Background: an optimization exercise with open tools, aiming at small area. Do not read the settings as production practice. Function was checked by simulation only, so behaviour that the tests miss may differ from the original. Not every run is shown, and edits may drop behaviour that the tests do not exercise. No activity file was given, so power comes from the tool's default toggle rates. No driver is modelled on the clock port, so clocking that relies on it looks cheaper here than on a real chip.

==> run_1/m3.png <==
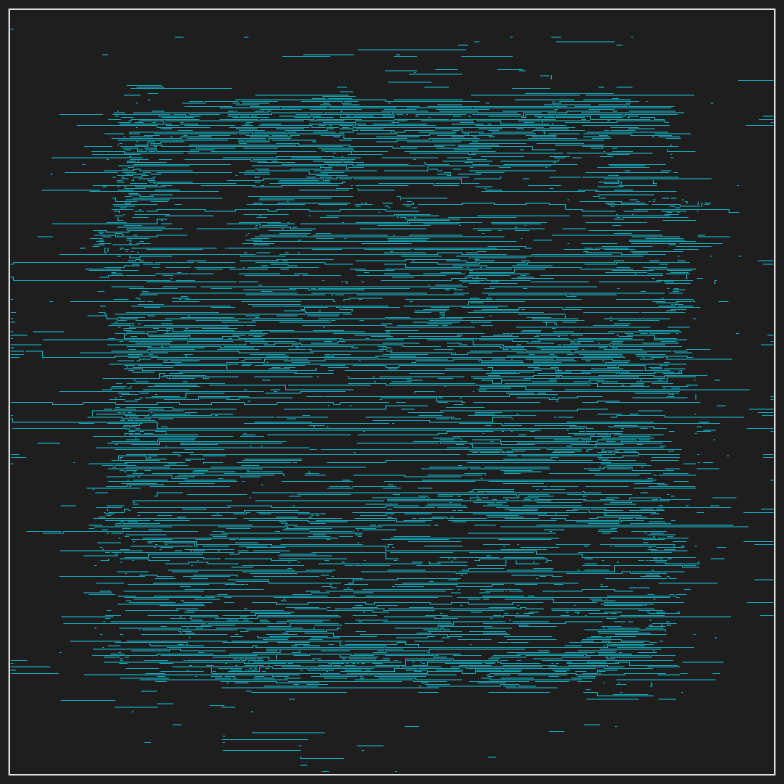
==> run_1/class_map.png <==
Scale bar: 100 um.
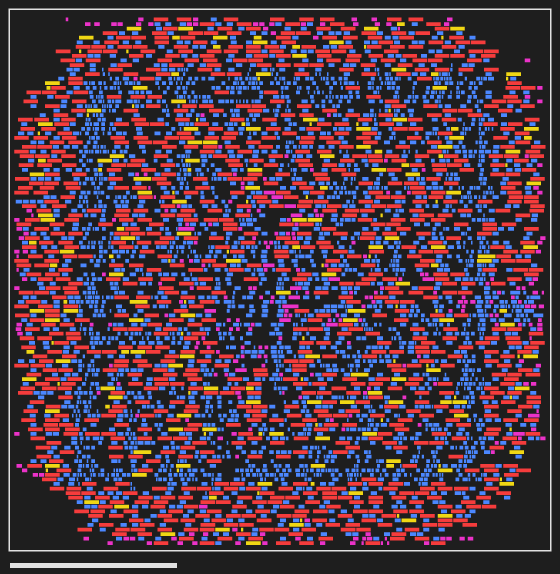
==> run_1/port_trees.png <==
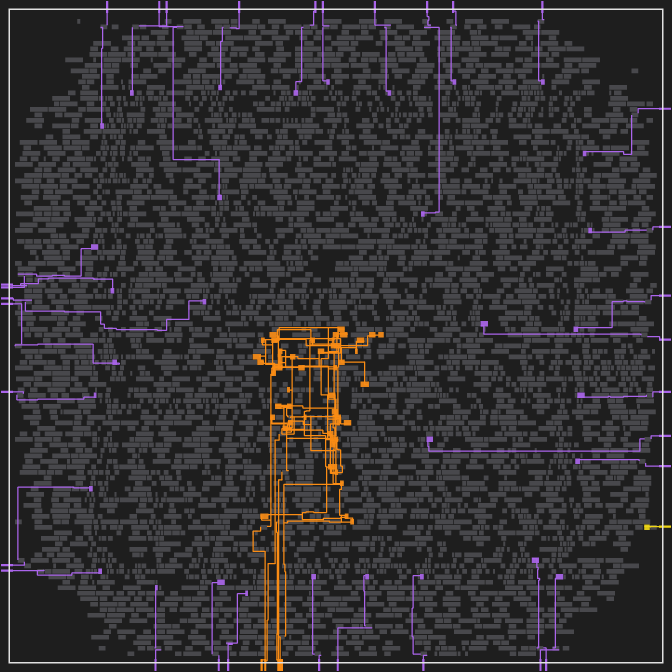
--- flow/run.sh ---
#!/bin/bash
# synth_recipe.tcl (not shown) runs the flow's synth.tcl, then flattens the netlist and writes it again
# the make line also repeats each setting of config.mk as NAME=value (left out here)
make -C /OpenROAD-flow-scripts/flow DESIGN_CONFIG=/design/flow/config.mk WORK_HOME=/design/flow/orfs CLKGATE_MAP_FILE= SYNTH_SCRIPT=/design/flow/synth_recipe.tcl finish
--- flow/config.mk ---
export PLATFORM = sky130hd
export DESIGN_NAME = regfile
export DESIGN_NICKNAME = regfile
export VERILOG_FILES = /design/flow/design.v
export SDC_FILE = /design/flow/constraint.sdc
export NUM_CORES = 4
export LEC_CHECK = 0
export CAP_MARGIN = 20
export CORE_MARGIN = 2
export CORE_UTILIZATION = 50
export PLACE_DENSITY = 0.6
export SLEW_MARGIN = 20
--- flow/constraint.sdc ---
create_clock -name core_clock -period 10.0 [get_ports {clock}]
set_input_delay 2.0000 -clock core_clock [delete_from_list [all_inputs] [get_ports {clock}]]
set_output_delay 2.0000 -clock core_clock [all_outputs]
set_load 0.01 [all_outputs]
--- flow/design.v ---
module decoder_5bits(out, sel, en);
	output [31:0] out;
	input [4:0] sel;
	input en;
	wire [4:0]nsel;
not n0 (nsel[0], sel[0]);
not n1 (nsel[1], sel[1]);
not n2 (nsel[2], sel[2]);
not n3 (nsel[3], sel[3]);
not n4 (nsel[4], sel[4]);
and_5bits out0(out[0], nsel[4], nsel[3], nsel[2], nsel[1], nsel[0],en);
and_5bits out1(out[1], nsel[4], nsel[3], nsel[2], nsel[1], sel[0],en);
and_5bits out2(out[2], nsel[4], nsel[3], nsel[2], sel[1], nsel[0],en);
and_5bits out3(out[3], nsel[4], nsel[3], nsel[2], sel[1], sel[0],en);
and_5bits out4(out[4], nsel[4], nsel[3], sel[2], nsel[1], nsel[0],en);
and_5bits out5(out[5], nsel[4], nsel[3], sel[2], nsel[1], sel[0],en);
and_5bits out6(out[6], nsel[4], nsel[3], sel[2], sel[1], nsel[0],en);
and_5bits out7(out[7], nsel[4], nsel[3], sel[2], sel[1], sel[0],en);
and_5bits out8(out[8], nsel[4], sel[3], nsel[2], nsel[1], nsel[0],en);
and_5bits out9(out[9], nsel[4], sel[3], nsel[2], nsel[1], sel[0],en);
and_5bits out10(out[10], nsel[4], sel[3], nsel[2], sel[1], nsel[0],en);
and_5bits out11(out[11], nsel[4], sel[3], nsel[2], sel[1], sel[0],en);
and_5bits out12(out[12], nsel[4], sel[3], sel[2], nsel[1], nsel[0],en);
and_5bits out13(out[13], nsel[4], sel[3], sel[2], nsel[1], sel[0],en);
and_5bits out14(out[14], nsel[4], sel[3], sel[2], sel[1], nsel[0],en);
and_5bits out15(out[15], nsel[4], sel[3], sel[2], sel[1], sel[0],en);
and_5bits out16(out[16], sel[4], nsel[3], nsel[2], nsel[1], nsel[0],en);
and_5bits out17(out[17], sel[4], nsel[3], nsel[2], nsel[1], sel[0],en);
and_5bits out18(out[18], sel[4], nsel[3], nsel[2], sel[1], nsel[0],en);
and_5bits out19(out[19], sel[4], nsel[3], nsel[2], sel[1], sel[0],en);
and_5bits out20(out[20], sel[4], nsel[3], sel[2], nsel[1], nsel[0],en);
and_5bits out21(out[21], sel[4], nsel[3], sel[2], nsel[1], sel[0],en);
and_5bits out22(out[22], sel[4], nsel[3], sel[2], sel[1], nsel[0],en);
and_5bits out23(out[23], sel[4], nsel[3], sel[2], sel[1], sel[0],en);
and_5bits out24(out[24], sel[4], sel[3], nsel[2], nsel[1], nsel[0],en);
and_5bits out25(out[25], sel[4], sel[3], nsel[2], nsel[1], sel[0],en);
and_5bits out26(out[26], sel[4], sel[3], nsel[2], sel[1], nsel[0],en);
and_5bits out27(out[27], sel[4], sel[3], nsel[2], sel[1], sel[0],en);
and_5bits out28(out[28], sel[4], sel[3], sel[2], nsel[1], nsel[0],en);
and_5bits out29(out[29], sel[4], sel[3], sel[2], nsel[1], sel[0],en);
and_5bits out30(out[30], sel[4], sel[3], sel[2], sel[1], nsel[0],en);
and_5bits out31(out[31], sel[4], sel[3], sel[2], sel[1], sel[0],en);
endmodule
module and_5bits(o, a, b, c, d, e, en);
output o;
input a, b, c, d, e, en;
wire w0,w1,w2,w3;
and a0(w0, a, b);
and a1(w1, w0, c);
and a2(w2, w1, d);
and a3(w3, w2, e);
and a4(o, w3, en);
endmodule
module register_32bits(q, d, clk, en, reset);
	input [31:0] d;
	input clk, en, reset;
  	output reg [31:0] q;
	always @(posedge clk or posedge reset) begin
     	     if (reset) begin
                  q <= 32'h00000000;
     	     end
     	     else if (en) begin
                  q <= d;
     	     end
        end
endmodule
module tristate_buffer( 
output [31:0]buffer, 
input [4:0]ctrl_readReg,
input [31:0] writereg_out0, writereg_out1,writereg_out2,writereg_out3,writereg_out4,
writereg_out5,writereg_out6,writereg_out7,writereg_out8,writereg_out9,writereg_out10,
writereg_out11,writereg_out12,writereg_out13,writereg_out14,writereg_out15,writereg_out16,
writereg_out17,writereg_out18,writereg_out19,writereg_out20,writereg_out21,writereg_out22,
writereg_out23,writereg_out24,writereg_out25,writereg_out26,writereg_out27,writereg_out28,
writereg_out29,writereg_out30,writereg_out31 );
wire[31:0] buffer_in[31:0];
wire [31:0] dec_readReg;
	decoder_5bits dec1(dec_readReg, ctrl_readReg, 1'b1);
assign buffer_in[0] = dec_readReg[0] ? writereg_out0 : 32'b0;
assign buffer_in[1] = dec_readReg[1] ? writereg_out1 : 32'b0;
assign buffer_in[2] = dec_readReg[2] ? writereg_out2 : 32'b0;
assign buffer_in[3] = dec_readReg[3] ? writereg_out3 : 32'b0;
assign buffer_in[4] = dec_readReg[4] ? writereg_out4 : 32'b0;
assign buffer_in[5] = dec_readReg[5] ? writereg_out5 : 32'b0;
assign buffer_in[6] = dec_readReg[6] ? writereg_out6 : 32'b0;
assign buffer_in[7] = dec_readReg[7] ? writereg_out7 : 32'b0;
assign buffer_in[8] = dec_readReg[8] ? writereg_out8 : 32'b0;
assign buffer_in[9] = dec_readReg[9] ? writereg_out9 : 32'b0;
assign buffer_in[10] = dec_readReg[10] ? writereg_out10 : 32'b0;
assign buffer_in[11] = dec_readReg[11] ? writereg_out11 : 32'b0;
assign buffer_in[12] = dec_readReg[12] ? writereg_out12 : 32'b0;
assign buffer_in[13] = dec_readReg[13] ? writereg_out13 : 32'b0;
assign buffer_in[14] = dec_readReg[14] ? writereg_out14 : 32'b0;
assign buffer_in[15] = dec_readReg[15] ? writereg_out15 : 32'b0;
assign buffer_in[16] = dec_readReg[16] ? writereg_out16 : 32'b0;
assign buffer_in[17] = dec_readReg[17] ? writereg_out17 : 32'b0;
assign buffer_in[18] = dec_readReg[18] ? writereg_out18 : 32'b0;
assign buffer_in[19] = dec_readReg[19] ? writereg_out19 : 32'b0;
assign buffer_in[20] = dec_readReg[20] ? writereg_out20 : 32'b0;
assign buffer_in[21] = dec_readReg[21] ? writereg_out21 : 32'b0;
assign buffer_in[22] = dec_readReg[22] ? writereg_out22 : 32'b0;
assign buffer_in[23] = dec_readReg[23] ? writereg_out23 : 32'b0;
assign buffer_in[24] = dec_readReg[24] ? writereg_out24 : 32'b0;
assign buffer_in[25] = dec_readReg[25] ? writereg_out25 : 32'b0;
assign buffer_in[26] = dec_readReg[26] ? writereg_out26 : 32'b0;
assign buffer_in[27] = dec_readReg[27] ? writereg_out27 : 32'b0;
assign buffer_in[28] = dec_readReg[28] ? writereg_out28 : 32'b0;
assign buffer_in[29] = dec_readReg[29] ? writereg_out29 : 32'b0;
assign buffer_in[30] = dec_readReg[30] ? writereg_out30 : 32'b0;
assign buffer_in[31] = dec_readReg[31] ? writereg_out31 : 32'b0;
assign buffer = buffer_in[ctrl_readReg];
endmodule
module regfile (
    clock,
    ctrl_writeEnable,
    ctrl_reset, ctrl_writeReg,
    ctrl_readRegA, ctrl_readRegB, data_writeReg,
    data_readRegA, data_readRegB
);
   input clock, ctrl_writeEnable, ctrl_reset;
   input [4:0] ctrl_writeReg, ctrl_readRegA, ctrl_readRegB;
   input [31:0] data_writeReg;
   output [31:0] data_readRegA, data_readRegB;
	wire [31:0] dec_writeReg;
	decoder_5bits dec0(dec_writeReg, ctrl_writeReg, ctrl_writeEnable);
	wire[31:0] writereg_out[31:0];
	genvar i;
   generate
		for (i = 0; i < 32; i = i + 1) 
			begin:register_writing
				register_32bits reg_n(writereg_out[i], data_writeReg, clock, dec_writeReg[i], ctrl_reset);
			end
   endgenerate
	tristate_buffer t0(data_readRegA, ctrl_readRegA, writereg_out[0], writereg_out[1],writereg_out[2],
	writereg_out[3],writereg_out[4],writereg_out[5],writereg_out[6],writereg_out[7],writereg_out[8],writereg_out[9],
	writereg_out[10],writereg_out[11],writereg_out[12],writereg_out[13],writereg_out[14],writereg_out[15],
	writereg_out[16],writereg_out[17],writereg_out[18],writereg_out[19],writereg_out[20],writereg_out[21],
	writereg_out[22],writereg_out[23],writereg_out[24],writereg_out[25],writereg_out[26],writereg_out[27],
	writereg_out[28],writereg_out[29],writereg_out[30],writereg_out[31] );
	tristate_buffer t1(data_readRegB, ctrl_readRegB, writereg_out[0], writereg_out[1],writereg_out[2],
	writereg_out[3],writereg_out[4],writereg_out[5],writereg_out[6],writereg_out[7],writereg_out[8],writereg_out[9],
	writereg_out[10],writereg_out[11],writereg_out[12],writereg_out[13],writereg_out[14],writereg_out[15],
	writereg_out[16],writereg_out[17],writereg_out[18],writereg_out[19],writereg_out[20],writereg_out[21],
	writereg_out[22],writereg_out[23],writereg_out[24],writereg_out[25],writereg_out[26],writereg_out[27],
	writereg_out[28],writereg_out[29],writereg_out[30],writereg_out[31] );
endmodule
==> flow_metrics.tcl, run 1 <==
set metrics [dict create \
    final_common_cell "dfrtp_1" \
    fin_crit_ns 8.714 \
    place_congestion 0.9913 \
    r2r_start "register_writing[24].reg_n.q[24]" \
    ys_top_cells_by_count "1024 x dfrtp_1, 1016 x mux2_2, 855 x a22oi_1" \
    fin_setup_tns_ns 0 \
    crit_buf_inv 3 \
    status "timing/DRC/antenna clean" \
    synth_top_area_share 0.5051 \
    synth-compound-area-share 0.1571 \
    ys_seq_elements 1024 \
    clk_pin_slew_worst_paths_ns 0.06 \
    whs_endpoint "register_writing[9].reg_n.q[17]" \
    cts_buffers 110 \
    p_seq_mw 5.79 \
    ys_warn_count 3 \
    start_util 0.5059 \
    die_area_um2 104000 \
    dp.cells 5555 \
    p_switching_mw 3.428 \
    drt_iter0_markers 9272 \
    synth.largest_area_cell "dfrtp_1" \
    area_growth_pct 13.47 \
    crit_family "buffers and inverters" \
    ys_seq_area_frac 0.5051 \
    intPower_mw 8.217 \
    cp-end-kind "primary output" \
    power_frac_clock 0.362 \
    dieHeight_um 322.5 \
    rsz0062_at_grt "no" \
    maxSlewViolCount 0 \
    top_register "register_writing.reg_n.q" \
    instances_no_fill 5772 \
    synth.area.mux_share 0.2306 \
    antenna_found_initial 15 \
    grt_pass1_vias 42271 \
    slew_headroom 0.09293 \
    async_reset_ff_frac 1.000 \
    final-hold-violation-count 0 \
    setup_viol 0 \
    viasPerCell 7.726 \
    synth-xor-area-share 0 \
    p_comb_frac 0.141 \
    yosysMostFrequentCell "dfrtp_1" \
    synth-simple-area-share 0.07149 \
    synthAdderAreaFrac 0 \
    biggestRegsByFlops "register_writing.reg_n.q x1024" \
    grt_start_max_net_pins 152 \
    synth_area_leaders "dfrtp_1 51%, mux2_2 23%, a22oi_1 13%" \
    leakagePower_nw 25.35 \
    crit_fanout 24 \
    fp.dieW_um 322.5 \
    p_comb_mw 1.64 \
    fmax_mhz 114.8 \
    crit_cells 9 \
    setup.worst_path.class "in2out" \
    cts_root_buffer "clkbuf_16" \
    hold_path_depth 1 \
    critPathLaunchType "primary input" \
    fin_util 0.5740 \
    synth_fp_nets 4395 \
    cts_resized 0 \
    fin_skew_ns 0 \
    drive_gt1_frac 0.3388 \
    maxCapViolCount 0 \
    dr.pass1.iters 12 \
    wl_per_cell_um 43.01 \
    dpl.hpwl_um 140900 \
    synthFlopType "dfrtp_1" \
    wl_met1_um 90660 \
    power_density_nw_per_um2 202.3 \
    top_power_group "registers" \
    htreeDepth 3 \
    syn_inst 4345 \
    coreArea_um2 100300 \
    slowest_delay_ns 1.16 \
    grt_pass1_wl_um 340500 \
    cp.arrival_ns 6.71 \
    hold_class "reg2reg" \
    fin_nets 4363 \
    top_layer_used "met5" \
    ir_drop_mv 0.1476 \
    cts_tree "yes" \
    track_usage 0.4720 \
    avgSynthCellArea_um2 11.68 \
    syn_area_um2 50730 \
    ctsHoldBuffers 0 \
    required_ns 8.00 \
    synth_top_family_by_area "multiplexers" \
    r2r_slack_ns 9.11 \
    r2r_cells 1 \
    worst_pin_slew_ns 1.357 \
    reg2reg_to "register_writing[24].reg_n.q[24]" \
    antenna_left 0 \
    layout_common_cells "1024 x dfrtp_1, 1016 x mux2_2, 855 x a22oi_1" \
    pg_clk_mw 4.22 \
    crit_slowest_cell "clkdlybuf4s50_1" \
    synth_edf_count 0 \
    wl_met2_um 98430 \
    holdCritStartpoint "register_writing[9].reg_n.q[17]" \
    clockBufferDepth 3 \
    grt_overflow 0 \
    cts.sink_count 1024 \
    yosysUniqueCellTypes 56 \
    period_share 0.8714 \
    postCtsSetupRepairBufs 0 \
]
Back to the opening pictures, m3.png:
- main direction: horizontal
- wire length on this layer: 39.3 mm
- nets with wire on the layer: 837
- longest straight run: 180 um
met3 GRT Util: 0.2007
detailed-route via count: 44594
wirelength, routed: 248200 um

Back to the opening pictures, class_map.png:
- magenta: remaining buffers and delay cells (cells 278; share of their area 4.5%)
- blue: remaining logic cells (cells 2899; share of their area 43%)
- red: registers (cells 1024; share of their area 46%)
- yellow: clock drivers and dummy loads (cells 203; share of their area 6.6%)
post-route cell area: 57570 um2
# rows: 116
sequential portion of the cell area: 0.4451

Back to the opening pictures, port_trees.png:
- yellow: ctrl_reset (bits 1; direction input; edge east; end cells 1; buffers 1; wire 11.6 um)
- orange: ctrl_readRegA (bits 5; direction input; edge south; end cells 52; buffers 8; wire 1920 um)
- purple: data_readRegB (bits 32; direction output; edge 10 north, 8 south, 7 east, 7 west; end cells 32; buffers 32; wire 1970 um)
IO buf count: 113
Ports: 114

-- run 1: stage by stage --
| step | total power, mW | area (um2) | hold slack, ns | setup WS (ns) |
|---|---|---|---|---|
| 2_1_floorplan | 6.610 | 50740 | 0.4872 | -6.114 |
| 3_3_place_gp | 7.346 | 53820 | 0.5116 | 1.642 |
| 3_5_place_dp | 7.391 | 53860 | 0.5161 | 1.543 |
| 4_1_cts | 11.54 | 57520 | 0.5298 | 1.547 |
| 5_1_grt | 11.95 | 57550 | 0.5470 | 1.436 |
| 6_report | 11.65 | 57570 | 0.5293 | 1.286 |
-- run 1: routing by layer --
metal / GRT usage / vias up
met5: 0 / -
met4: 0.2880 / 14
met3: 0.2007 / 1347
met2: 0.6412 / 4369
met1: 0.6205 / 22376
li1: - / 16488
-- run 1: layout make-up --
cell class	count	area [um2]
Sequential cell	1024	25620
Clock inverter	50	444.2
Multi-Input combinational cell	2888	23980
Tap cell	1357	1698
Timing Repair Buffer	278	2530
Fill cell	8571	42720
Antenna cell	11	27.53
Inverter	11	45.04
Clock buffer	153	3218
-- run 1: cells by family after synthesis --
group	count (synthesis)
compound gates	1079
mux	1041
flops	1024
simple gates	768
buf+inv	433
--- run 2 (diff from run 1) ---
==> flow/design.v (replaced) <==
module regfile (
    clock,
    ctrl_writeEnable,
    ctrl_reset, ctrl_writeReg,
    ctrl_readRegA, ctrl_readRegB, data_writeReg,
    data_readRegA, data_readRegB
);
   input clock, ctrl_writeEnable, ctrl_reset;
   input [4:0] ctrl_writeReg, ctrl_readRegA, ctrl_readRegB;
   input [31:0] data_writeReg;
   output [31:0] data_readRegA, data_readRegB;
   reg [31:0] valid;
   reg [31:0] data [0:31];
   wire [31:0] wsel = ctrl_writeEnable ? (32'd1 << ctrl_writeReg) : 32'd0;
   always @(posedge clock or posedge ctrl_reset) begin
      if (ctrl_reset)
         valid <= 32'd0;
      else
         valid <= valid | wsel;
   end
   genvar i;
   generate
      for (i = 0; i < 32; i = i + 1) begin : regs
         always @(posedge clock) begin
            if (wsel[i])
               data[i] <= data_writeReg;
         end
      end
   endgenerate
   wire [31:0] rselA = (32'd1 << ctrl_readRegA) & valid;
   wire [31:0] rselB = (32'd1 << ctrl_readRegB) & valid;
   read_port rdA (.sel(rselA), .d00(data[0]), .d01(data[1]), .d02(data[2]), .d03(data[3]),
      .d04(data[4]), .d05(data[5]), .d06(data[6]), .d07(data[7]), .d08(data[8]), .d09(data[9]),
      .d10(data[10]), .d11(data[11]), .d12(data[12]), .d13(data[13]), .d14(data[14]), .d15(data[15]),
      .d16(data[16]), .d17(data[17]), .d18(data[18]), .d19(data[19]), .d20(data[20]), .d21(data[21]),
      .d22(data[22]), .d23(data[23]), .d24(data[24]), .d25(data[25]), .d26(data[26]), .d27(data[27]),
      .d28(data[28]), .d29(data[29]), .d30(data[30]), .d31(data[31]), .q(data_readRegA));
   read_port rdB (.sel(rselB), .d00(data[0]), .d01(data[1]), .d02(data[2]), .d03(data[3]),
      .d04(data[4]), .d05(data[5]), .d06(data[6]), .d07(data[7]), .d08(data[8]), .d09(data[9]),
      .d10(data[10]), .d11(data[11]), .d12(data[12]), .d13(data[13]), .d14(data[14]), .d15(data[15]),
      .d16(data[16]), .d17(data[17]), .d18(data[18]), .d19(data[19]), .d20(data[20]), .d21(data[21]),
      .d22(data[22]), .d23(data[23]), .d24(data[24]), .d25(data[25]), .d26(data[26]), .d27(data[27]),
      .d28(data[28]), .d29(data[29]), .d30(data[30]), .d31(data[31]), .q(data_readRegB));
endmodule
module read_port (
   input  [31:0] sel,
   input  [31:0] d00, d01, d02, d03, d04, d05, d06, d07,
   input  [31:0] d08, d09, d10, d11, d12, d13, d14, d15,
   input  [31:0] d16, d17, d18, d19, d20, d21, d22, d23,
   input  [31:0] d24, d25, d26, d27, d28, d29, d30, d31,
   output [31:0] q
);
   wire [31:0] d [0:31];
   assign d[0] = d00;  assign d[1] = d01;  assign d[2] = d02;  assign d[3] = d03;
   assign d[4] = d04;  assign d[5] = d05;  assign d[6] = d06;  assign d[7] = d07;
   assign d[8] = d08;  assign d[9] = d09;  assign d[10] = d10; assign d[11] = d11;
   assign d[12] = d12; assign d[13] = d13; assign d[14] = d14; assign d[15] = d15;
   assign d[16] = d16; assign d[17] = d17; assign d[18] = d18; assign d[19] = d19;
   assign d[20] = d20; assign d[21] = d21; assign d[22] = d22; assign d[23] = d23;
   assign d[24] = d24; assign d[25] = d25; assign d[26] = d26; assign d[27] = d27;
   assign d[28] = d28; assign d[29] = d29; assign d[30] = d30; assign d[31] = d31;
   genvar b, g;
   generate
      for (b = 0; b < 32; b = b + 1) begin : bits
         wire [10:0] n;
         for (g = 0; g < 10; g = g + 1) begin : grp
            aoi222 u (.y(n[g]),
               .a1(sel[3*g]),   .a2(d[3*g][b]),
               .b1(sel[3*g+1]), .b2(d[3*g+1][b]),
               .c1(sel[3*g+2]), .c2(d[3*g+2][b]));
         end
         aoi22 u10 (.y(n[10]), .a1(sel[30]), .a2(d[30][b]), .b1(sel[31]), .b2(d[31][b]));
         assign q[b] = ~&n;
      end
   endgenerate
endmodule
module aoi222 (output y, input a1, a2, b1, b2, c1, c2);
   assign y = ~((a1 & a2) | (b1 & b2) | (c1 & c2));
endmodule
module aoi22 (output y, input a1, a2, b1, b2);
   assign y = ~((a1 & a2) | (b1 & b2));
endmodule
--- a/flow/config.mk
+++ b/flow/config.mk
@@ -11,2 +11,4 @@
 export PLACE_DENSITY = 0.6
 export SLEW_MARGIN = 20
+export SYNTH_HIERARCHICAL = 1
+export SYNTH_MINIMUM_KEEP_SIZE = 0
==> run_2/port_trees.png <==
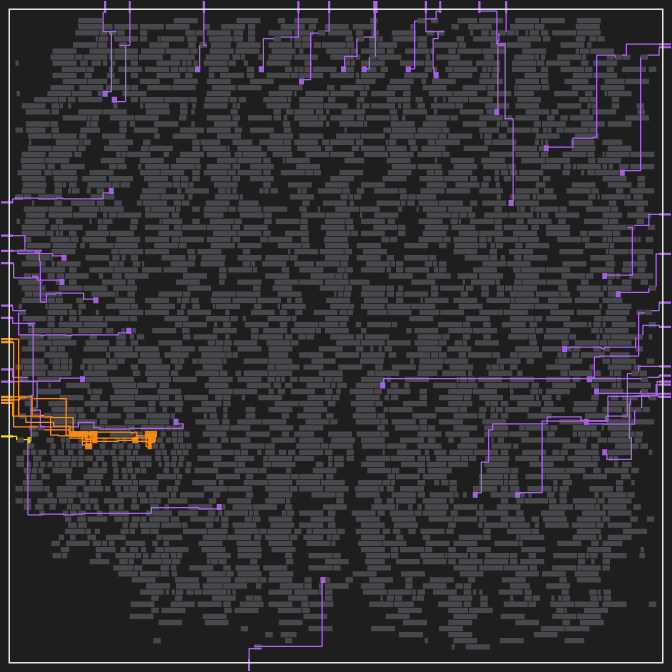
- purple: data_readRegB (bits 32; direction output; edge 12 east, 11 north, 8 west, 1 south; end cells 32; buffers 32; wire 2030 um)
- yellow: ctrl_reset (bits 1; direction input; edge west; end cells 1; buffers 1; wire 6.10 um)
- orange: ctrl_readRegA (bits 5; direction input; edge west; end cells 12; buffers 5; wire 453 um)

==> run_2/ff_map.png <==
Other cells in grey.
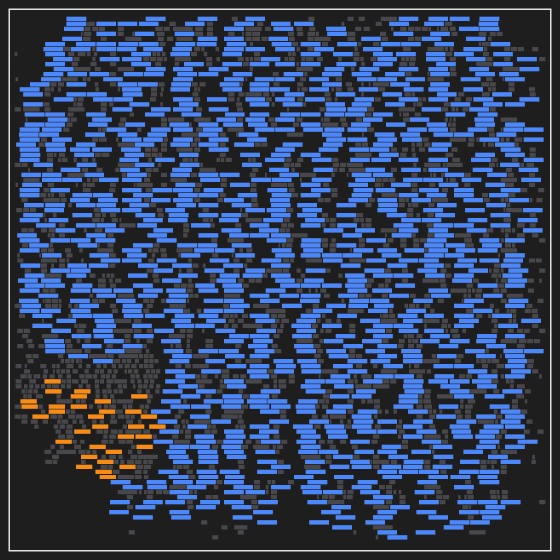
- blue: data (sequential cells 1024; where spread over the die)
- orange: valid (sequential cells 32; where south-west)
area occupied by registers: 31550 um2
sequential portion of the cell area: 0.6553
P_seq: 5.00 mW
final core occ: 0.5873

==> run 2 against run 1 <==
  * Still clean on timing, DRC and antenna
  * Core utilization rose by 1.3 points
  * Global-route usage fell by 9.4 points
  * Clock skew did not move
  * Clock-buffer cell count fell by 28
  * Maximum frequency rose by 12%
  * Synthesized cell count fell by 49%
  * Combinational power fell by 64%
  * First-iteration DRC count fell by 11%
  * Critical path depth fell by 1
  * Sequential cell count rose by 32
  * Worst hold slack got worse by 0.032 ns
  * Critical path type unchanged
  * Critical endpoint is now data_readRegB[17]
==> flow_metrics.tcl, run 2 <==
set metrics [dict create \
    design_area_um2 48140 \
    start_util 0.5050 \
    r2r_slack_ns 9.22 \
    dominant-cell-class "sequential cells" \
    layout_common_cells "1024 x edfxtp_1, 640 x a222oi_1, 129 x nand4_1" \
    synth_edf_count 1024 \
    htreeDepth 3 \
    final-hold-violation-count 0 \
    grt_start_max_net_pins 33 \
    async_reset_ff_frac 0.03030 \
    synth.largest_area_cell "edfxtp_1" \
    ys_warn_count 10 \
    viasPerCell 8.451 \
    hold_class "reg2reg" \
    antenna_left 0 \
    place_congestion 0.9293 \
    ys_top_cells_by_count "1024 x edfxtp_1, 640 x a222oi_1, 129 x nand4_1" \
    r2r_start "valid[25]" \
    synth_top_area_share 0.7428 \
    cp-end-kind "primary output" \
    fmax_mhz 128.1 \
    antenna_found_initial 15 \
    p_switching_mw 2.126 \
    multi_input_area_um2 10110 \
    r2r_cells 1 \
    coreArea_um2 81980 \
    clock_area_frac 0.07235 \
    slew_headroom 0.07281 \
    postCtsSetupRepairBufs 0 \
    grt_overflow 0 \
    multi_input_area_share 0.2100 \
    drt_iter0_markers 8270 \
    top_power_group "registers" \
    status "timing/DRC/antenna clean" \
    dieHeight_um 291.7 \
    rsz0062_at_grt "no" \
    ctsHoldBuffers 0 \
    syn_area_um2 41400 \
    holdCritStartpoint "valid[23]" \
    wl_per_cell_um 45.10 \
    whs_endpoint "valid[23]" \
    instances_no_fill 3646 \
    ys_seq_area_frac 0.7622 \
    maxSlewViolCount 0 \
    multi_input_cells 1124 \
    fin_crit_ns 7.806 \
    fill_cells 6115 \
    ys_seq_elements 1056 \
]
==> run_2/closeup.png <==
Region (199, 53) to (239, 93) um. Cells in grey, sequential cells in the stronger grey; small squares are vias.
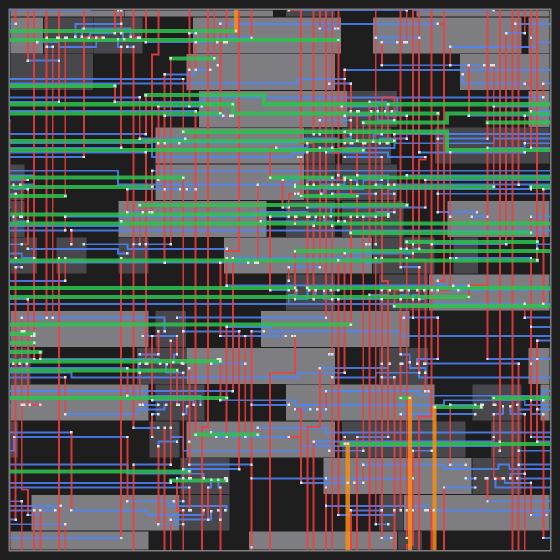
- orange: M4
- blue: M1
- green: M3
- red: M2
- cells with their middle in the window: 54
- netlist names of flops here include: data (22)
- sequential cells in the window: 22
- most frequent: edfxtp_1 (22), a222oi_1 (14)

[run 2: critical path: stages]
cell and delay (ns):
clkdlybuf4s50_1 0.52, nor2b_1 0.50, and3_2 0.95, buf_4 0.59
a22oi_2 0.16, nand4_1 0.17, or3_1 0.31, clkdlybuf4s50_1 0.60
[run 2: metal layers]
layer / vias to the layer above / GRT usage / share of wire
met4: 12 / 0.2116 / 0.066
met5: - / 0.001702 / 0.00058
met3: 685 / 0.1489 / 0.18
li1: 11531 / - / -
met2: 3267 / 0.5430 / 0.42
met1: 15319 / 0.4934 / 0.33
[run 2: kinds of logic (layout without fill, tap and decap cells)]
group | after synthesis | after routing | synth area share
compound gates | 736 | 736 | 0.1803
buf+inv | 16 | 389 | 0.001874
flops | 1056 | 1056 | 0.7622
other cells | 0 | 7 | 0
simple gates | 388 | 388 | 0.05570
[run 2: worst max path at each step]
stage,start,to
floorplan,ctrl_readRegB[1],data_readRegB[10]
global placement,ctrl_readRegB[1],data_readRegB[17]
detailed placement,ctrl_readRegB[1],data_readRegB[17]
CTS,ctrl_readRegB[1],data_readRegB[17]
global route,ctrl_readRegB[1],data_readRegB[17]
finish,ctrl_readRegB[1],data_readRegB[17]
--- run 3 (diff from run 2) ---
==> flow/flow/run.sh (new file) <==
#!/bin/bash
# The standard layout (bash standard.sh, with the standard synthesis), with
# two changes: the port buffers are buf_2 cells instead of the tool's default
# delay buffer, and clock tree synthesis uses smaller clock buffers and adds
# no dummy loads.
set -euo pipefail
export BUFFER_PORTS_ARGS="-buffer_cell sky130_fd_sc_hd__buf_2"
export CTS_ARGS="-sink_clustering_enable -repair_clock_nets -dont_use_dummy_load -buf_list {sky130_fd_sc_hd__clkbuf_4 sky130_fd_sc_hd__clkbuf_8 sky130_fd_sc_hd__clkbuf_16}"
bash standard.sh > standard_make.log 2>&1
==> flow/standard.sh (new file) <==
#!/bin/bash
# synth_recipe.tcl (not shown) runs the flow's synth.tcl, then flattens the netlist and writes it again
# the make line also repeats each setting of config.mk as NAME=value (left out here)
make -C /OpenROAD-flow-scripts/flow DESIGN_CONFIG=/design/flow/config.mk WORK_HOME=/design/flow/orfs CLKGATE_MAP_FILE= SYNTH_SCRIPT=/design/flow/synth_recipe.tcl "${@:-finish}"
--- a/flow/config.mk
+++ b/flow/config.mk
@@ -6,9 +6,9 @@
 export NUM_CORES = 4
 export LEC_CHECK = 0
-export CAP_MARGIN = 20
+export CAP_MARGIN = 0
 export CORE_MARGIN = 2
 export CORE_UTILIZATION = 50
 export PLACE_DENSITY = 0.6
-export SLEW_MARGIN = 20
+export SLEW_MARGIN = 0
 export SYNTH_HIERARCHICAL = 1
 export SYNTH_MINIMUM_KEEP_SIZE = 0
removed: flow/run.sh
==> run_3/ff_map.png <==
Other cells in grey.
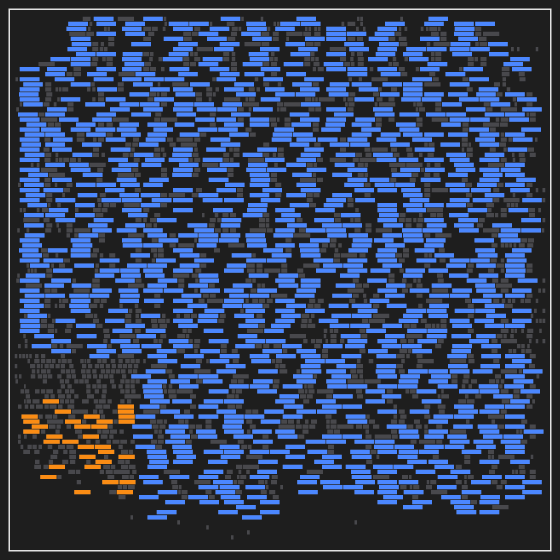
- blue: data (sequential cells 1024; where spread over the die)
- orange: valid (sequential cells 32; where south-west)
final core occ: 0.5699
sequential portion of the cell area: 0.6753

==> run_3/class_map.png <==
Scale bar: 100 um.
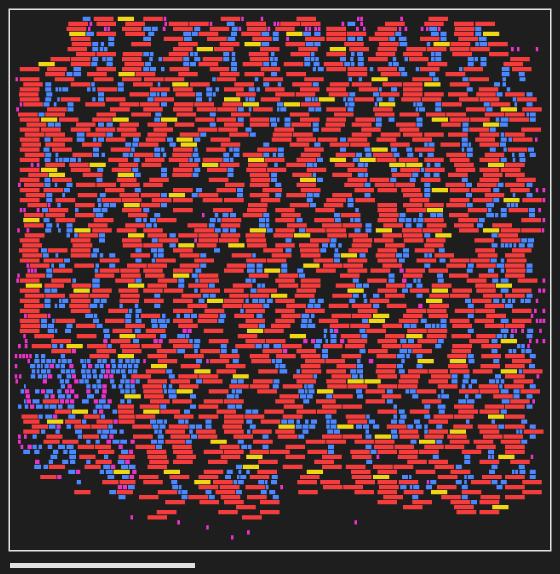
- magenta: remaining buffers and delay cells (cells 178; share of their area 2.3%)
- red: registers (cells 1056; share of their area 70%)
- blue: remaining logic cells (cells 1125; share of their area 22%)
- yellow: clock-net drivers (cells 107; share of their area 5.9%)
core area: 81980 um2
post-route cell area: 46720 um2

==> run 3 against run 2 <==
  * Sequential cell count unchanged
  * Clock-buffer cell count decreased by 18
  * Cell area decreased by 3.0%
  * Worst hold slack improved by 0.018 ns
  * Synthesized cell count unchanged
  * Wire length decreased by 2.3%
  * Synthesized area unchanged
  * Die area unchanged
  * Cell count decreased by 2.9%
  * Largest power group unchanged
==> flow_metrics.tcl, run 3 <==
set metrics [dict create \
    cts_tree "yes" \
    cts_resized 0 \
    yosysMostFrequentCell "edfxtp_1" \
    drive_gt1_frac 0.1825 \
    drt_iter0_markers 7737 \
    instances_no_fill 3539 \
    wirelength_um 160600 \
    dieHeight_um 291.7 \
    crit_buf_inv 2 \
    fmax_mhz 142.6 \
    dominant-cell-class "sequential cells" \
    area_growth_pct 12.86 \
    cp-end-kind "primary output" \
    avgSynthCellArea_um2 18.85 \
    crit_fanout 32 \
    status "timing/DRC/antenna clean" \
    grt_pass1_wl_um 218700 \
    r2r_cells 1 \
    synthAdderAreaFrac 0 \
    hold_class "reg2reg" \
    syn_inst 2196 \
    setup_ws_ns 2.985 \
    final_common_cell "edfxtp_1" \
    ir_drop_mv 0.1446 \
    synth-simple-area-share 0.05571 \
    synth-compound-area-share 0.1803 \
    antenna_left 0 \
    cp_common_cell "buf_2" \
    io_pins 114 \
    place_area_um2 44030 \
    worst_pin_slew_ns 1.412 \
    hold_path_depth 1 \
    fin_setup_tns_ns 0 \
    die_area_um2 85110 \
    grt_overflow 0 \
    ys_seq_elements 1056 \
    synth-xor-area-share 0 \
    final-hold-violation-count 0 \
    track_usage 0.3683 \
    power_density_nw_per_um2 189.8 \
    seq_area_um2 31550 \
    whs_ns 0.5156 \
    crit_family "simple AND/OR/NAND/NOR gates" \
    leakagePower_nw 14.64 \
    multi_input_area_share 0.2159 \
    period_share 0.7015 \
    synth_top_family_by_area "compound AO/OA/AOI/OAI gates" \
    taps 1070 \
    yosysUniqueCellTypes 27 \
    seq_cells 1056 \
    finalPower_mw 8.869 \
    syn_area_um2 41400 \
    whs_endpoint "valid[5]" \
    ys_top_cells_by_count "1024 x edfxtp_1, 640 x a222oi_1, 129 x nand4_1" \
    ys_seq_area_frac 0.7622 \
    multi_input_cells 1124 \
    start_util 0.5050 \
    reg2reg_to "valid[0]" \
    holdCritStartpoint "valid[5]" \
    crit_slowest_cell "and3_2" \
    path_cells "buf_2 > nor3_1 > and3_2 > a222oi_1 > nand4_1 > or3_1 > buf_2" \
    place_congestion 0.8999 \
    top_register "data" \
    required_ns 8.00 \
    multi_input_area_um2 10090 \
    setup_viol 0 \
    synth.area.mux_share 0 \
    rsz0062_at_grt "no" \
    cts_buffers 107 \
    postCtsSetupRepairBufs 0 \
    fill_cells 6241 \
    grt_pass1_vias 30474 \
]
==> run_3/port_trees.png <==
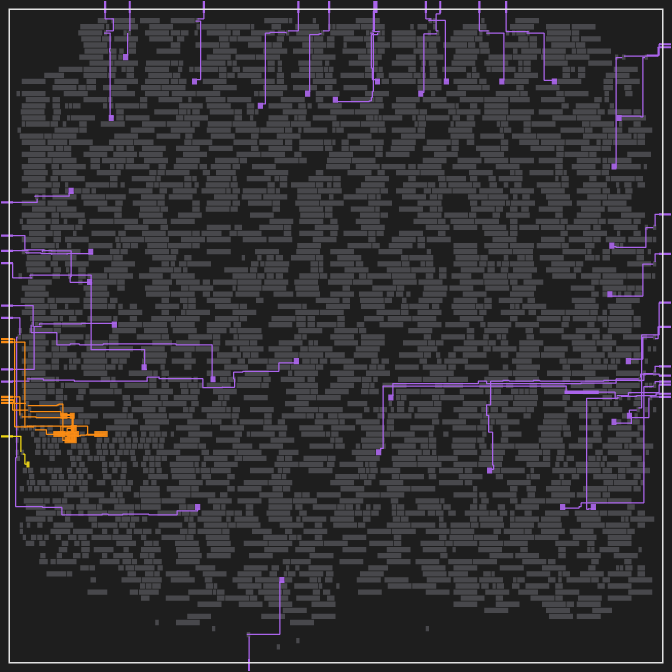
- yellow: ctrl_reset (bits 1; direction input; edge west; end cells 1; buffers 1; wire 17.8 um)
- purple: data_readRegB (bits 32; direction output; edge 12 east, 11 north, 8 west, 1 south; end cells 32; buffers 32; wire 2240 um)
- orange: ctrl_readRegA (bits 5; direction input; edge west; end cells 12; buffers 5; wire 351 um)

==> run 3: metal layers <==
metal	global-route usage	up-vias	part of all wire	wire [um]
li1	-	11400	-	-
met1	0.4685	15006	0.33	53310
met2	0.5428	3205	0.43	68770
met3	0.1440	711	0.17	28080
met4	0.2043	14	0.065	10360
met5	0	-	0.00065	105
==> run 3: power breakdown <==
group / internal, mW / switching, mW / total, mW
combinational: 0.157 / 0.365 / 0.522
clock: 1.86 / 1.49 / 3.35
sequential: 4.94 / 0.0571 / 5.00
total: 6.96 / 1.91 / 8.87
==> run 3: worst max-delay path by stage <==
| stage | to | slack, ns | cells after the start | from |
|---|---|---|---|---|
| 2_1_floorplan | data_readRegB[10] | 4.16 | 5 | ctrl_readRegB[1] |
| 3_3_place_gp | data_readRegB[26] | 3.44 | 7 | ctrl_readRegB[4] |
| 3_5_place_dp | data_readRegB[11] | 3.36 | 7 | ctrl_readRegB[4] |
| 4_1_cts | data_readRegB[11] | 3.35 | 7 | ctrl_readRegB[2] |
| 5_1_grt | data_readRegB[11] | 3.16 | 7 | ctrl_readRegB[2] |
| 6_report | data_readRegB[25] | 2.99 | 7 | ctrl_readRegB[4] |
--- run 4 (diff from run 3) ---
--- a/flow/design.v
+++ b/flow/design.v
@@ -63,5 +63,6 @@
    generate
       for (b = 0; b < 32; b = b + 1) begin : bits
-         wire [10:0] n;
+         wire [9:0] n;
+         wire t;
          for (g = 0; g < 10; g = g + 1) begin : grp
             aoi222 u (.y(n[g]),
@@ -70,6 +71,7 @@
                .c1(sel[3*g+2]), .c2(d[3*g+2][b]));
          end
-         aoi22 u10 (.y(n[10]), .a1(sel[30]), .a2(d[30][b]), .b1(sel[31]), .b2(d[31][b]));
-         assign q[b] = ~&n;
+         rd_tail u10 (.y(t), .n8(n[8]), .n9(n[9]),
+            .a1(sel[30]), .a2(d[30][b]), .b1(sel[31]), .b2(d[31][b]));
+         assign q[b] = ~&n[7:0] | t;
       end
    endgenerate
@@ -78,5 +80,5 @@
    assign y = ~((a1 & a2) | (b1 & b2) | (c1 & c2));
 endmodule
-module aoi22 (output y, input a1, a2, b1, b2);
-   assign y = ~((a1 & a2) | (b1 & b2));
+module rd_tail (output y, input n8, n9, a1, a2, b1, b2);
+   assign y = ~(n8 & n9 & ~((a1 & a2) | (b1 & b2)));
 endmodule
==> flow/flow/run.sh (replaced) <==
#!/bin/bash
# The standard layout (bash standard.sh, with the standard synthesis), with
# two changes: the port buffers are buf_1 cells instead of the tool's default
# delay buffer (repair may still resize them), and clock tree synthesis
# clusters more flip-flops per leaf buffer and adds no dummy loads.
set -euo pipefail
export BUFFER_PORTS_ARGS="-buffer_cell sky130_fd_sc_hd__buf_1"
export CTS_ARGS="-sink_clustering_enable -repair_clock_nets -dont_use_dummy_load -buf_list {sky130_fd_sc_hd__clkbuf_8 sky130_fd_sc_hd__clkbuf_16} -sink_clustering_size 30 -sink_clustering_max_diameter 100"
bash standard.sh > standard_make.log 2>&1
--- a/flow/config.mk
+++ b/flow/config.mk
@@ -8,6 +8,6 @@
 export CAP_MARGIN = 0
 export CORE_MARGIN = 2
-export CORE_UTILIZATION = 50
-export PLACE_DENSITY = 0.6
+export CORE_UTILIZATION = 60
+export PLACE_DENSITY = 0.7
 export SLEW_MARGIN = 0
 export SYNTH_HIERARCHICAL = 1
==> run_4/closeup.png <==
Region (180, 47) to (220, 87) um. Cells in grey, sequential cells in the stronger grey; small squares are vias.
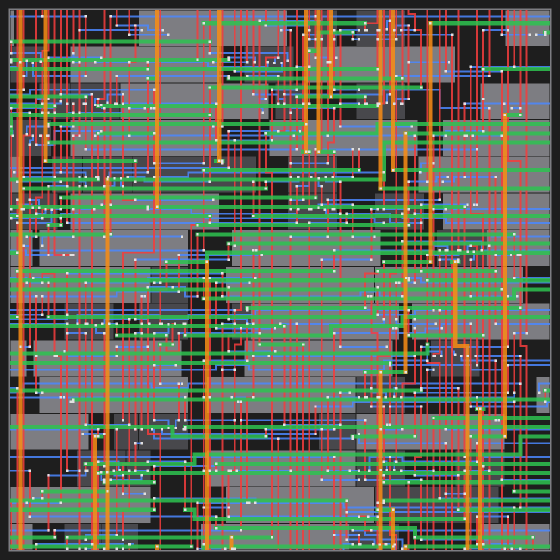
- blue: M1
- green: M3
- red: M2
- orange: M4
- sequential cells in the window: 27
- cells with their middle in the window: 61
- most frequent: edfxtp_1 (27), a222oi_1 (19), nand4_1 (4)
- netlist names of flops here include: data (27)

==> run_4/class_map.png <==
Scale bar: 100 um.
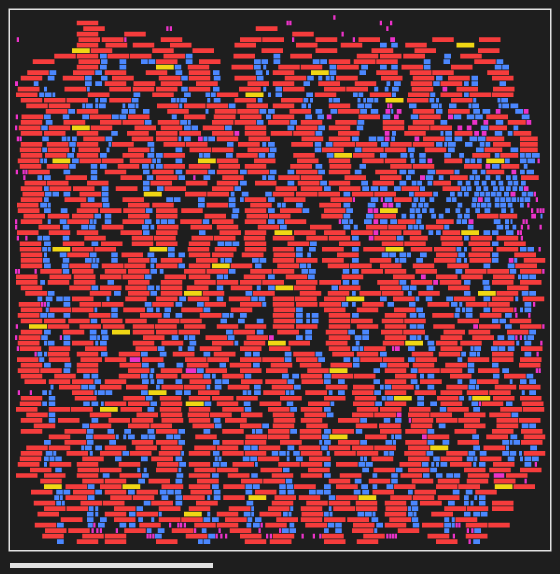
- blue: remaining logic cells (cells 1125; share of their area 23%)
- yellow: clock-net drivers (cells 41; share of their area 2.4%)
- magenta: remaining buffers and delay cells (cells 161; share of their area 1.9%)
- red: registers (cells 1056; share of their area 73%)
core area: 68350 um2
final core occ: 0.6503
sequential portion of the cell area: 0.7099
post-route cell area: 44440 um2

==> run 4 against run 3 <==
  * The layout now fails its checks (max-capacitance violations, max-slew violations)
  * Combinational power decreased by 5.6%
  * Wire length shrank 8.0%
  * Largest cell class unchanged
  * Total power is 16% lower
  * Core utilization is 8.0 points higher
==> flow_metrics.tcl, run 4 <==
set metrics [dict create \
    critPathLaunchType "primary input" \
    final-hold-violation-count 0 \
    reg2reg_to "valid[1]" \
    cp-startpoint "ctrl_readRegA[1]" \
    dpl.hpwl_um 77710 \
    clock_latency_ns 0.62 \
    synthFlopType "edfxtp_1" \
    htreeDepth 2 \
    clk_pin_slew_worst_paths_ns 0.11 \
    setup_viol 0 \
    maxSlewViolCount 33 \
    ys_warn_count 10 \
    fill_cells 4689 \
    io_pins 114 \
    die_area_um2 70850 \
    cts_resized 0 \
    crit_cells 7 \
    antenna_found_initial 15 \
    top_register "data" \
    crit_family "simple AND/OR/NAND/NOR gates" \
    wl_met2_um 63260 \
    cts_buffers 41 \
    r2r_start "valid[1]" \
    violations "max-capacitance violations, max-slew violations" \
    cts_root_buffer "clkbuf_16" \
    slowest_delay_ns 0.69 \
    leakagePower_nw 13.52 \
    setup_ws_ns 3.039 \
    viasPerCell 9.157 \
    status "finished with violations" \
    layout_common_cells "1024 x edfxtp_1, 640 x a222oi_1, 124 x nand3_1" \
    cts.sink_count 1056 \
    cts_tree "yes" \
    area_growth_pct 7.764 \
    post-place-ws_ns 3.315 \
    maxCapViolCount 1 \
    fp.dieW_um 266.2 \
    antenna_left 0 \
    ir_drop_mv 0.1960 \
    crit_buf_inv 2 \
    yosysMostFrequentCell "edfxtp_1" \
    avgSynthCellArea_um2 18.78 \
    power_density_nw_per_um2 168.1 \
    ys_seq_elements 1056 \
    holdCritStartpoint "valid[31]" \
    fin_skew_ns 0 \
    synth_edf_count 1024 \
    fmax_mhz 143.7 \
    slew_headroom -0.009032 \
    syn_inst 2196 \
    grt_util_met1 0.5402 \
    required_ns 8.00 \
    yosysUniqueCellTypes 27 \
    start_util 0.6034 \
    synth_area_leaders "edfxtp_1 75%, a222oi_1 16%, dfrtp_1 1.9%" \
    wirelength_um 147800 \
    seq_area_um2 31550 \
    grt_start_max_net_pins 33 \
    grt_overflow 0 \
    dr.pass1.iters 11 \
    postCtsSetupRepairBufs 0 \
    biggestRegsByFlops "data x1024, valid x32" \
    synth.largest_area_cell "edfxtp_1" \
    r2r_cells 1 \
    hold_path_depth 1 \
    fin_nets 2435 \
    grt_use_met2 0.5863 \
    place_area_um2 43350 \
    period_share 0.6961 \
    vias 29962 \
    dieHeight_um 266.2 \
    top_usage_layer "met2" \
    grt_pass1_vias 29272 \
    finalPower_mw 7.471 \
    synth_fp_nets 2246 \
    setup.worst_path.class "in2out" \
    crit_slowest_cell "a222oi_1" \
    path_cells "buf_1 > and3b_1 > and3_2 > a222oi_1 > nand3_1 > or4b_1 > buf_1" \
    final_common_cell "edfxtp_1" \
    fin_setup_tns_ns 0 \
    ys_top_cells_by_count "1024 x edfxtp_1, 640 x a222oi_1, 124 x nand3_1" \
    whs_endpoint "valid[31]" \
    worst_pin_slew_ns 1.514 \
    rsz0062_at_grt "no" \
    top_layer_used "met5" \
    clockBufferDepth 3 \
    async_reset_ff_frac 0.03030 \
    syn_area_um2 41240 \
    hold_class "reg2reg" \
    fin_crit_ns 6.961 \
    cp-end-kind "primary output" \
    cp.arrival_ns 4.96 \
    endpoint "data_readRegA[6]" \
    place_congestion 0.9098 \
    row_count 96 \
]
==> run_4/port_trees.png <==
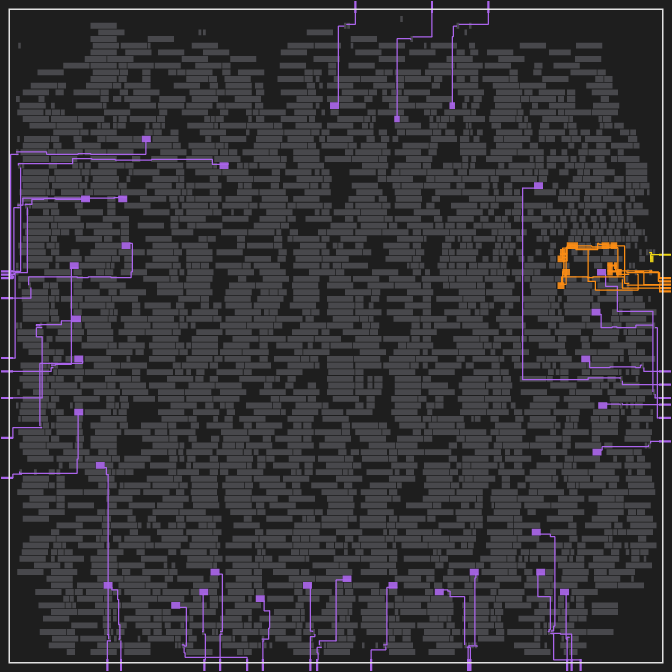
- orange: ctrl_readRegA (bits 5; direction input; edge east; end cells 12; buffers 5; wire 343 um)
- yellow: ctrl_reset (bits 1; direction input; edge east; end cells 1; buffers 1; wire 7.60 um)
- purple: data_readRegB (bits 32; direction output; edge 14 south, 9 west, 6 east, 3 north; end cells 32; buffers 32; wire 1900 um)

[run 4: cells by family after synthesis]
kind of cell	share of synthesized area
buffers and inverters	0.001881
AND/OR/NAND/NOR	0.05992
flip-flops	0.7650
AO/OA/AOI/OAI	0.1732
[run 4: final cells by class]
cell class / instances / share of cell area
multi-input cells: 1124 / 0.2235
repair buffers: 161 / 0.01819
inverters: 1 / 0.00008446
flip-flops and latches: 1056 / 0.7099
well taps: 882 / 0.02483
clock buffers: 41 / 0.02309
diodes: 7 / 0.0003941
[run 4: report_power, final]
group | leakage, nW | internal (mW) | switching (mW) | total (mW)
sequential | 9.59 | 4.93 | 0.0487 | 4.98
clock | 0.505 | 0.743 | 1.26 | 2.00
combinational | 3.42 | 0.140 | 0.353 | 0.493
[run 4: Yosys stat by module, one instance, submodules excluded]
module	times used	cells	flip-flops and latches	cell area (um2)
aoi222	640	1	0	10.01
rd_tail	64	2	0	12.51
read_port	2	96	0	683.2
regfile	1	1236	1056	32670
[run 4: through the flow]
step	std cells	hold WS, ns
after floorplan	2196	0.4484
after global placement	3221	0.4688
after detailed placement	3221	0.4739
after CTS	3262	0.5018
after global routing	3271	0.5252
final	3272	0.5091
--- run 5 (diff from run 4) ---
--- a/flow/flow/run.sh
+++ b/flow/flow/run.sh
@@ -6,4 +6,4 @@
 set -euo pipefail
 export BUFFER_PORTS_ARGS="-buffer_cell sky130_fd_sc_hd__buf_1"
-export CTS_ARGS="-sink_clustering_enable -repair_clock_nets -dont_use_dummy_load -buf_list {sky130_fd_sc_hd__clkbuf_8 sky130_fd_sc_hd__clkbuf_16} -sink_clustering_size 30 -sink_clustering_max_diameter 100"
+export CTS_ARGS="-sink_clustering_enable -repair_clock_nets -dont_use_dummy_load -buf_list {sky130_fd_sc_hd__clkbuf_8 sky130_fd_sc_hd__clkbuf_16} -sink_clustering_size 26 -sink_clustering_max_diameter 80"
 bash standard.sh > standard_make.log 2>&1
--- a/flow/config.mk
+++ b/flow/config.mk
@@ -6,9 +6,9 @@
 export NUM_CORES = 4
 export LEC_CHECK = 0
-export CAP_MARGIN = 0
+export CAP_MARGIN = 10
 export CORE_MARGIN = 2
 export CORE_UTILIZATION = 60
 export PLACE_DENSITY = 0.7
-export SLEW_MARGIN = 0
+export SLEW_MARGIN = 10
 export SYNTH_HIERARCHICAL = 1
 export SYNTH_MINIMUM_KEEP_SIZE = 0
==> run_5/ff_map.png <==
Other cells in grey.
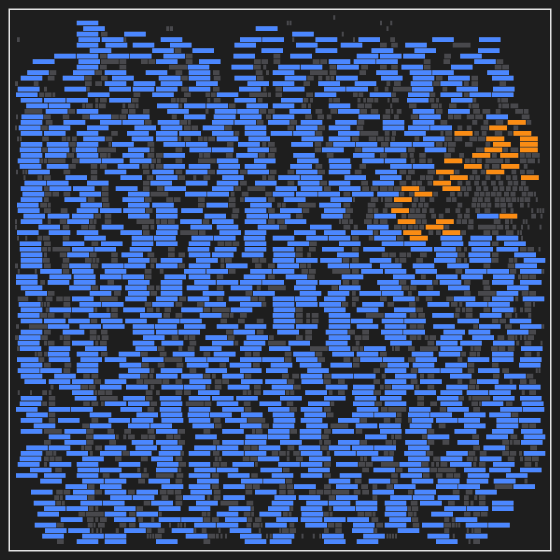
- blue: data (sequential cells 1024; where spread over the die)
- orange: valid (sequential cells 32)
sequential portion of the cell area: 0.7078
P_seq: 4.98 mW
final core occ: 0.6522

==> run_5/port_trees.png <==
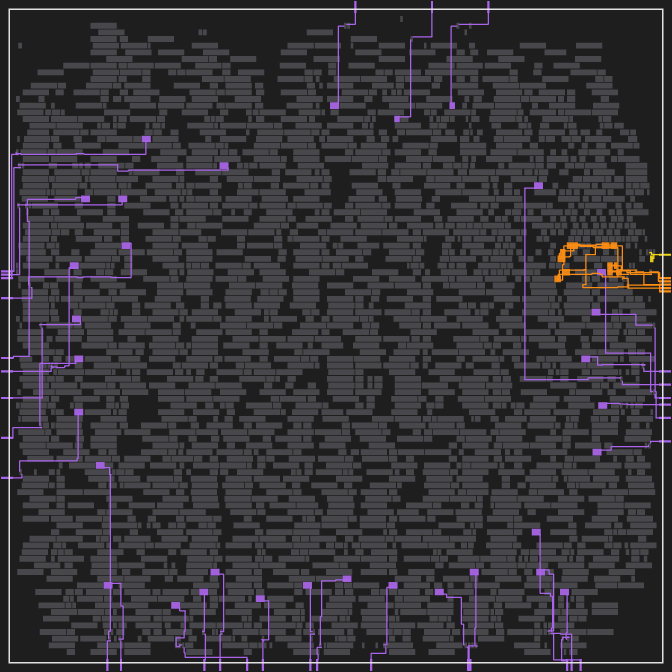
- orange: ctrl_readRegA (bits 5; direction input; edge east; end cells 12; buffers 5; wire 340 um)
- purple: data_readRegB (bits 32; direction output; edge 14 south, 9 west, 6 east, 3 north; end cells 32; buffers 32; wire 1890 um)
- yellow: ctrl_reset (bits 1; direction input; edge east; end cells 1; buffers 1; wire 9.00 um)

==> run 5 against run 4 <==
  * The run now finishes clean
  * Largest power group unchanged
  * Sequential power hardly changed
  * Non-clock buffer count shrank 2
  * Wire length is 0.24% higher
  * Core utilization is 0.20 points higher
  * Highest routed layer unchanged
  * Combinational power is essentially flat
  * Clock skew did not move
  * Register-to-register slack about the same
  * Critical path depth unchanged
  * Maximum frequency barely moved
  * Largest cell class unchanged
  * First-iteration DRC count grew 1.6%
==> flow_metrics.tcl, run 5 <==
set metrics [dict create \
    synth_area_leaders "edfxtp_1 75%, a222oi_1 16%, dfrtp_1 1.9%" \
    instances_no_fill 3274 \
    syn_inst 2196 \
    synth.largest_area_cell "edfxtp_1" \
    worst_pin_slew_ns 1.433 \
    wl_met1_um 45870 \
    synth_top_family_by_area "compound AO/OA/AOI/OAI gates" \
    htreeDepth 2 \
    io_pins 114 \
    rsz0062_at_grt "no" \
    top_layer_used "met5" \
    cp-end-kind "primary output" \
    fmax_mhz 143.7 \
    grt_overflow 0 \
    track_usage 0.4103 \
    setup.worst_path.class "in2out" \
    final-hold-violation-count 0 \
    synth-compound-area-share 0.1732 \
    hold_class "reg2reg" \
    ys_top_cells_by_count "1024 x edfxtp_1, 640 x a222oi_1, 124 x nand3_1" \
    grt_util_met1 0.5391 \
    met3_usage 0.1539 \
    ir_drop_mv 0.1735 \
    dpl.hpwl_um 77710 \
    antenna_left 0 \
    synth_top_area_share 0.7456 \
    fill_cells 4679 \
    status "timing/DRC/antenna clean" \
    crit_slowest_cell "and3_2" \
    synth-xor-area-share 0 \
    required_ns 8.00 \
    synth-simple-area-share 0.05992 \
    place_congestion 0.9098 \
    cts_buffers 47 \
    intPower_mw 5.912 \
    ctsHoldBuffers 0 \
    die_area_um2 70850 \
    synthAdderAreaFrac 0 \
    post-place-ws_ns 3.315 \
    layout_common_cells "1024 x edfxtp_1, 640 x a222oi_1, 124 x nand3_1" \
    crit_buf_inv 2 \
    leakagePower_nw 13.62 \
    maxSlewViolCount 0 \
    critPathLaunchType "primary input" \
    synth_fp_nets 2246 \
    crit_fanout 32 \
    async_reset_ff_frac 0.03030 \
    fp.dieW_um 266.2 \
    yosysMostFrequentCell "edfxtp_1" \
    grt_start_max_net_pins 33 \
    io_buffers 113 \
    cts_tree "yes" \
    ys_seq_elements 1056 \
    ys_warn_count 10 \
    synth_edf_count 1024 \
    power_density_nw_per_um2 170.2 \
    maxCapViolCount 0 \
    avgSynthCellArea_um2 18.78 \
    wl_met2_um 63750 \
    p_comb_mw 0.493 \
    dp.cells 3221 \
    place_area_um2 43350 \
    grt_pass1_wl_um 203900 \
    dieHeight_um 266.2 \
    period_share 0.6957 \
    cp.arrival_ns 4.96 \
    fin_skew_ns 0 \
    area_growth_pct 8.088 \
    dr.pass1.iters 13 \
    postCtsSetupRepairBufs 0 \
    crit_family "simple AND/OR/NAND/NOR gates" \
    start_util 0.6034 \
    fin_crit_ns 6.957 \
    pg_clk_mw 2.12 \
    top_power_group "registers" \
    drt_iter0_markers 8994 \
    vias 30080 \
    coreArea_um2 68350 \
    cts_resized 0 \
    synth.area.mux_share 0 \
    cp_common_cell "buf_1" \
    grt_use_met2 0.5912 \
    final_common_cell "edfxtp_1" \
    grt_pass1_vias 29294 \
    setup_ws_ns 3.043 \
    viasPerCell 9.188 \
    whs_ns 0.5058 \
    cts_root_buffer "clkbuf_16" \
]
==> run_5/class_map.png <==
Scale bar: 100 um.
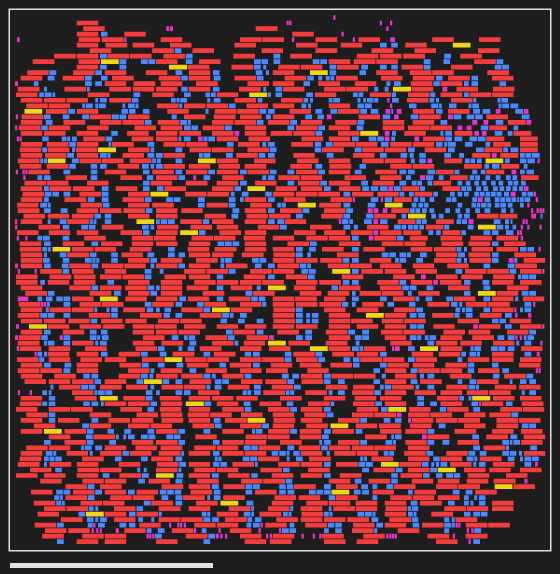
- red: registers (cells 1056; share of their area 73%)
- magenta: remaining buffers and delay cells (cells 159; share of their area 1.8%)
- yellow: clock-net drivers (cells 47; share of their area 2.7%)
- blue: remaining logic cells (cells 1125; share of their area 23%)
# rows: 96
post-route cell area: 44580 um2

-- run 5: cell counts after synthesis --
Identical to the previous run, type by type.
-- run 5: area by class of cell --
cell class | instances | area (um2) | area share
Antenna cell | 5 | 12.51 | 0.0002807
Sequential cell | 1056 | 31550 | 0.7078
Tap cell | 882 | 1104 | 0.02476
Timing Repair Buffer | 159 | 797.0 | 0.01788
Multi-Input combinational cell | 1124 | 9933 | 0.2228
Inverter | 1 | 3.754 | 0.00008421
Clock buffer | 47 | 1176 | 0.02638
-- run 5: modules after synthesis, one instance, submodules excluded --
| module | cell area (um2) | cells inside | flip-flops and latches |
|---|---|---|---|
| aoi222 | 10.01 | 1 | 0 |
| rd_tail | 12.51 | 2 | 0 |
| regfile | 32670 | 1236 | 1056 |
| read_port | 683.2 | 96 | 0 |
-- run 5: worst paths after layout --
check / start / end / cells after the start
setup / recovery: ctrl_readRegB[2] / data_readRegB[18] / 7
hold / removal: valid[31] / valid[31] / 1
setup reg to reg: valid[1] / valid[1] / 1
hold reg to reg: valid[31] / valid[31] / 1
max in group asynchronous: ctrl_reset / valid[6] / 3
min in group asynchronous: ctrl_reset / valid[10] / 3
--- run 6 (diff from run 5) ---
--- a/flow/design.v
+++ b/flow/design.v
@@ -73,5 +73,8 @@
          rd_tail u10 (.y(t), .n8(n[8]), .n9(n[9]),
             .a1(sel[30]), .a2(d[30][b]), .b1(sel[31]), .b2(d[31][b]));
-         assign q[b] = ~&n[7:0] | t;
+         wire p0, p1;
+         nand4 c0 (.y(p0), .a(n[0]), .b(n[1]), .c(n[2]), .d(n[3]));
+         nand4 c1 (.y(p1), .a(n[4]), .b(n[5]), .c(n[6]), .d(n[7]));
+         or3 c2 (.y(q[b]), .a(p0), .b(p1), .c(t));
       end
    endgenerate
@@ -83,2 +86,8 @@
    assign y = ~(n8 & n9 & ~((a1 & a2) | (b1 & b2)));
 endmodule
+module nand4 (output y, input a, b, c, d);
+   assign y = ~(a & b & c & d);
+endmodule
+module or3 (output y, input a, b, c);
+   assign y = a | b | c;
+endmodule
--- a/flow/config.mk
+++ b/flow/config.mk
@@ -8,6 +8,6 @@
 export CAP_MARGIN = 10
 export CORE_MARGIN = 2
-export CORE_UTILIZATION = 60
-export PLACE_DENSITY = 0.7
+export CORE_UTILIZATION = 50
+export PLACE_DENSITY = 0.6
 export SLEW_MARGIN = 10
 export SYNTH_HIERARCHICAL = 1
==> run_6/class_map.png <==
Scale bar: 100 um.
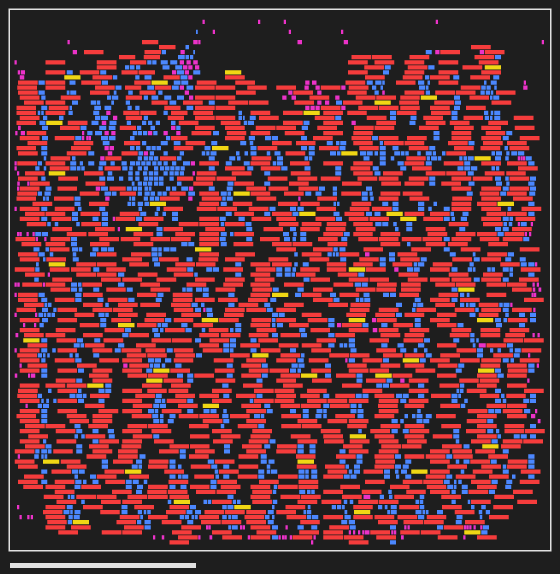
- red: registers (cells 1056; share of their area 72%)
- magenta: remaining buffers and delay cells (cells 184; share of their area 2.3%)
- blue: remaining logic cells (cells 1125; share of their area 22%)
- yellow: clock-net drivers (cells 49; share of their area 2.8%)
# rows: 105
post-route cell area: 44890 um2
final core occ: 0.5494

==> run_6/port_trees.png <==
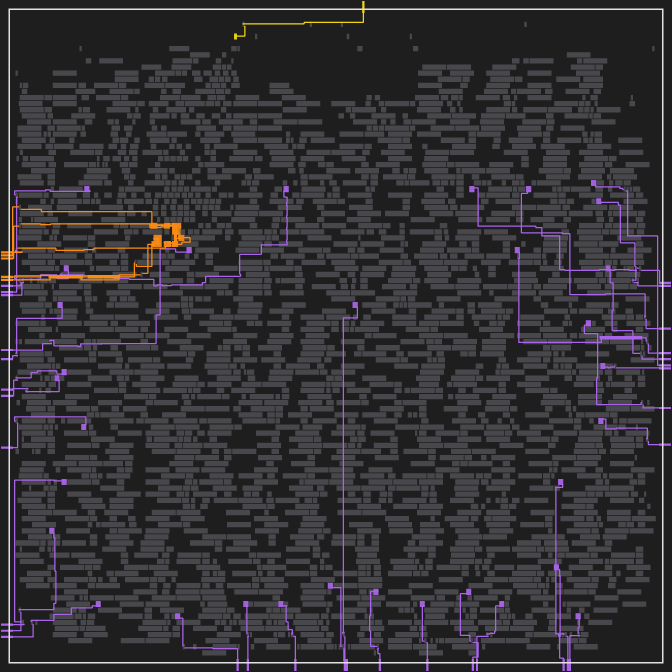
- purple: data_readRegB (bits 32; direction output; edge 12 south, 11 west, 9 east; end cells 32; buffers 32; wire 2150 um)
- yellow: ctrl_reset (bits 1; direction input; edge north; end cells 1; buffers 1; wire 68.5 um)
- orange: ctrl_readRegA (bits 5; direction input; edge west; end cells 12; buffers 5; wire 528 um)

==> run 6 against run 5 <==
  * Synthesized area shrank 0.40%
  * Worst hold slack gained 0.012 ns
  * Critical path depth is the same
  * Sequential power is essentially flat
  * Maximum frequency shrank 1.4%
  * Wire length grew 6.8%
  * Core utilization shrank 10 points
  * First-iteration DRC count shrank 12%
  * Total power grew 1.1%
  * Register-to-register slack is essentially flat
  * Non-clock buffer count grew 25
  * Clock power grew 2%
  * Largest cell class unchanged
==> flow_metrics.tcl, run 6 <==
set metrics [dict create \
    drt_iter0_markers 7901 \
    slew_headroom 0.04811 \
    antenna_found_initial 11 \
    rsz0062_at_grt "no" \
    io_buffers 113 \
    yosysMostFrequentCell "edfxtp_1" \
    power_density_nw_per_um2 170.8 \
    ctsHoldBuffers 0 \
    clockBufferDepth 3 \
    p_comb_frac 0.066 \
    wl_per_cell_um 45.31 \
    maxSlewViolCount 0 \
    synth_top_area_share 0.7486 \
    synthFlopType "edfxtp_1" \
    grt_pass1_wl_um 216000 \
    setup_ws_ns 2.946 \
    vias 30005 \
    io_pins 114 \
    final_common_cell "edfxtp_1" \
    cp_common_cell "buf_1" \
    clk_pin_slew_worst_paths_ns 0.10 \
    htreeDepth 2 \
    yosysUniqueCellTypes 27 \
    dpl.hpwl_um 85850 \
    grt_overflow 0 \
    p_switching_mw 1.721 \
    ys_seq_elements 1056 \
    syn_inst 2196 \
    cts_tree "yes" \
    synth_fp_nets 2246 \
    start_util 0.5027 \
    cts_buffers 49 \
    place_congestion 0.9581 \
    worst_pin_slew_ns 1.428 \
    fin_skew_ns 0 \
    ys_seq_area_frac 0.7681 \
    status "timing/DRC/antenna clean" \
    ir_drop_mv 0.1934 \
    path_cells "buf_1 > nor2b_1 > and3_2 > a222oi_1 > nand4_1 > or3_1 > buf_1" \
    fin_setup_tns_ns 0 \
    async_reset_ff_frac 0.03030 \
    syn_area_um2 41080 \
    biggestRegsByFlops "data x1024, valid x32" \
    cts_resized 0 \
    cts_root_buffer "clkbuf_16" \
    fp.dieW_um 290.6 \
    wl_met1_um 53650 \
    finalPower_mw 7.668 \
    required_ns 8.00 \
    cp.arrival_ns 5.05 \
    whs_ns 0.5183 \
    cts.sink_count 1056 \
    crit_slowest_cell "and3_2" \
    p_seq_frac 0.650 \
    setup.worst_path.class "in2out" \
    top_usage_layer "met2" \
    clock_latency_ns 0.63 \
    postCtsSetupRepairBufs 0 \
    fill_cells 6390 \
    wirelength_um 158300 \
    critPathLaunchType "primary input" \
    grt_start_max_net_pins 33 \
    grt_util_met1 0.4714 \
    ys_warn_count 10 \
    instances_no_fill 3494 \
    leakagePower_nw 13.60 \
    multi_input_area_um2 9768 \
    maxCapViolCount 0 \
    intPower_mw 5.947 \
    met3_usage 0.1198 \
    fin_crit_ns 7.054 \
    layout_common_cells "1024 x edfxtp_1, 640 x a222oi_1, 129 x nand4_1" \
    area_growth_pct 9.294 \
    die_area_um2 84460 \
    synth_area_leaders "edfxtp_1 75%, a222oi_1 16%, nand4_1 2.0%" \
    crit_fanout 32 \
    post-place-ws_ns 3.198 \
    dp.cells 3433 \
    coreArea_um2 81720 \
    netSwitchingFraction 0.2244 \
    cp-end-kind "primary output" \
    seq_area_um2 31550 \
    crit_buf_inv 2 \
    wl_met3_um 25300 \
    place_area_um2 43600 \
]
==> run_6/closeup.png <==
Region (198, 53) to (238, 93) um. Cells in grey, sequential cells in the stronger grey; small squares are vias.
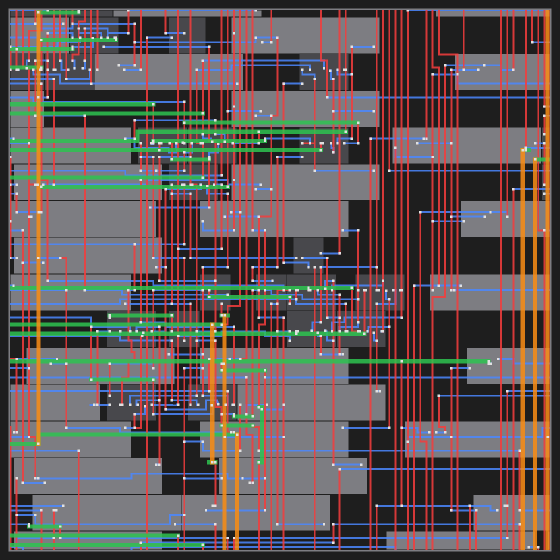
- red: M2
- green: M3
- orange: M4
- blue: M1
- netlist names of flops here include: data (29)
- sequential cells in the window: 29
- most frequent: edfxtp_1 (29), a222oi_1 (15), nand4_1 (4)
- cells with their middle in the window: 49

==> run 6: power by group through the flow <==
stage	registers, mW	logic (mW)	clock network, mW
2_1_floorplan	5.06	0.220	0
3_3_place_gp	5.08	0.478	0
3_5_place_dp	5.08	0.488	0
4_1_cts	4.98	0.489	2.19
5_1_grt	4.99	0.521	2.33
6_report	4.98	0.509	2.17
==> run 6: cell families after synthesis <==
family	share of synthesized area
and+or+nand+nor	0.05614
DFF	0.7681
buffers and inverters	0.001888
AOI/OAI and AO/OA	0.1739
==> run 6: cell type report <==
type	count	share of cell area
Antenna cell	10	0.0005574
Clock buffer	49	0.02731
Inverter	1	0.00008361
Multi-Input combinational cell	1124	0.2176
Sequential cell	1056	0.7028
Tap cell	1070	0.02982
Timing Repair Buffer	184	0.02185
==> run 6: path summary, 6_finish.rpt <==
path	depth (start not counted)	slack [ns]	end	startpoint
min in group asynchronous	3	1.43	valid[28]	ctrl_reset
setup / recovery	7	2.95	data_readRegB[30]	ctrl_readRegB[1]
setup reg to reg	1	9.21	valid[3]	valid[3]
hold reg to reg	1	0.52	valid[22]	valid[22]
hold / removal	1	0.52	valid[22]	valid[22]
max in group asynchronous	3	8.24	valid[30]	ctrl_reset
--- run 7 (diff from run 6) ---
--- a/flow/design.v
+++ b/flow/design.v
@@ -11,23 +11,28 @@
    output [31:0] data_readRegA, data_readRegB;
    reg [31:0] valid;
+   reg phase;
    reg [31:0] data [0:31];
-   wire [31:0] wsel = ctrl_writeEnable ? (32'd1 << ctrl_writeReg) : 32'd0;
+   wire [31:0] we, web;
+   write_decoder wdec (.en(ctrl_writeEnable), .addr(ctrl_writeReg), .we(we), .web(web));
    always @(posedge clock or posedge ctrl_reset) begin
-      if (ctrl_reset)
+      if (ctrl_reset) begin
          valid <= 32'd0;
-      else
-         valid <= valid | wsel;
+         phase <= 1'b0;
+      end else begin
+         valid <= valid | we;
+         phase <= ~phase;
+      end
    end
+   wire [31:0] x = data_writeReg ^ {32{phase}};
    genvar i;
    generate
       for (i = 0; i < 32; i = i + 1) begin : regs
-         always @(posedge clock) begin
-            if (wsel[i])
-               data[i] <= data_writeReg;
-         end
+         always @(posedge clock)
+            data[i] <= ~((data[i] | {32{we[i]}}) & (x | {32{web[i]}}));
       end
    endgenerate
    wire [31:0] rselA = (32'd1 << ctrl_readRegA) & valid;
    wire [31:0] rselB = (32'd1 << ctrl_readRegB) & valid;
+   wire [31:0] rawA, rawB;
    read_port rdA (.sel(rselA), .d00(data[0]), .d01(data[1]), .d02(data[2]), .d03(data[3]),
       .d04(data[4]), .d05(data[5]), .d06(data[6]), .d07(data[7]), .d08(data[8]), .d09(data[9]),
@@ -35,5 +40,5 @@
       .d16(data[16]), .d17(data[17]), .d18(data[18]), .d19(data[19]), .d20(data[20]), .d21(data[21]),
       .d22(data[22]), .d23(data[23]), .d24(data[24]), .d25(data[25]), .d26(data[26]), .d27(data[27]),
-      .d28(data[28]), .d29(data[29]), .d30(data[30]), .d31(data[31]), .q(data_readRegA));
+      .d28(data[28]), .d29(data[29]), .d30(data[30]), .d31(data[31]), .q(rawA));
    read_port rdB (.sel(rselB), .d00(data[0]), .d01(data[1]), .d02(data[2]), .d03(data[3]),
       .d04(data[4]), .d05(data[5]), .d06(data[6]), .d07(data[7]), .d08(data[8]), .d09(data[9]),
@@ -41,5 +46,18 @@
       .d16(data[16]), .d17(data[17]), .d18(data[18]), .d19(data[19]), .d20(data[20]), .d21(data[21]),
       .d22(data[22]), .d23(data[23]), .d24(data[24]), .d25(data[25]), .d26(data[26]), .d27(data[27]),
-      .d28(data[28]), .d29(data[29]), .d30(data[30]), .d31(data[31]), .q(data_readRegB));
+      .d28(data[28]), .d29(data[29]), .d30(data[30]), .d31(data[31]), .q(rawB));
+   wire flipA = phase & |rselA;
+   wire flipB = phase & |rselB;
+   assign data_readRegA = rawA ^ {32{flipA}};
+   assign data_readRegB = rawB ^ {32{flipB}};
+endmodule
+module write_decoder (
+   input         en,
+   input  [4:0]  addr,
+   output [31:0] we,
+   output [31:0] web
+);
+   assign we = en ? (32'd1 << addr) : 32'd0;
+   assign web = ~we;
 endmodule
 module read_port (
==> run_7/closeup.png <==
Region (195, 52) to (235, 92) um. Cells in grey, sequential cells in the stronger grey; small squares are vias.
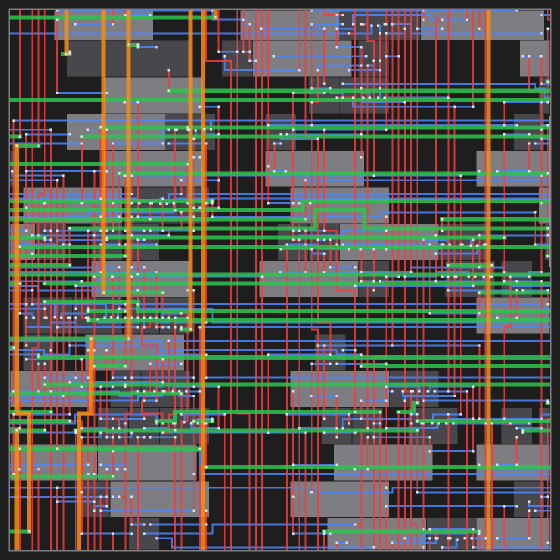
- red: M2
- blue: M1
- orange: M4
- green: M3
- sequential cells in the window: 26
- netlist names of flops here include: data (25), valid (1)
- cells with their middle in the window: 67
- most frequent: dfxtp_1 (25), o22ai_1 (23), a222oi_1 (13)

==> run_7/ff_map.png <==
Other sequential cells in the stronger grey, the rest of the logic in the fainter grey.
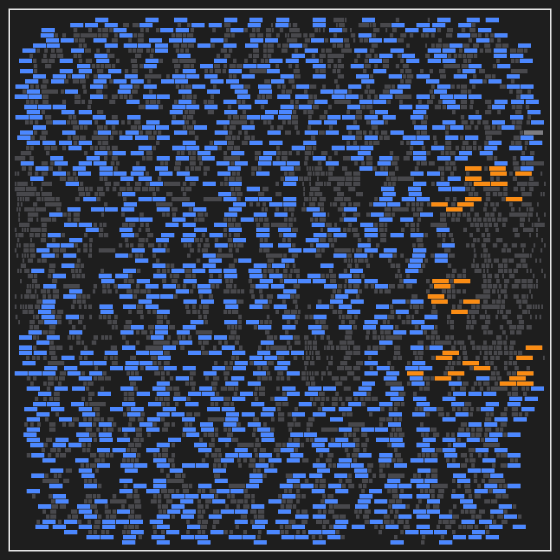
- blue: data (sequential cells 1024; where spread over the die)
- orange: valid (sequential cells 32; where east)
- not coloured: 1
area occupied by registers: 21330 um2
sequential portion of the cell area: 0.4936
P_seq: 6.03 mW

==> run 7 against run 6 <==
  * Still clean
  * First-iteration DRC count is 14% higher
  * Core utilization fell by 0.33 points
  * Worst setup slack lost 0.62 ns
  * Sequential share of layout area is 21 points lower
  * Maximum frequency fell by 8.1%
  * Non-clock buffer count grew 60
  * Critical path depth up 3
  * Cell count grew 36%
  * Critical path type unchanged
  * Largest cell class unchanged
==> flow_metrics.tcl, run 7 <==
set metrics [dict create \
    synth_edf_count 0 \
    required_ns 8.00 \
    grt_overflow 0 \
    coreArea_um2 79130 \
    htreeDepth 2 \
    design_area_um2 43210 \
    setup_ws_ns 2.327 \
    cts_buffers 51 \
    p_comb_mw 1.63 \
    antenna_found_initial 12 \
    clock_area_frac 0.02953 \
    maxCapViolCount 0 \
    layout.non_clock_inverters 2 \
    fin_util 0.5461 \
    ir_drop_mv 0.1356 \
    dp.cells 4695 \
    io_pins 114 \
    multi_input_area_um2 17860 \
    top_power_group "registers" \
    fp.dieW_um 286.8 \
    status "timing/DRC/antenna clean" \
    drt_iter0_markers 9029 \
    hold_class "reg2reg" \
    fin_nets 3748 \
    postCtsSetupRepairBufs 0 \
    avgSynthCellArea_um2 10.66 \
    cts_resized 0 \
    dr.pass1.iters 11 \
    clockBufferDepth 3 \
    grt_pass1_wl_um 264400 \
    instances_no_fill 4753 \
    async_reset_ff_frac 0.03122 \
    fmax_mhz 130.3 \
    fin_skew_ns 0.04685 \
    synth_fp_nets 3800 \
    viasPerCell 8.556 \
    clk_pin_slew_worst_paths_ns 0.06 \
    clock_latency_ns 0.68 \
    track_usage 0.4312 \
    critPathLaunchType "primary input" \
    synthFlopType "dfxtp_1" \
    final_common_cell "o22ai_1" \
    buffer_area_frac 0.03257 \
    layout_common_cells "1025 x o22ai_1, 1024 x dfxtp_1, 640 x a222oi_1" \
    area_growth_pct 8.050 \
    yosysUniqueCellTypes 49 \
    crit_slowest_cell "or4_1" \
    row_count 103 \
    whs_ns 0.4715 \
    netSwitchingFraction 0.3060 \
    p_comb_frac 0.164 \
    rsz0062_at_grt "no" \
    intPower_mw 6.888 \
    ys_warn_count 10 \
    fin_crit_ns 7.673 \
    io_buffers 113 \
    syn_area_um2 39990 \
    path_cells "buf_1 > and3b_1 > and3_1 > buf_4 > or4_1 > or4b_1 > o41ai_4 > buf_4 > xnor2_1 > buf_1" \
    fin_setup_tns_ns 0 \
    seq_cells 1057 \
    synth_top_area_share 0.5126 \
    synth.largest_area_cell "dfxtp_1" \
    cp-end-kind "primary output" \
]
==> run_7/port_trees.png <==
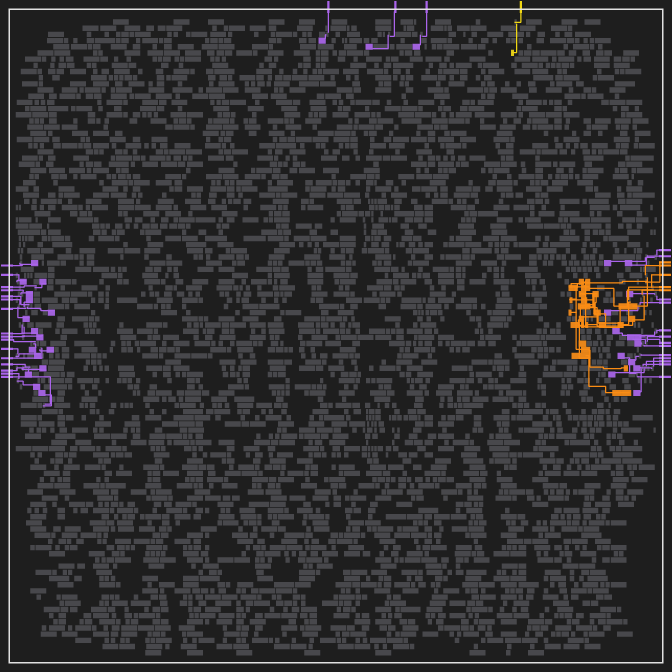
- orange: ctrl_readRegA (bits 5; direction input; edge east; end cells 28; buffers 5; wire 526 um)
- yellow: ctrl_reset (bits 1; direction input; edge north; end cells 1; buffers 1; wire 22.6 um)
- purple: data_readRegB (bits 32; direction output; edge 16 west, 13 east, 3 north; end cells 32; buffers 32; wire 575 um)

run 7: cell count changes after synthesis, moves of 8 or more:
cell	before	now
dfxtp_1	0	1024
clkbuf_1	8	334
xor2_1	0	32
nand2_1	1	36
o22ai_1	0	1025
and4_1	0	8
nor2_1	34	45
or2_2	1	33
o21bai_1	28	0
xnor2_1	0	64
edfxtp_1	1024	0
run 7: final timing paths:
path,from,slack (ns),cells after the start,end
setup / recovery,ctrl_readRegB[4],2.33,10,data_readRegB[10]
hold / removal,data[24][6],0.47,1,data[24][6]
setup reg to reg,phase,7.16,3,data[29][24]
hold reg to reg,data[24][6],0.47,1,data[24][6]
max in group asynchronous,ctrl_reset,8.15,3,phase
min in group asynchronous,ctrl_reset,1.47,3,phase
run 7: cells by family after synthesis:
family	synth area share
buffers and inverters	0.03391
AOI/OAI and AO/OA	0.3355
DFF	0.5332
xor gates and xnor gates	0.02102
and+or+nand+nor	0.07280
muxes	0.003566
run 7: per-layer routing:
metal / track usage / routed length [um] / vias to the layer above
li1: - / - / 16289
met1: 0.5528 / 66010 / 19650
met2: 0.6080 / 75390 / 3919
met3: 0.1498 / 29830 / 805
met4: 0.2967 / 15040 / 2
met5: 0 / 11 / -
--- run 8 (diff from run 7) ---
--- a/flow/config.mk
+++ b/flow/config.mk
@@ -8,6 +8,6 @@
 export CAP_MARGIN = 10
 export CORE_MARGIN = 2
-export CORE_UTILIZATION = 50
-export PLACE_DENSITY = 0.6
+export CORE_UTILIZATION = 60
+export PLACE_DENSITY = 0.7
 export SLEW_MARGIN = 10
 export SYNTH_HIERARCHICAL = 1
==> run_8/closeup.png <==
Region (177, 46) to (217, 86) um. Cells in grey, sequential cells in the stronger grey; small squares are vias.
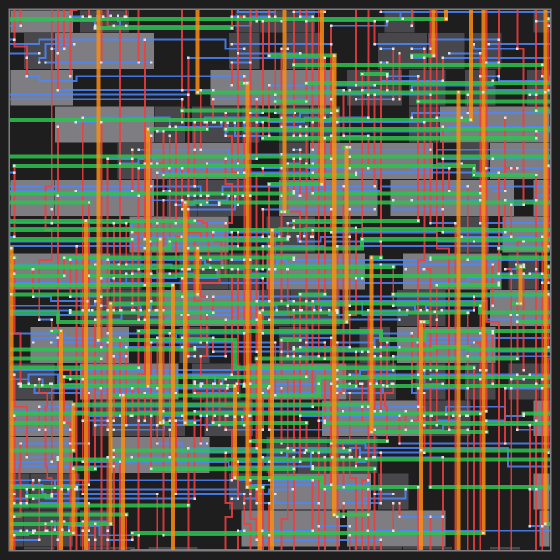
- orange: M4
- blue: M1
- red: M2
- green: M3
- most frequent: dfxtp_1 (24), o22ai_1 (22), a222oi_1 (16)
- cells with their middle in the window: 89
- sequential cells in the window: 28
- netlist names of flops here include: data (24), valid (4)

==> run_8/class_map.png <==
Scale bar: 100 um.
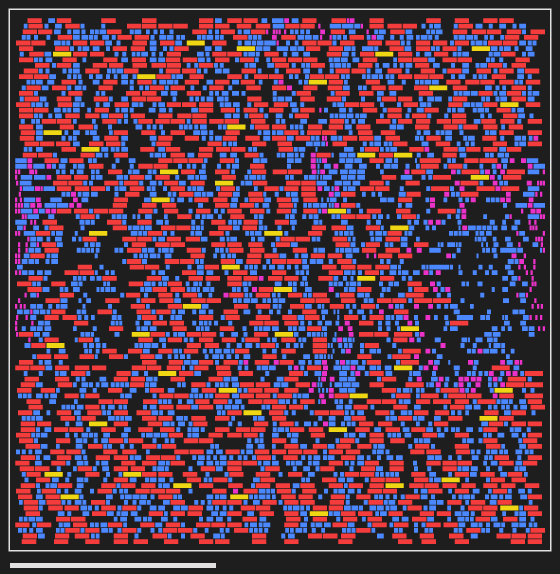
- blue: remaining logic cells (cells 2344; share of their area 43%)
- yellow: clock-net drivers (cells 48; share of their area 2.9%)
- red: registers (cells 1057; share of their area 51%)
- magenta: remaining buffers and delay cells (cells 256; share of their area 3.6%)
final core occ: 0.6512
post-route cell area: 42890 um2
sequential portion of the cell area: 0.4973
# rows: 94

==> run 8 against run 7 <==
  * Synthesized cell count unchanged
  * Cell area decreased by 0.74%
  * Sequential share of layout area increased by 0.37 points
  * Largest cell class unchanged
==> flow_metrics.tcl, run 8 <==
set metrics [dict create \
    status "timing/DRC/antenna clean" \
    dieHeight_um 262.2 \
    clk_pin_slew_worst_paths_ns 0.10 \
    cts_resized 0 \
    dr.pass1.iters 13 \
    netSwitchingFraction 0.3058 \
    p_comb_frac 0.166 \
    wirelength_um 179900 \
    seq_area_um2 21330 \
    top_usage_layer "met2" \
    antenna_found_initial 8 \
    ys_seq_elements 1057 \
    top_layer_used "met5" \
    cts_root_buffer "clkbuf_16" \
    ys_warn_count 10 \
    cp.arrival_ns 6.06 \
    post-place-ws_ns 2.433 \
    async_reset_ff_frac 0.03122 \
    grt_use_met2 0.6907 \
    synth_fp_nets 3800 \
    syn_area_um2 39990 \
    slew_headroom 0.06310 \
    cts.sink_count 1057 \
    synth_edf_count 0 \
    yosysUniqueCellTypes 49 \
    required_ns 8.00 \
    p_comb_mw 1.63 \
    htreeDepth 2 \
    cts_tree "yes" \
    maxSlewViolCount 0 \
    wl_met3_um 32450 \
    wl_met1_um 59850 \
    synth.largest_area_cell "dfxtp_1" \
    synth_top_area_share 0.5126 \
    fin_setup_tns_ns 0 \
    vias 41607 \
    p_seq_frac 0.614 \
    pg_clk_mw 2.17 \
    io_buffers 113 \
    grt_util_met1 0.6335 \
    crit_slowest_cell "xnor2_1" \
    worst_pin_slew_ns 1.402 \
    area_growth_pct 7.246 \
    track_usage 0.4998 \
    p_seq_mw 6.05 \
    dp.cells 4521 \
    yosysMostFrequentCell "o22ai_1" \
    avgSynthCellArea_um2 10.66 \
    rsz0062_at_grt "no" \
    finalPower_mw 9.850 \
    viasPerCell 9.094 \
    crit_family "simple AND/OR/NAND/NOR gates" \
    crit_buf_inv 3 \
    dominant-cell-class "sequential cells" \
    synthFlopType "dfxtp_1" \
    setup_viol 0 \
    dpl.hpwl_um 102700 \
    fmax_mhz 124.1 \
    place_congestion 0.9927 \
    drt_iter0_markers 10815 \
    slowest_delay_ns 0.66 \
    top_register "data" \
    synth_area_leaders "dfxtp_1 51%, o22ai_1 16%, a222oi_1 16%" \
    leakagePower_nw 14.89 \
    intPower_mw 6.838 \
    r2r_slack_ns 7.12 \
    instances_no_fill 4575 \
    path_cells "buf_1 > nor2b_1 > and3_1 > buf_4 > a222oi_1 > nand4_1 > or3_1 > xnor2_1 > buf_1" \
    final_common_cell "o22ai_1" \
    die_area_um2 68740 \
    drive_gt1_frac 0.08205 \
    antenna_cells 6 \
    layout.non_clock_inverters 2 \
    critPathLaunchType "primary input" \
    fin_crit_ns 8.060 \
    num-nonclk-buffers 256 \
    ctsHoldBuffers 0 \
    grt_start_max_net_pins 34 \
    cp-end-kind "primary output" \
    layout_common_cells "1025 x o22ai_1, 1024 x dfxtp_1, 640 x a222oi_1" \
    fill_cells 5182 \
    ys_top_cells_by_count "1025 x o22ai_1, 1024 x dfxtp_1, 640 x a222oi_1" \
    postCtsSetupRepairBufs 0 \
    whs_ns 0.4734 \
    biggestRegsByFlops "data x1024, valid x32, phase x1" \
    p_switching_mw 3.012 \
    multi_input_cells 2342 \
    ir_drop_mv 0.1749 \
    met3_usage 0.1980 \
    period_share 0.8060 \
    clock_area_frac 0.02801 \
    multi_input_area_share 0.4140 \
    setup_ws_ns 1.940 \
    clock_latency_ns 0.67 \
    setup.worst_path.class "in2out" \
    final-hold-violation-count 0 \
    fin_skew_ns 0.03581 \
    fin_nets 3757 \
    fp.dieW_um 262.2 \
    syn_inst 3750 \
    top_power_group "registers" \
    antenna_left 0 \
    cp_common_cell "buf_1" \
    grt_pass1_wl_um 255900 \
    power_density_nw_per_um2 229.7 \
    cts_buffers 48 \
]
==> run_8/port_trees.png <==
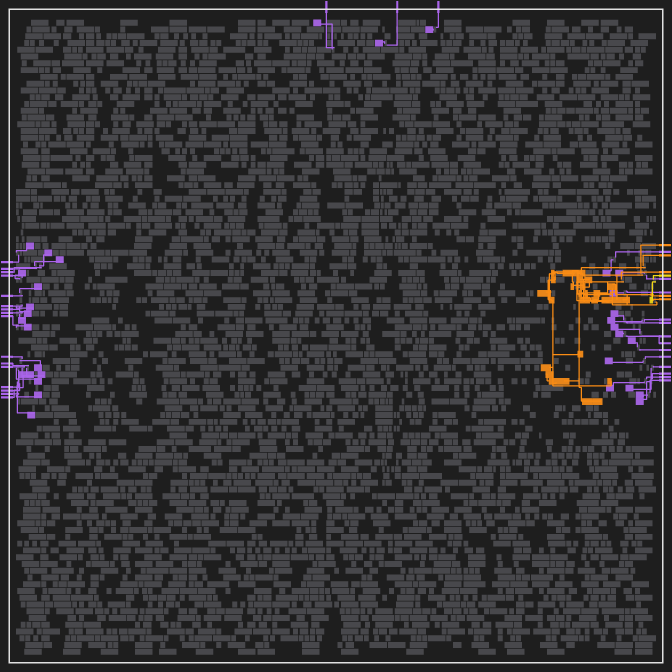
- orange: ctrl_readRegA (bits 5; direction input; edge east; end cells 28; buffers 5; wire 504 um)
- yellow: ctrl_reset (bits 1; direction input; edge east; end cells 1; buffers 1; wire 14.0 um)
- purple: data_readRegB (bits 32; direction output; edge 16 west, 13 east, 3 north; end cells 32; buffers 32; wire 553 um)

## run 8: cell types whose count changed in the layout (fill, tap and decap cells not counted)
cell       previous run  this run
xor2_2               27        32
and3_2                4         0
nor2_2                0         8
xor2_4                5         0
diode_2               7         6
buf_4               131       143
nor2_4               32        24
clkbuf_16            51        48
and3_1               56        60
## run 8: logic make-up (layout without fill, tap and decap cells)
logic type | count (synthesis) | in the layout | synth area share
XOR/XNOR | 96 | 96 | 0.02102
AND/OR/NAND/NOR | 492 | 492 | 0.07280
buffers and inverters | 351 | 306 | 0.03391
AO/OA/AOI/OAI | 1743 | 1743 | 0.3355
flip-flops | 1057 | 1057 | 0.5332
multiplexers | 11 | 11 | 0.003566
other | 0 | 6 | 0
## run 8: final timing paths
| kind | from | endpoint | depth (start not counted) |
|---|---|---|---|
| worst max register to register | phase | data[23][9] | 4 |
| worst min-delay path | data[4][23] | data[4][23] | 1 |
| max in group asynchronous | ctrl_reset | valid[16] | 3 |
| worst max-delay path | ctrl_readRegA[0] | data_readRegA[0] | 9 |
| worst min register to register | data[4][23] | data[4][23] | 1 |
| min in group asynchronous | ctrl_reset | valid[1] | 2 |
--- run 9 (diff from run 8) ---
--- a/flow/config.mk
+++ b/flow/config.mk
@@ -8,6 +8,6 @@
 export CAP_MARGIN = 10
 export CORE_MARGIN = 2
-export CORE_UTILIZATION = 60
-export PLACE_DENSITY = 0.7
+export CORE_UTILIZATION = 55
+export PLACE_DENSITY = 0.65
 export SLEW_MARGIN = 10
 export SYNTH_HIERARCHICAL = 1
==> run_9/ff_map.png <==
Other sequential cells in the stronger grey, the rest of the logic in the fainter grey.
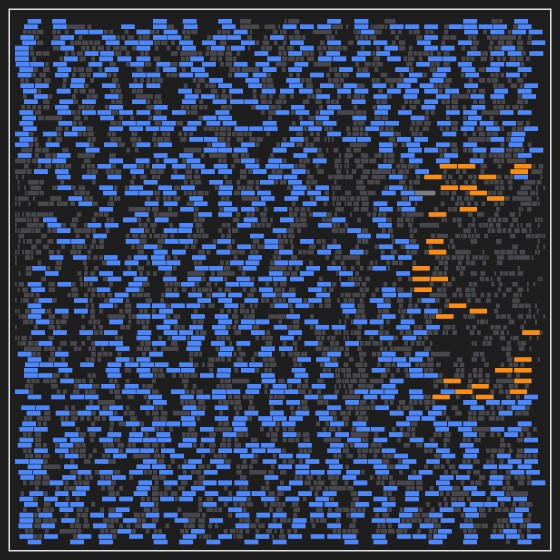
- orange: valid (sequential cells 32; where east)
- blue: data (sequential cells 1024; where spread over the die)
final core occ: 0.6012
sequential portion of the cell area: 0.4946
P_seq: 6.04 mW

==> run_9/closeup.png <==
Region (185, 48) to (225, 88) um. Cells in grey, sequential cells in the stronger grey; small squares are vias.
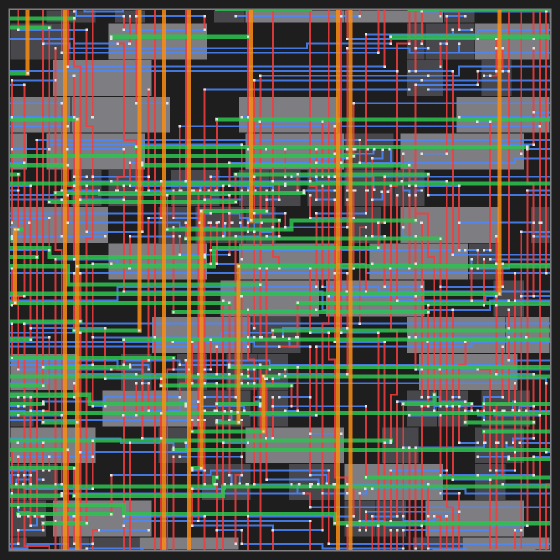
- green: M3
- red: M2
- blue: M1
- orange: M4
- cells with their middle in the window: 68
- netlist names of flops here include: data (25), valid (2)
- most frequent: dfxtp_1 (25), o22ai_1 (22), a222oi_1 (11)
- sequential cells in the window: 27

==> run 9 against run 8 <==
  * Still clean on timing, DRC and antenna
  * Register-to-register slack got worse by 0.18 ns
  * Clock-buffer cell count rose by 1
  * Highest routed layer unchanged
  * Sequential power about the same
  * Global-route usage shrank 3.0 points
  * Maximum frequency increased by 3.0%
  * Combinational power is essentially flat
  * Sequential cell count stayed put
==> flow_metrics.tcl, run 9 <==
set metrics [dict create \
    crit_buf_inv 3 \
    track_usage 0.4695 \
    cts_tree "yes" \
    design_area_um2 43130 \
    status "timing/DRC/antenna clean" \
    fp.dieW_um 273.7 \
    antenna_left 0 \
    coreArea_um2 71730 \
    crit_family "simple AND/OR/NAND/NOR gates" \
    clock_latency_ns 0.68 \
    period_share 0.7824 \
    hold_path_depth 1 \
    seq_area_um2 21330 \
    grt_pass1_wl_um 261600 \
    wl_per_cell_um 39.35 \
    fin_setup_tns_ns 0 \
    wl_met3_um 31450 \
    buffer_area_frac 0.03508 \
    ctsHoldBuffers 0 \
    wl_met2_um 73090 \
    p_comb_frac 0.164 \
    place_area_um2 41810 \
    slowest_delay_ns 1.11 \
    final_common_cell "o22ai_1" \
    fin_nets 3754 \
    grt_pass1_vias 38094 \
    r2r_cells 4 \
    fin_crit_ns 7.824 \
    clockBufferDepth 3 \
    wirelength_um 183400 \
    critPathLaunchType "primary input" \
    antenna_found_initial 9 \
    synth_fp_nets 3800 \
    grt_start_max_net_pins 34 \
    viasPerCell 8.819 \
    instances_no_fill 4661 \
    clk_pin_slew_worst_paths_ns 0.10 \
    top_layer_used "met5" \
    htreeDepth 2 \
    crit_fanout 18 \
    start_util 0.5575 \
    maxCapViolCount 0 \
    intPower_mw 6.854 \
    avgSynthCellArea_um2 10.66 \
    crit_slowest_cell "and4_1" \
    setup.worst_path.class "in2out" \
    wl_met1_um 63000 \
    ys_seq_area_frac 0.5332 \
    whs_ns 0.4725 \
    ys_top_cells_by_count "1025 x o22ai_1, 1024 x dfxtp_1, 640 x a222oi_1" \
    taps 950 \
    syn_inst 3750 \
    drt_iter0_markers 9812 \
    hold_class "reg2reg" \
    path_cells "buf_1 > nor2b_1 > and4_1 > buf_4 > a222oi_1 > nand4_1 > or3_1 > xnor2_1 > buf_1" \
    yosysMostFrequentCell "o22ai_1" \
    num-nonclk-buffers 252 \
    cp-end-kind "primary output" \
    row_count 98 \
    fill_cells 6009 \
    dp.cells 4600 \
    grt_overflow 0 \
    postCtsSetupRepairBufs 0 \
    multi_input_area_um2 17840 \
    clock_buffers 49 \
    synth_top_area_share 0.5126 \
    crit_cells 9 \
    drive_gt1_frac 0.08212 \
    multi_input_cells 2342 \
    synth_area_leaders "dfxtp_1 51%, o22ai_1 16%, a222oi_1 16%" \
    p_seq_frac 0.611 \
    yosysUniqueCellTypes 49 \
    power_frac_clock 0.225 \
    area_growth_pct 7.837 \
    layout_common_cells "1025 x o22ai_1, 1024 x dfxtp_1, 640 x a222oi_1" \
    synthFlopType "dfxtp_1" \
    layout.non_clock_inverters 2 \
    dieHeight_um 273.7 \
    top_register "data" \
    vias 41104 \
    rsz0062_at_grt "no" \
    synth_edf_count 0 \
    cts.sink_count 1057 \
    io_pins 114 \
    slew_headroom 0.04302 \
    maxSlewViolCount 0 \
    syn_area_um2 39990 \
    dr.pass1.iters 12 \
    synth.largest_area_cell "dfxtp_1" \
    ir_drop_mv 0.2077 \
    cp.arrival_ns 5.82 \
    pg_clk_mw 2.22 \
    die_area_um2 74890 \
    seq_cells 1057 \
    antenna_cells 9 \
    async_reset_ff_frac 0.03122 \
    required_ns 8.00 \
]
==> run_9/port_trees.png <==
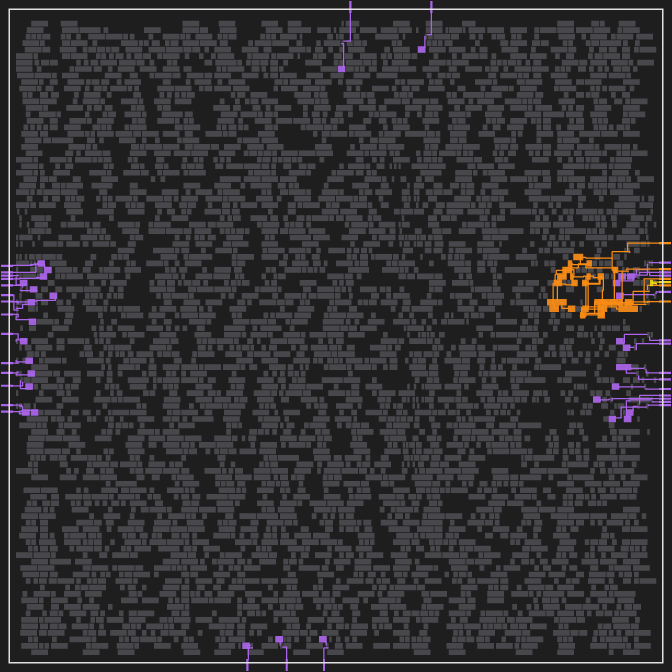
- orange: ctrl_readRegA (bits 5; direction input; edge east; end cells 28; buffers 5; wire 450 um)
- purple: data_readRegB (bits 32; direction output; edge 14 west, 13 east, 3 south, 2 north; end cells 32; buffers 32; wire 524 um)
- yellow: ctrl_reset (bits 1; direction input; edge east; end cells 1; buffers 1; wire 5.90 um)

==> run 9: cell counts after synthesis <==
Identical to the previous run, type by type.
==> run 9: metal layers <==
layer,GRT usage,vias to the layer above
li1,-,16308
met1,0.5959,19674
met2,0.6520,4260
met3,0.1807,858
met4,0.3284,4
met5,0.007060,-
==> run 9: path summary, 6_finish.rpt <==
kind | from | endpoint | slack (ns)
setup reg to reg | phase | data[30][16] | 6.94
hold / removal | data[1][28] | data[1][28] | 0.47
min in group asynchronous | ctrl_reset | valid[19] | 1.44
hold reg to reg | data[1][28] | data[1][28] | 0.47
setup / recovery | ctrl_readRegB[0] | data_readRegB[3] | 2.18
max in group asynchronous | ctrl_reset | valid[14] | 8.19
==> run 9: logic make-up (layout without fill, tap and decap cells) <==
logic type	Yosys count	after routing	synth area share
DFF	1057	1057	0.5332
AOI/OAI and AO/OA	1743	1743	0.3355
muxes	11	11	0.003566
xor gates and xnor gates	96	96	0.02102
other	0	9	0
and+or+nand+nor	492	492	0.07280
buffers and inverters	351	303	0.03391
==> run 9: through the flow <==
step	util	worst slack, ns
after floorplan	-	3.219
after global placement	0.5829	2.478
after detailed placement	0.5829	2.397
after CTS	0.6000	2.395
after global routing	0.6010	2.172
final	0.6012	2.176
--- run 10 (diff from run 9) ---
==> flow/flow/run.sh (replaced) <==
#!/bin/bash
# The standard layout (bash standard.sh, with the standard synthesis), with
# two changes: the port buffers are buf_1 cells instead of the tool's default
# delay buffer (repair may still resize them), and clock tree synthesis
# builds the tree from buf_12 cells, clusters more flip-flops per leaf
# buffer and adds no dummy loads.
set -euo pipefail
export BUFFER_PORTS_ARGS="-buffer_cell sky130_fd_sc_hd__buf_1"
export CTS_ARGS="-sink_clustering_enable -repair_clock_nets -dont_use_dummy_load -buf_list {sky130_fd_sc_hd__buf_12} -sink_clustering_size 26 -sink_clustering_max_diameter 80"
bash standard.sh > standard_make.log 2>&1
--- a/flow/config.mk
+++ b/flow/config.mk
@@ -6,8 +6,8 @@
 export NUM_CORES = 4
 export LEC_CHECK = 0
-export CAP_MARGIN = 10
+export CAP_MARGIN = 20
 export CORE_MARGIN = 2
-export CORE_UTILIZATION = 55
-export PLACE_DENSITY = 0.65
+export CORE_UTILIZATION = 50
+export PLACE_DENSITY = 0.6
 export SLEW_MARGIN = 10
 export SYNTH_HIERARCHICAL = 1
==> run_10/port_trees.png <==
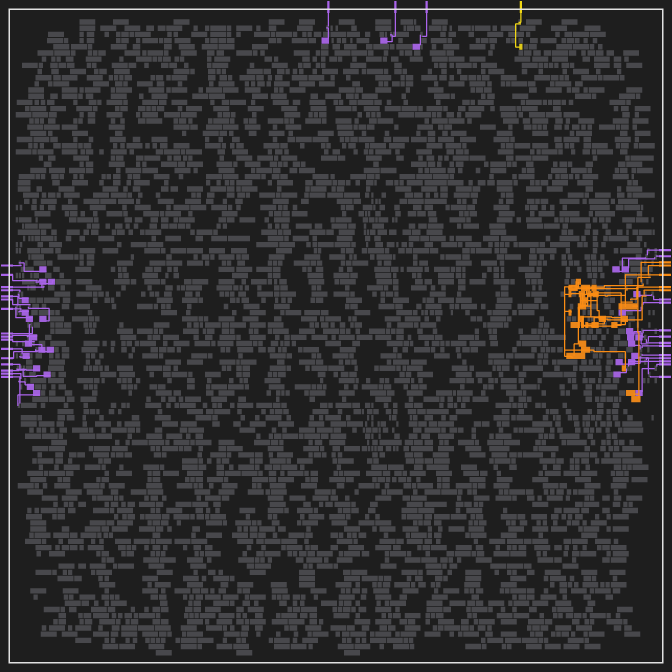
- yellow: ctrl_reset (bits 1; direction input; edge north; end cells 1; buffers 1; wire 20.7 um)
- orange: ctrl_readRegA (bits 5; direction input; edge east; end cells 28; buffers 5; wire 556 um)
- purple: data_readRegB (bits 32; direction output; edge 16 west, 13 east, 3 north; end cells 32; buffers 32; wire 573 um)

==> run_10/class_map.png <==
Scale bar: 100 um.
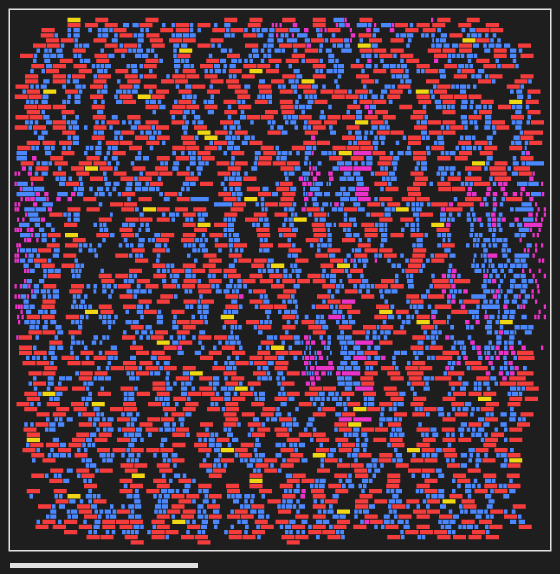
- red: registers (cells 1057; share of their area 51%)
- blue: remaining logic cells (cells 2344; share of their area 43%)
- yellow: clock-net drivers (cells 50; share of their area 2.4%)
- magenta: remaining buffers and delay cells (cells 261; share of their area 4.3%)
post-route cell area: 43340 um2
sequential portion of the cell area: 0.4922
final core occ: 0.5477
# rows: 103
core area: 79130 um2

==> run 10 against run 9 <==
  * Largest power group unchanged
  * Highest routed layer unchanged
  * Critical path depth is 1 higher
  * Sequential power is essentially flat
  * Worst setup slack improved by 0.18 ns
  * Maximum frequency rose by 2.4%
  * Register-to-register slack improved by 0.13 ns
  * Critical endpoint is now data_readRegB[11]
  * Total power down 0.71%
  * Die area grew 9.8%
  * Via count shrank 0.24%
  * Core utilization fell by 5.4 points
  * Clock-buffer cell count increased by 1
  * Synthesized area is the same
  * Synthesized cell count is the same
==> flow_metrics.tcl, run 10 <==
set metrics [dict create \
    syn_area_um2 39990 \
    synth_top_family_by_area "compound AO/OA/AOI/OAI gates" \
    slowest_delay_ns 0.57 \
    cts_buffers 50 \
    dieHeight_um 286.8 \
    clock_area_frac 0.02310 \
    cts_resized 0 \
    ys_seq_elements 1057 \
    cp-end-kind "primary output" \
    crit_family "simple AND/OR/NAND/NOR gates" \
    ir_drop_mv 0.1480 \
    layout_common_cells "1025 x o22ai_1, 1024 x dfxtp_1, 640 x a222oi_1" \
    dpl.hpwl_um 106500 \
    num-nonclk-buffers 261 \
    final-hold-violation-count 0 \
    final_common_cell "o22ai_1" \
    p_switching_mw 3.054 \
    cts.sink_count 1057 \
    yosysMostFrequentCell "o22ai_1" \
    power_density_nw_per_um2 226.4 \
    hold_path_depth 1 \
    synth.area.mux_share 0.003567 \
    setup_ws_ns 2.359 \
    syn_inst 3750 \
    synth_fp_nets 3800 \
    finalPower_mw 9.811 \
    vias 41005 \
    grt_util_met1 0.5636 \
    die_area_um2 82260 \
    top_register "data" \
    power_frac_clock 0.219 \
    met3_usage 0.1379 \
    leakagePower_nw 14.88 \
    path_cells "buf_1 > and3b_1 > and3_1 > buf_4 > or4_1 > or4b_1 > o41ai_4 > buf_4 > xnor2_1 > buf_1" \
    r2r_cells 3 \
    crit_buf_inv 4 \
    seq_area_um2 21330 \
    slew_headroom 0.1360 \
    cts_tree "yes" \
    fin_crit_ns 7.641 \
    drive_gt1_frac 0.08486 \
    place_congestion 1.055 \
    wl_met1_um 66760 \
    post-place-ws_ns 2.464 \
    viasPerCell 8.595 \
    synth_edf_count 0 \
    grt_overflow 0 \
    fin_skew_ns 0.04108 \
    yosysUniqueCellTypes 49 \
    io_buffers 113 \
    p_seq_frac 0.615 \
    dr.pass1.iters 14 \
    cts_root_buffer "buf_12" \
    dp.cells 4702 \
    clock_latency_ns 0.60 \
    synth-simple-area-share 0.07280 \
    intPower_mw 6.757 \
    wl_met2_um 76020 \
    r2r_slack_ns 7.07 \
    synth-xor-area-share 0.02102 \
    reg2reg_to "data[2][6]" \
    track_usage 0.4317 \
    worst_pin_slew_ns 1.293 \
    io_pins 114 \
    ys_top_cells_by_count "1025 x o22ai_1, 1024 x dfxtp_1, 640 x a222oi_1" \
    biggestRegsByFlops "data x1024, valid x32, phase x1" \
    crit_slowest_cell "or4_1" \
    fill_cells 6883 \
    avgSynthCellArea_um2 10.66 \
    rsz0062_at_grt "no" \
    antenna_left 0 \
    fmax_mhz 130.9 \
    multi_input_cells 2342 \
    status "timing/DRC/antenna clean" \
    synthAdderAreaFrac 0 \
    top_layer_used "met5" \
    fin_nets 3764 \
    required_ns 8.00 \
]
==> run_10/ff_map.png <==
Other sequential cells in the stronger grey, the rest of the logic in the fainter grey.
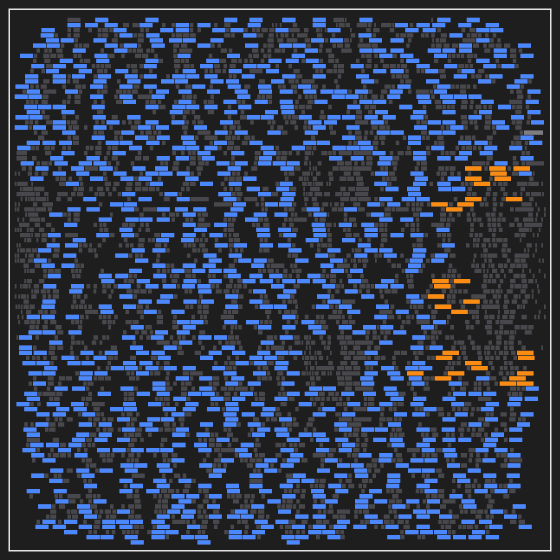
- blue: data (sequential cells 1024; where spread over the die)
- orange: valid (sequential cells 32; where east)
- not coloured: 1

-- run 10: kinds of logic (layout without fill, tap and decap cells) --
family          Yosys count  count (layout)
buf+inv                 351             313
xor+xnor                 96              96
flops                  1057            1057
simple gates            492             492
other cells               0               9
compound gates         1743            1743
mux                      11              11
-- run 10: worst max path at each step --
| stage | from | endpoint | slack, ns | cells past startpoint |
|---|---|---|---|---|
| finish | ctrl_readRegB[4] | data_readRegB[11] | 2.36 | 10 |
| global route | ctrl_readRegB[4] | data_readRegB[19] | 2.27 | 10 |
| CTS | ctrl_readRegB[4] | data_readRegB[10] | 2.45 | 10 |
| detailed placement | ctrl_readRegB[4] | data_readRegB[10] | 2.46 | 10 |
| global placement | ctrl_readRegB[4] | data_readRegB[13] | 2.57 | 10 |
| floorplan | ctrl_readRegB[0] | data_readRegB[10] | 3.22 | 9 |
-- run 10: power groups by stage --
stage               clock network [mW]  logic, mW  registers (mW)
finish                            2.15       1.63            6.04
global route                      2.30       1.72            6.15
CTS                               2.15       1.57            5.99
detailed placement                   0       1.57            6.08
global placement                     0       1.50            6.00
floorplan                            0       1.10            5.87

[what the ideal ports hide]
Ports are ideal in the flow. The routed layouts listed here were re-timed in OpenROAD.
Step 1: set_driving_cell puts a clkbuf_16 on clock and a buf_2 on each other input, an assumption about the parent block.
Step 2, shift: input delay + t, output delay - t, t = (earliest + latest rising clock arrival at the registers) / 2. This alone moves slack from input paths to output paths.
a / b / c = ideal / step 1 / step 2; a / b = the first two.
run | t, ns | slack for setup (ns) | hold WS [ns] | worst register clock-pin slew, ns
run 1 | 0.790 | 1.286 / 1.212 / 1.212 | 0.529 / 0.529 / 0.529 | 0.07 / 0.07
run 2 | 0.739 | 2.194 / 2.167 / 2.167 | 0.497 / 0.497 / 0.497 | 0.06 / 0.06
run 3 | 0.718 | 2.985 / 2.955 / 2.955 | 0.516 / 0.516 / 0.516 | 0.07 / 0.07
run 4 | 0.683 | 3.039 / 3.003 / 3.003 | 0.509 / 0.509 / 0.509 | 0.11 / 0.11
run 5 | 0.690 | 3.043 / 3.010 / 3.010 | 0.506 / 0.506 / 0.506 | 0.10 / 0.10
run 6 | 0.701 | 2.946 / 2.912 / 2.912 | 0.518 / 0.518 / 0.518 | 0.10 / 0.10
run 7 | 0.718 | 2.327 / 2.303 / 2.303 | 0.471 / 0.471 / 0.471 | 0.11 / 0.11
run 8 | 0.709 | 1.940 / 1.902 / 1.902 | 0.473 / 0.473 / 0.473 | 0.11 / 0.11
run 9 | 0.715 | 2.176 / 2.140 / 2.140 | 0.472 / 0.472 / 0.472 | 0.11 / 0.11
run 10 | 0.656 | 2.359 / 2.331 / 2.331 | 0.466 / 0.466 / 0.466 | 0.11 / 0.11
For run 1, which loses most, drivers alone change the setup slack by -0.074 ns; drivers and shift together by -0.074 ns.
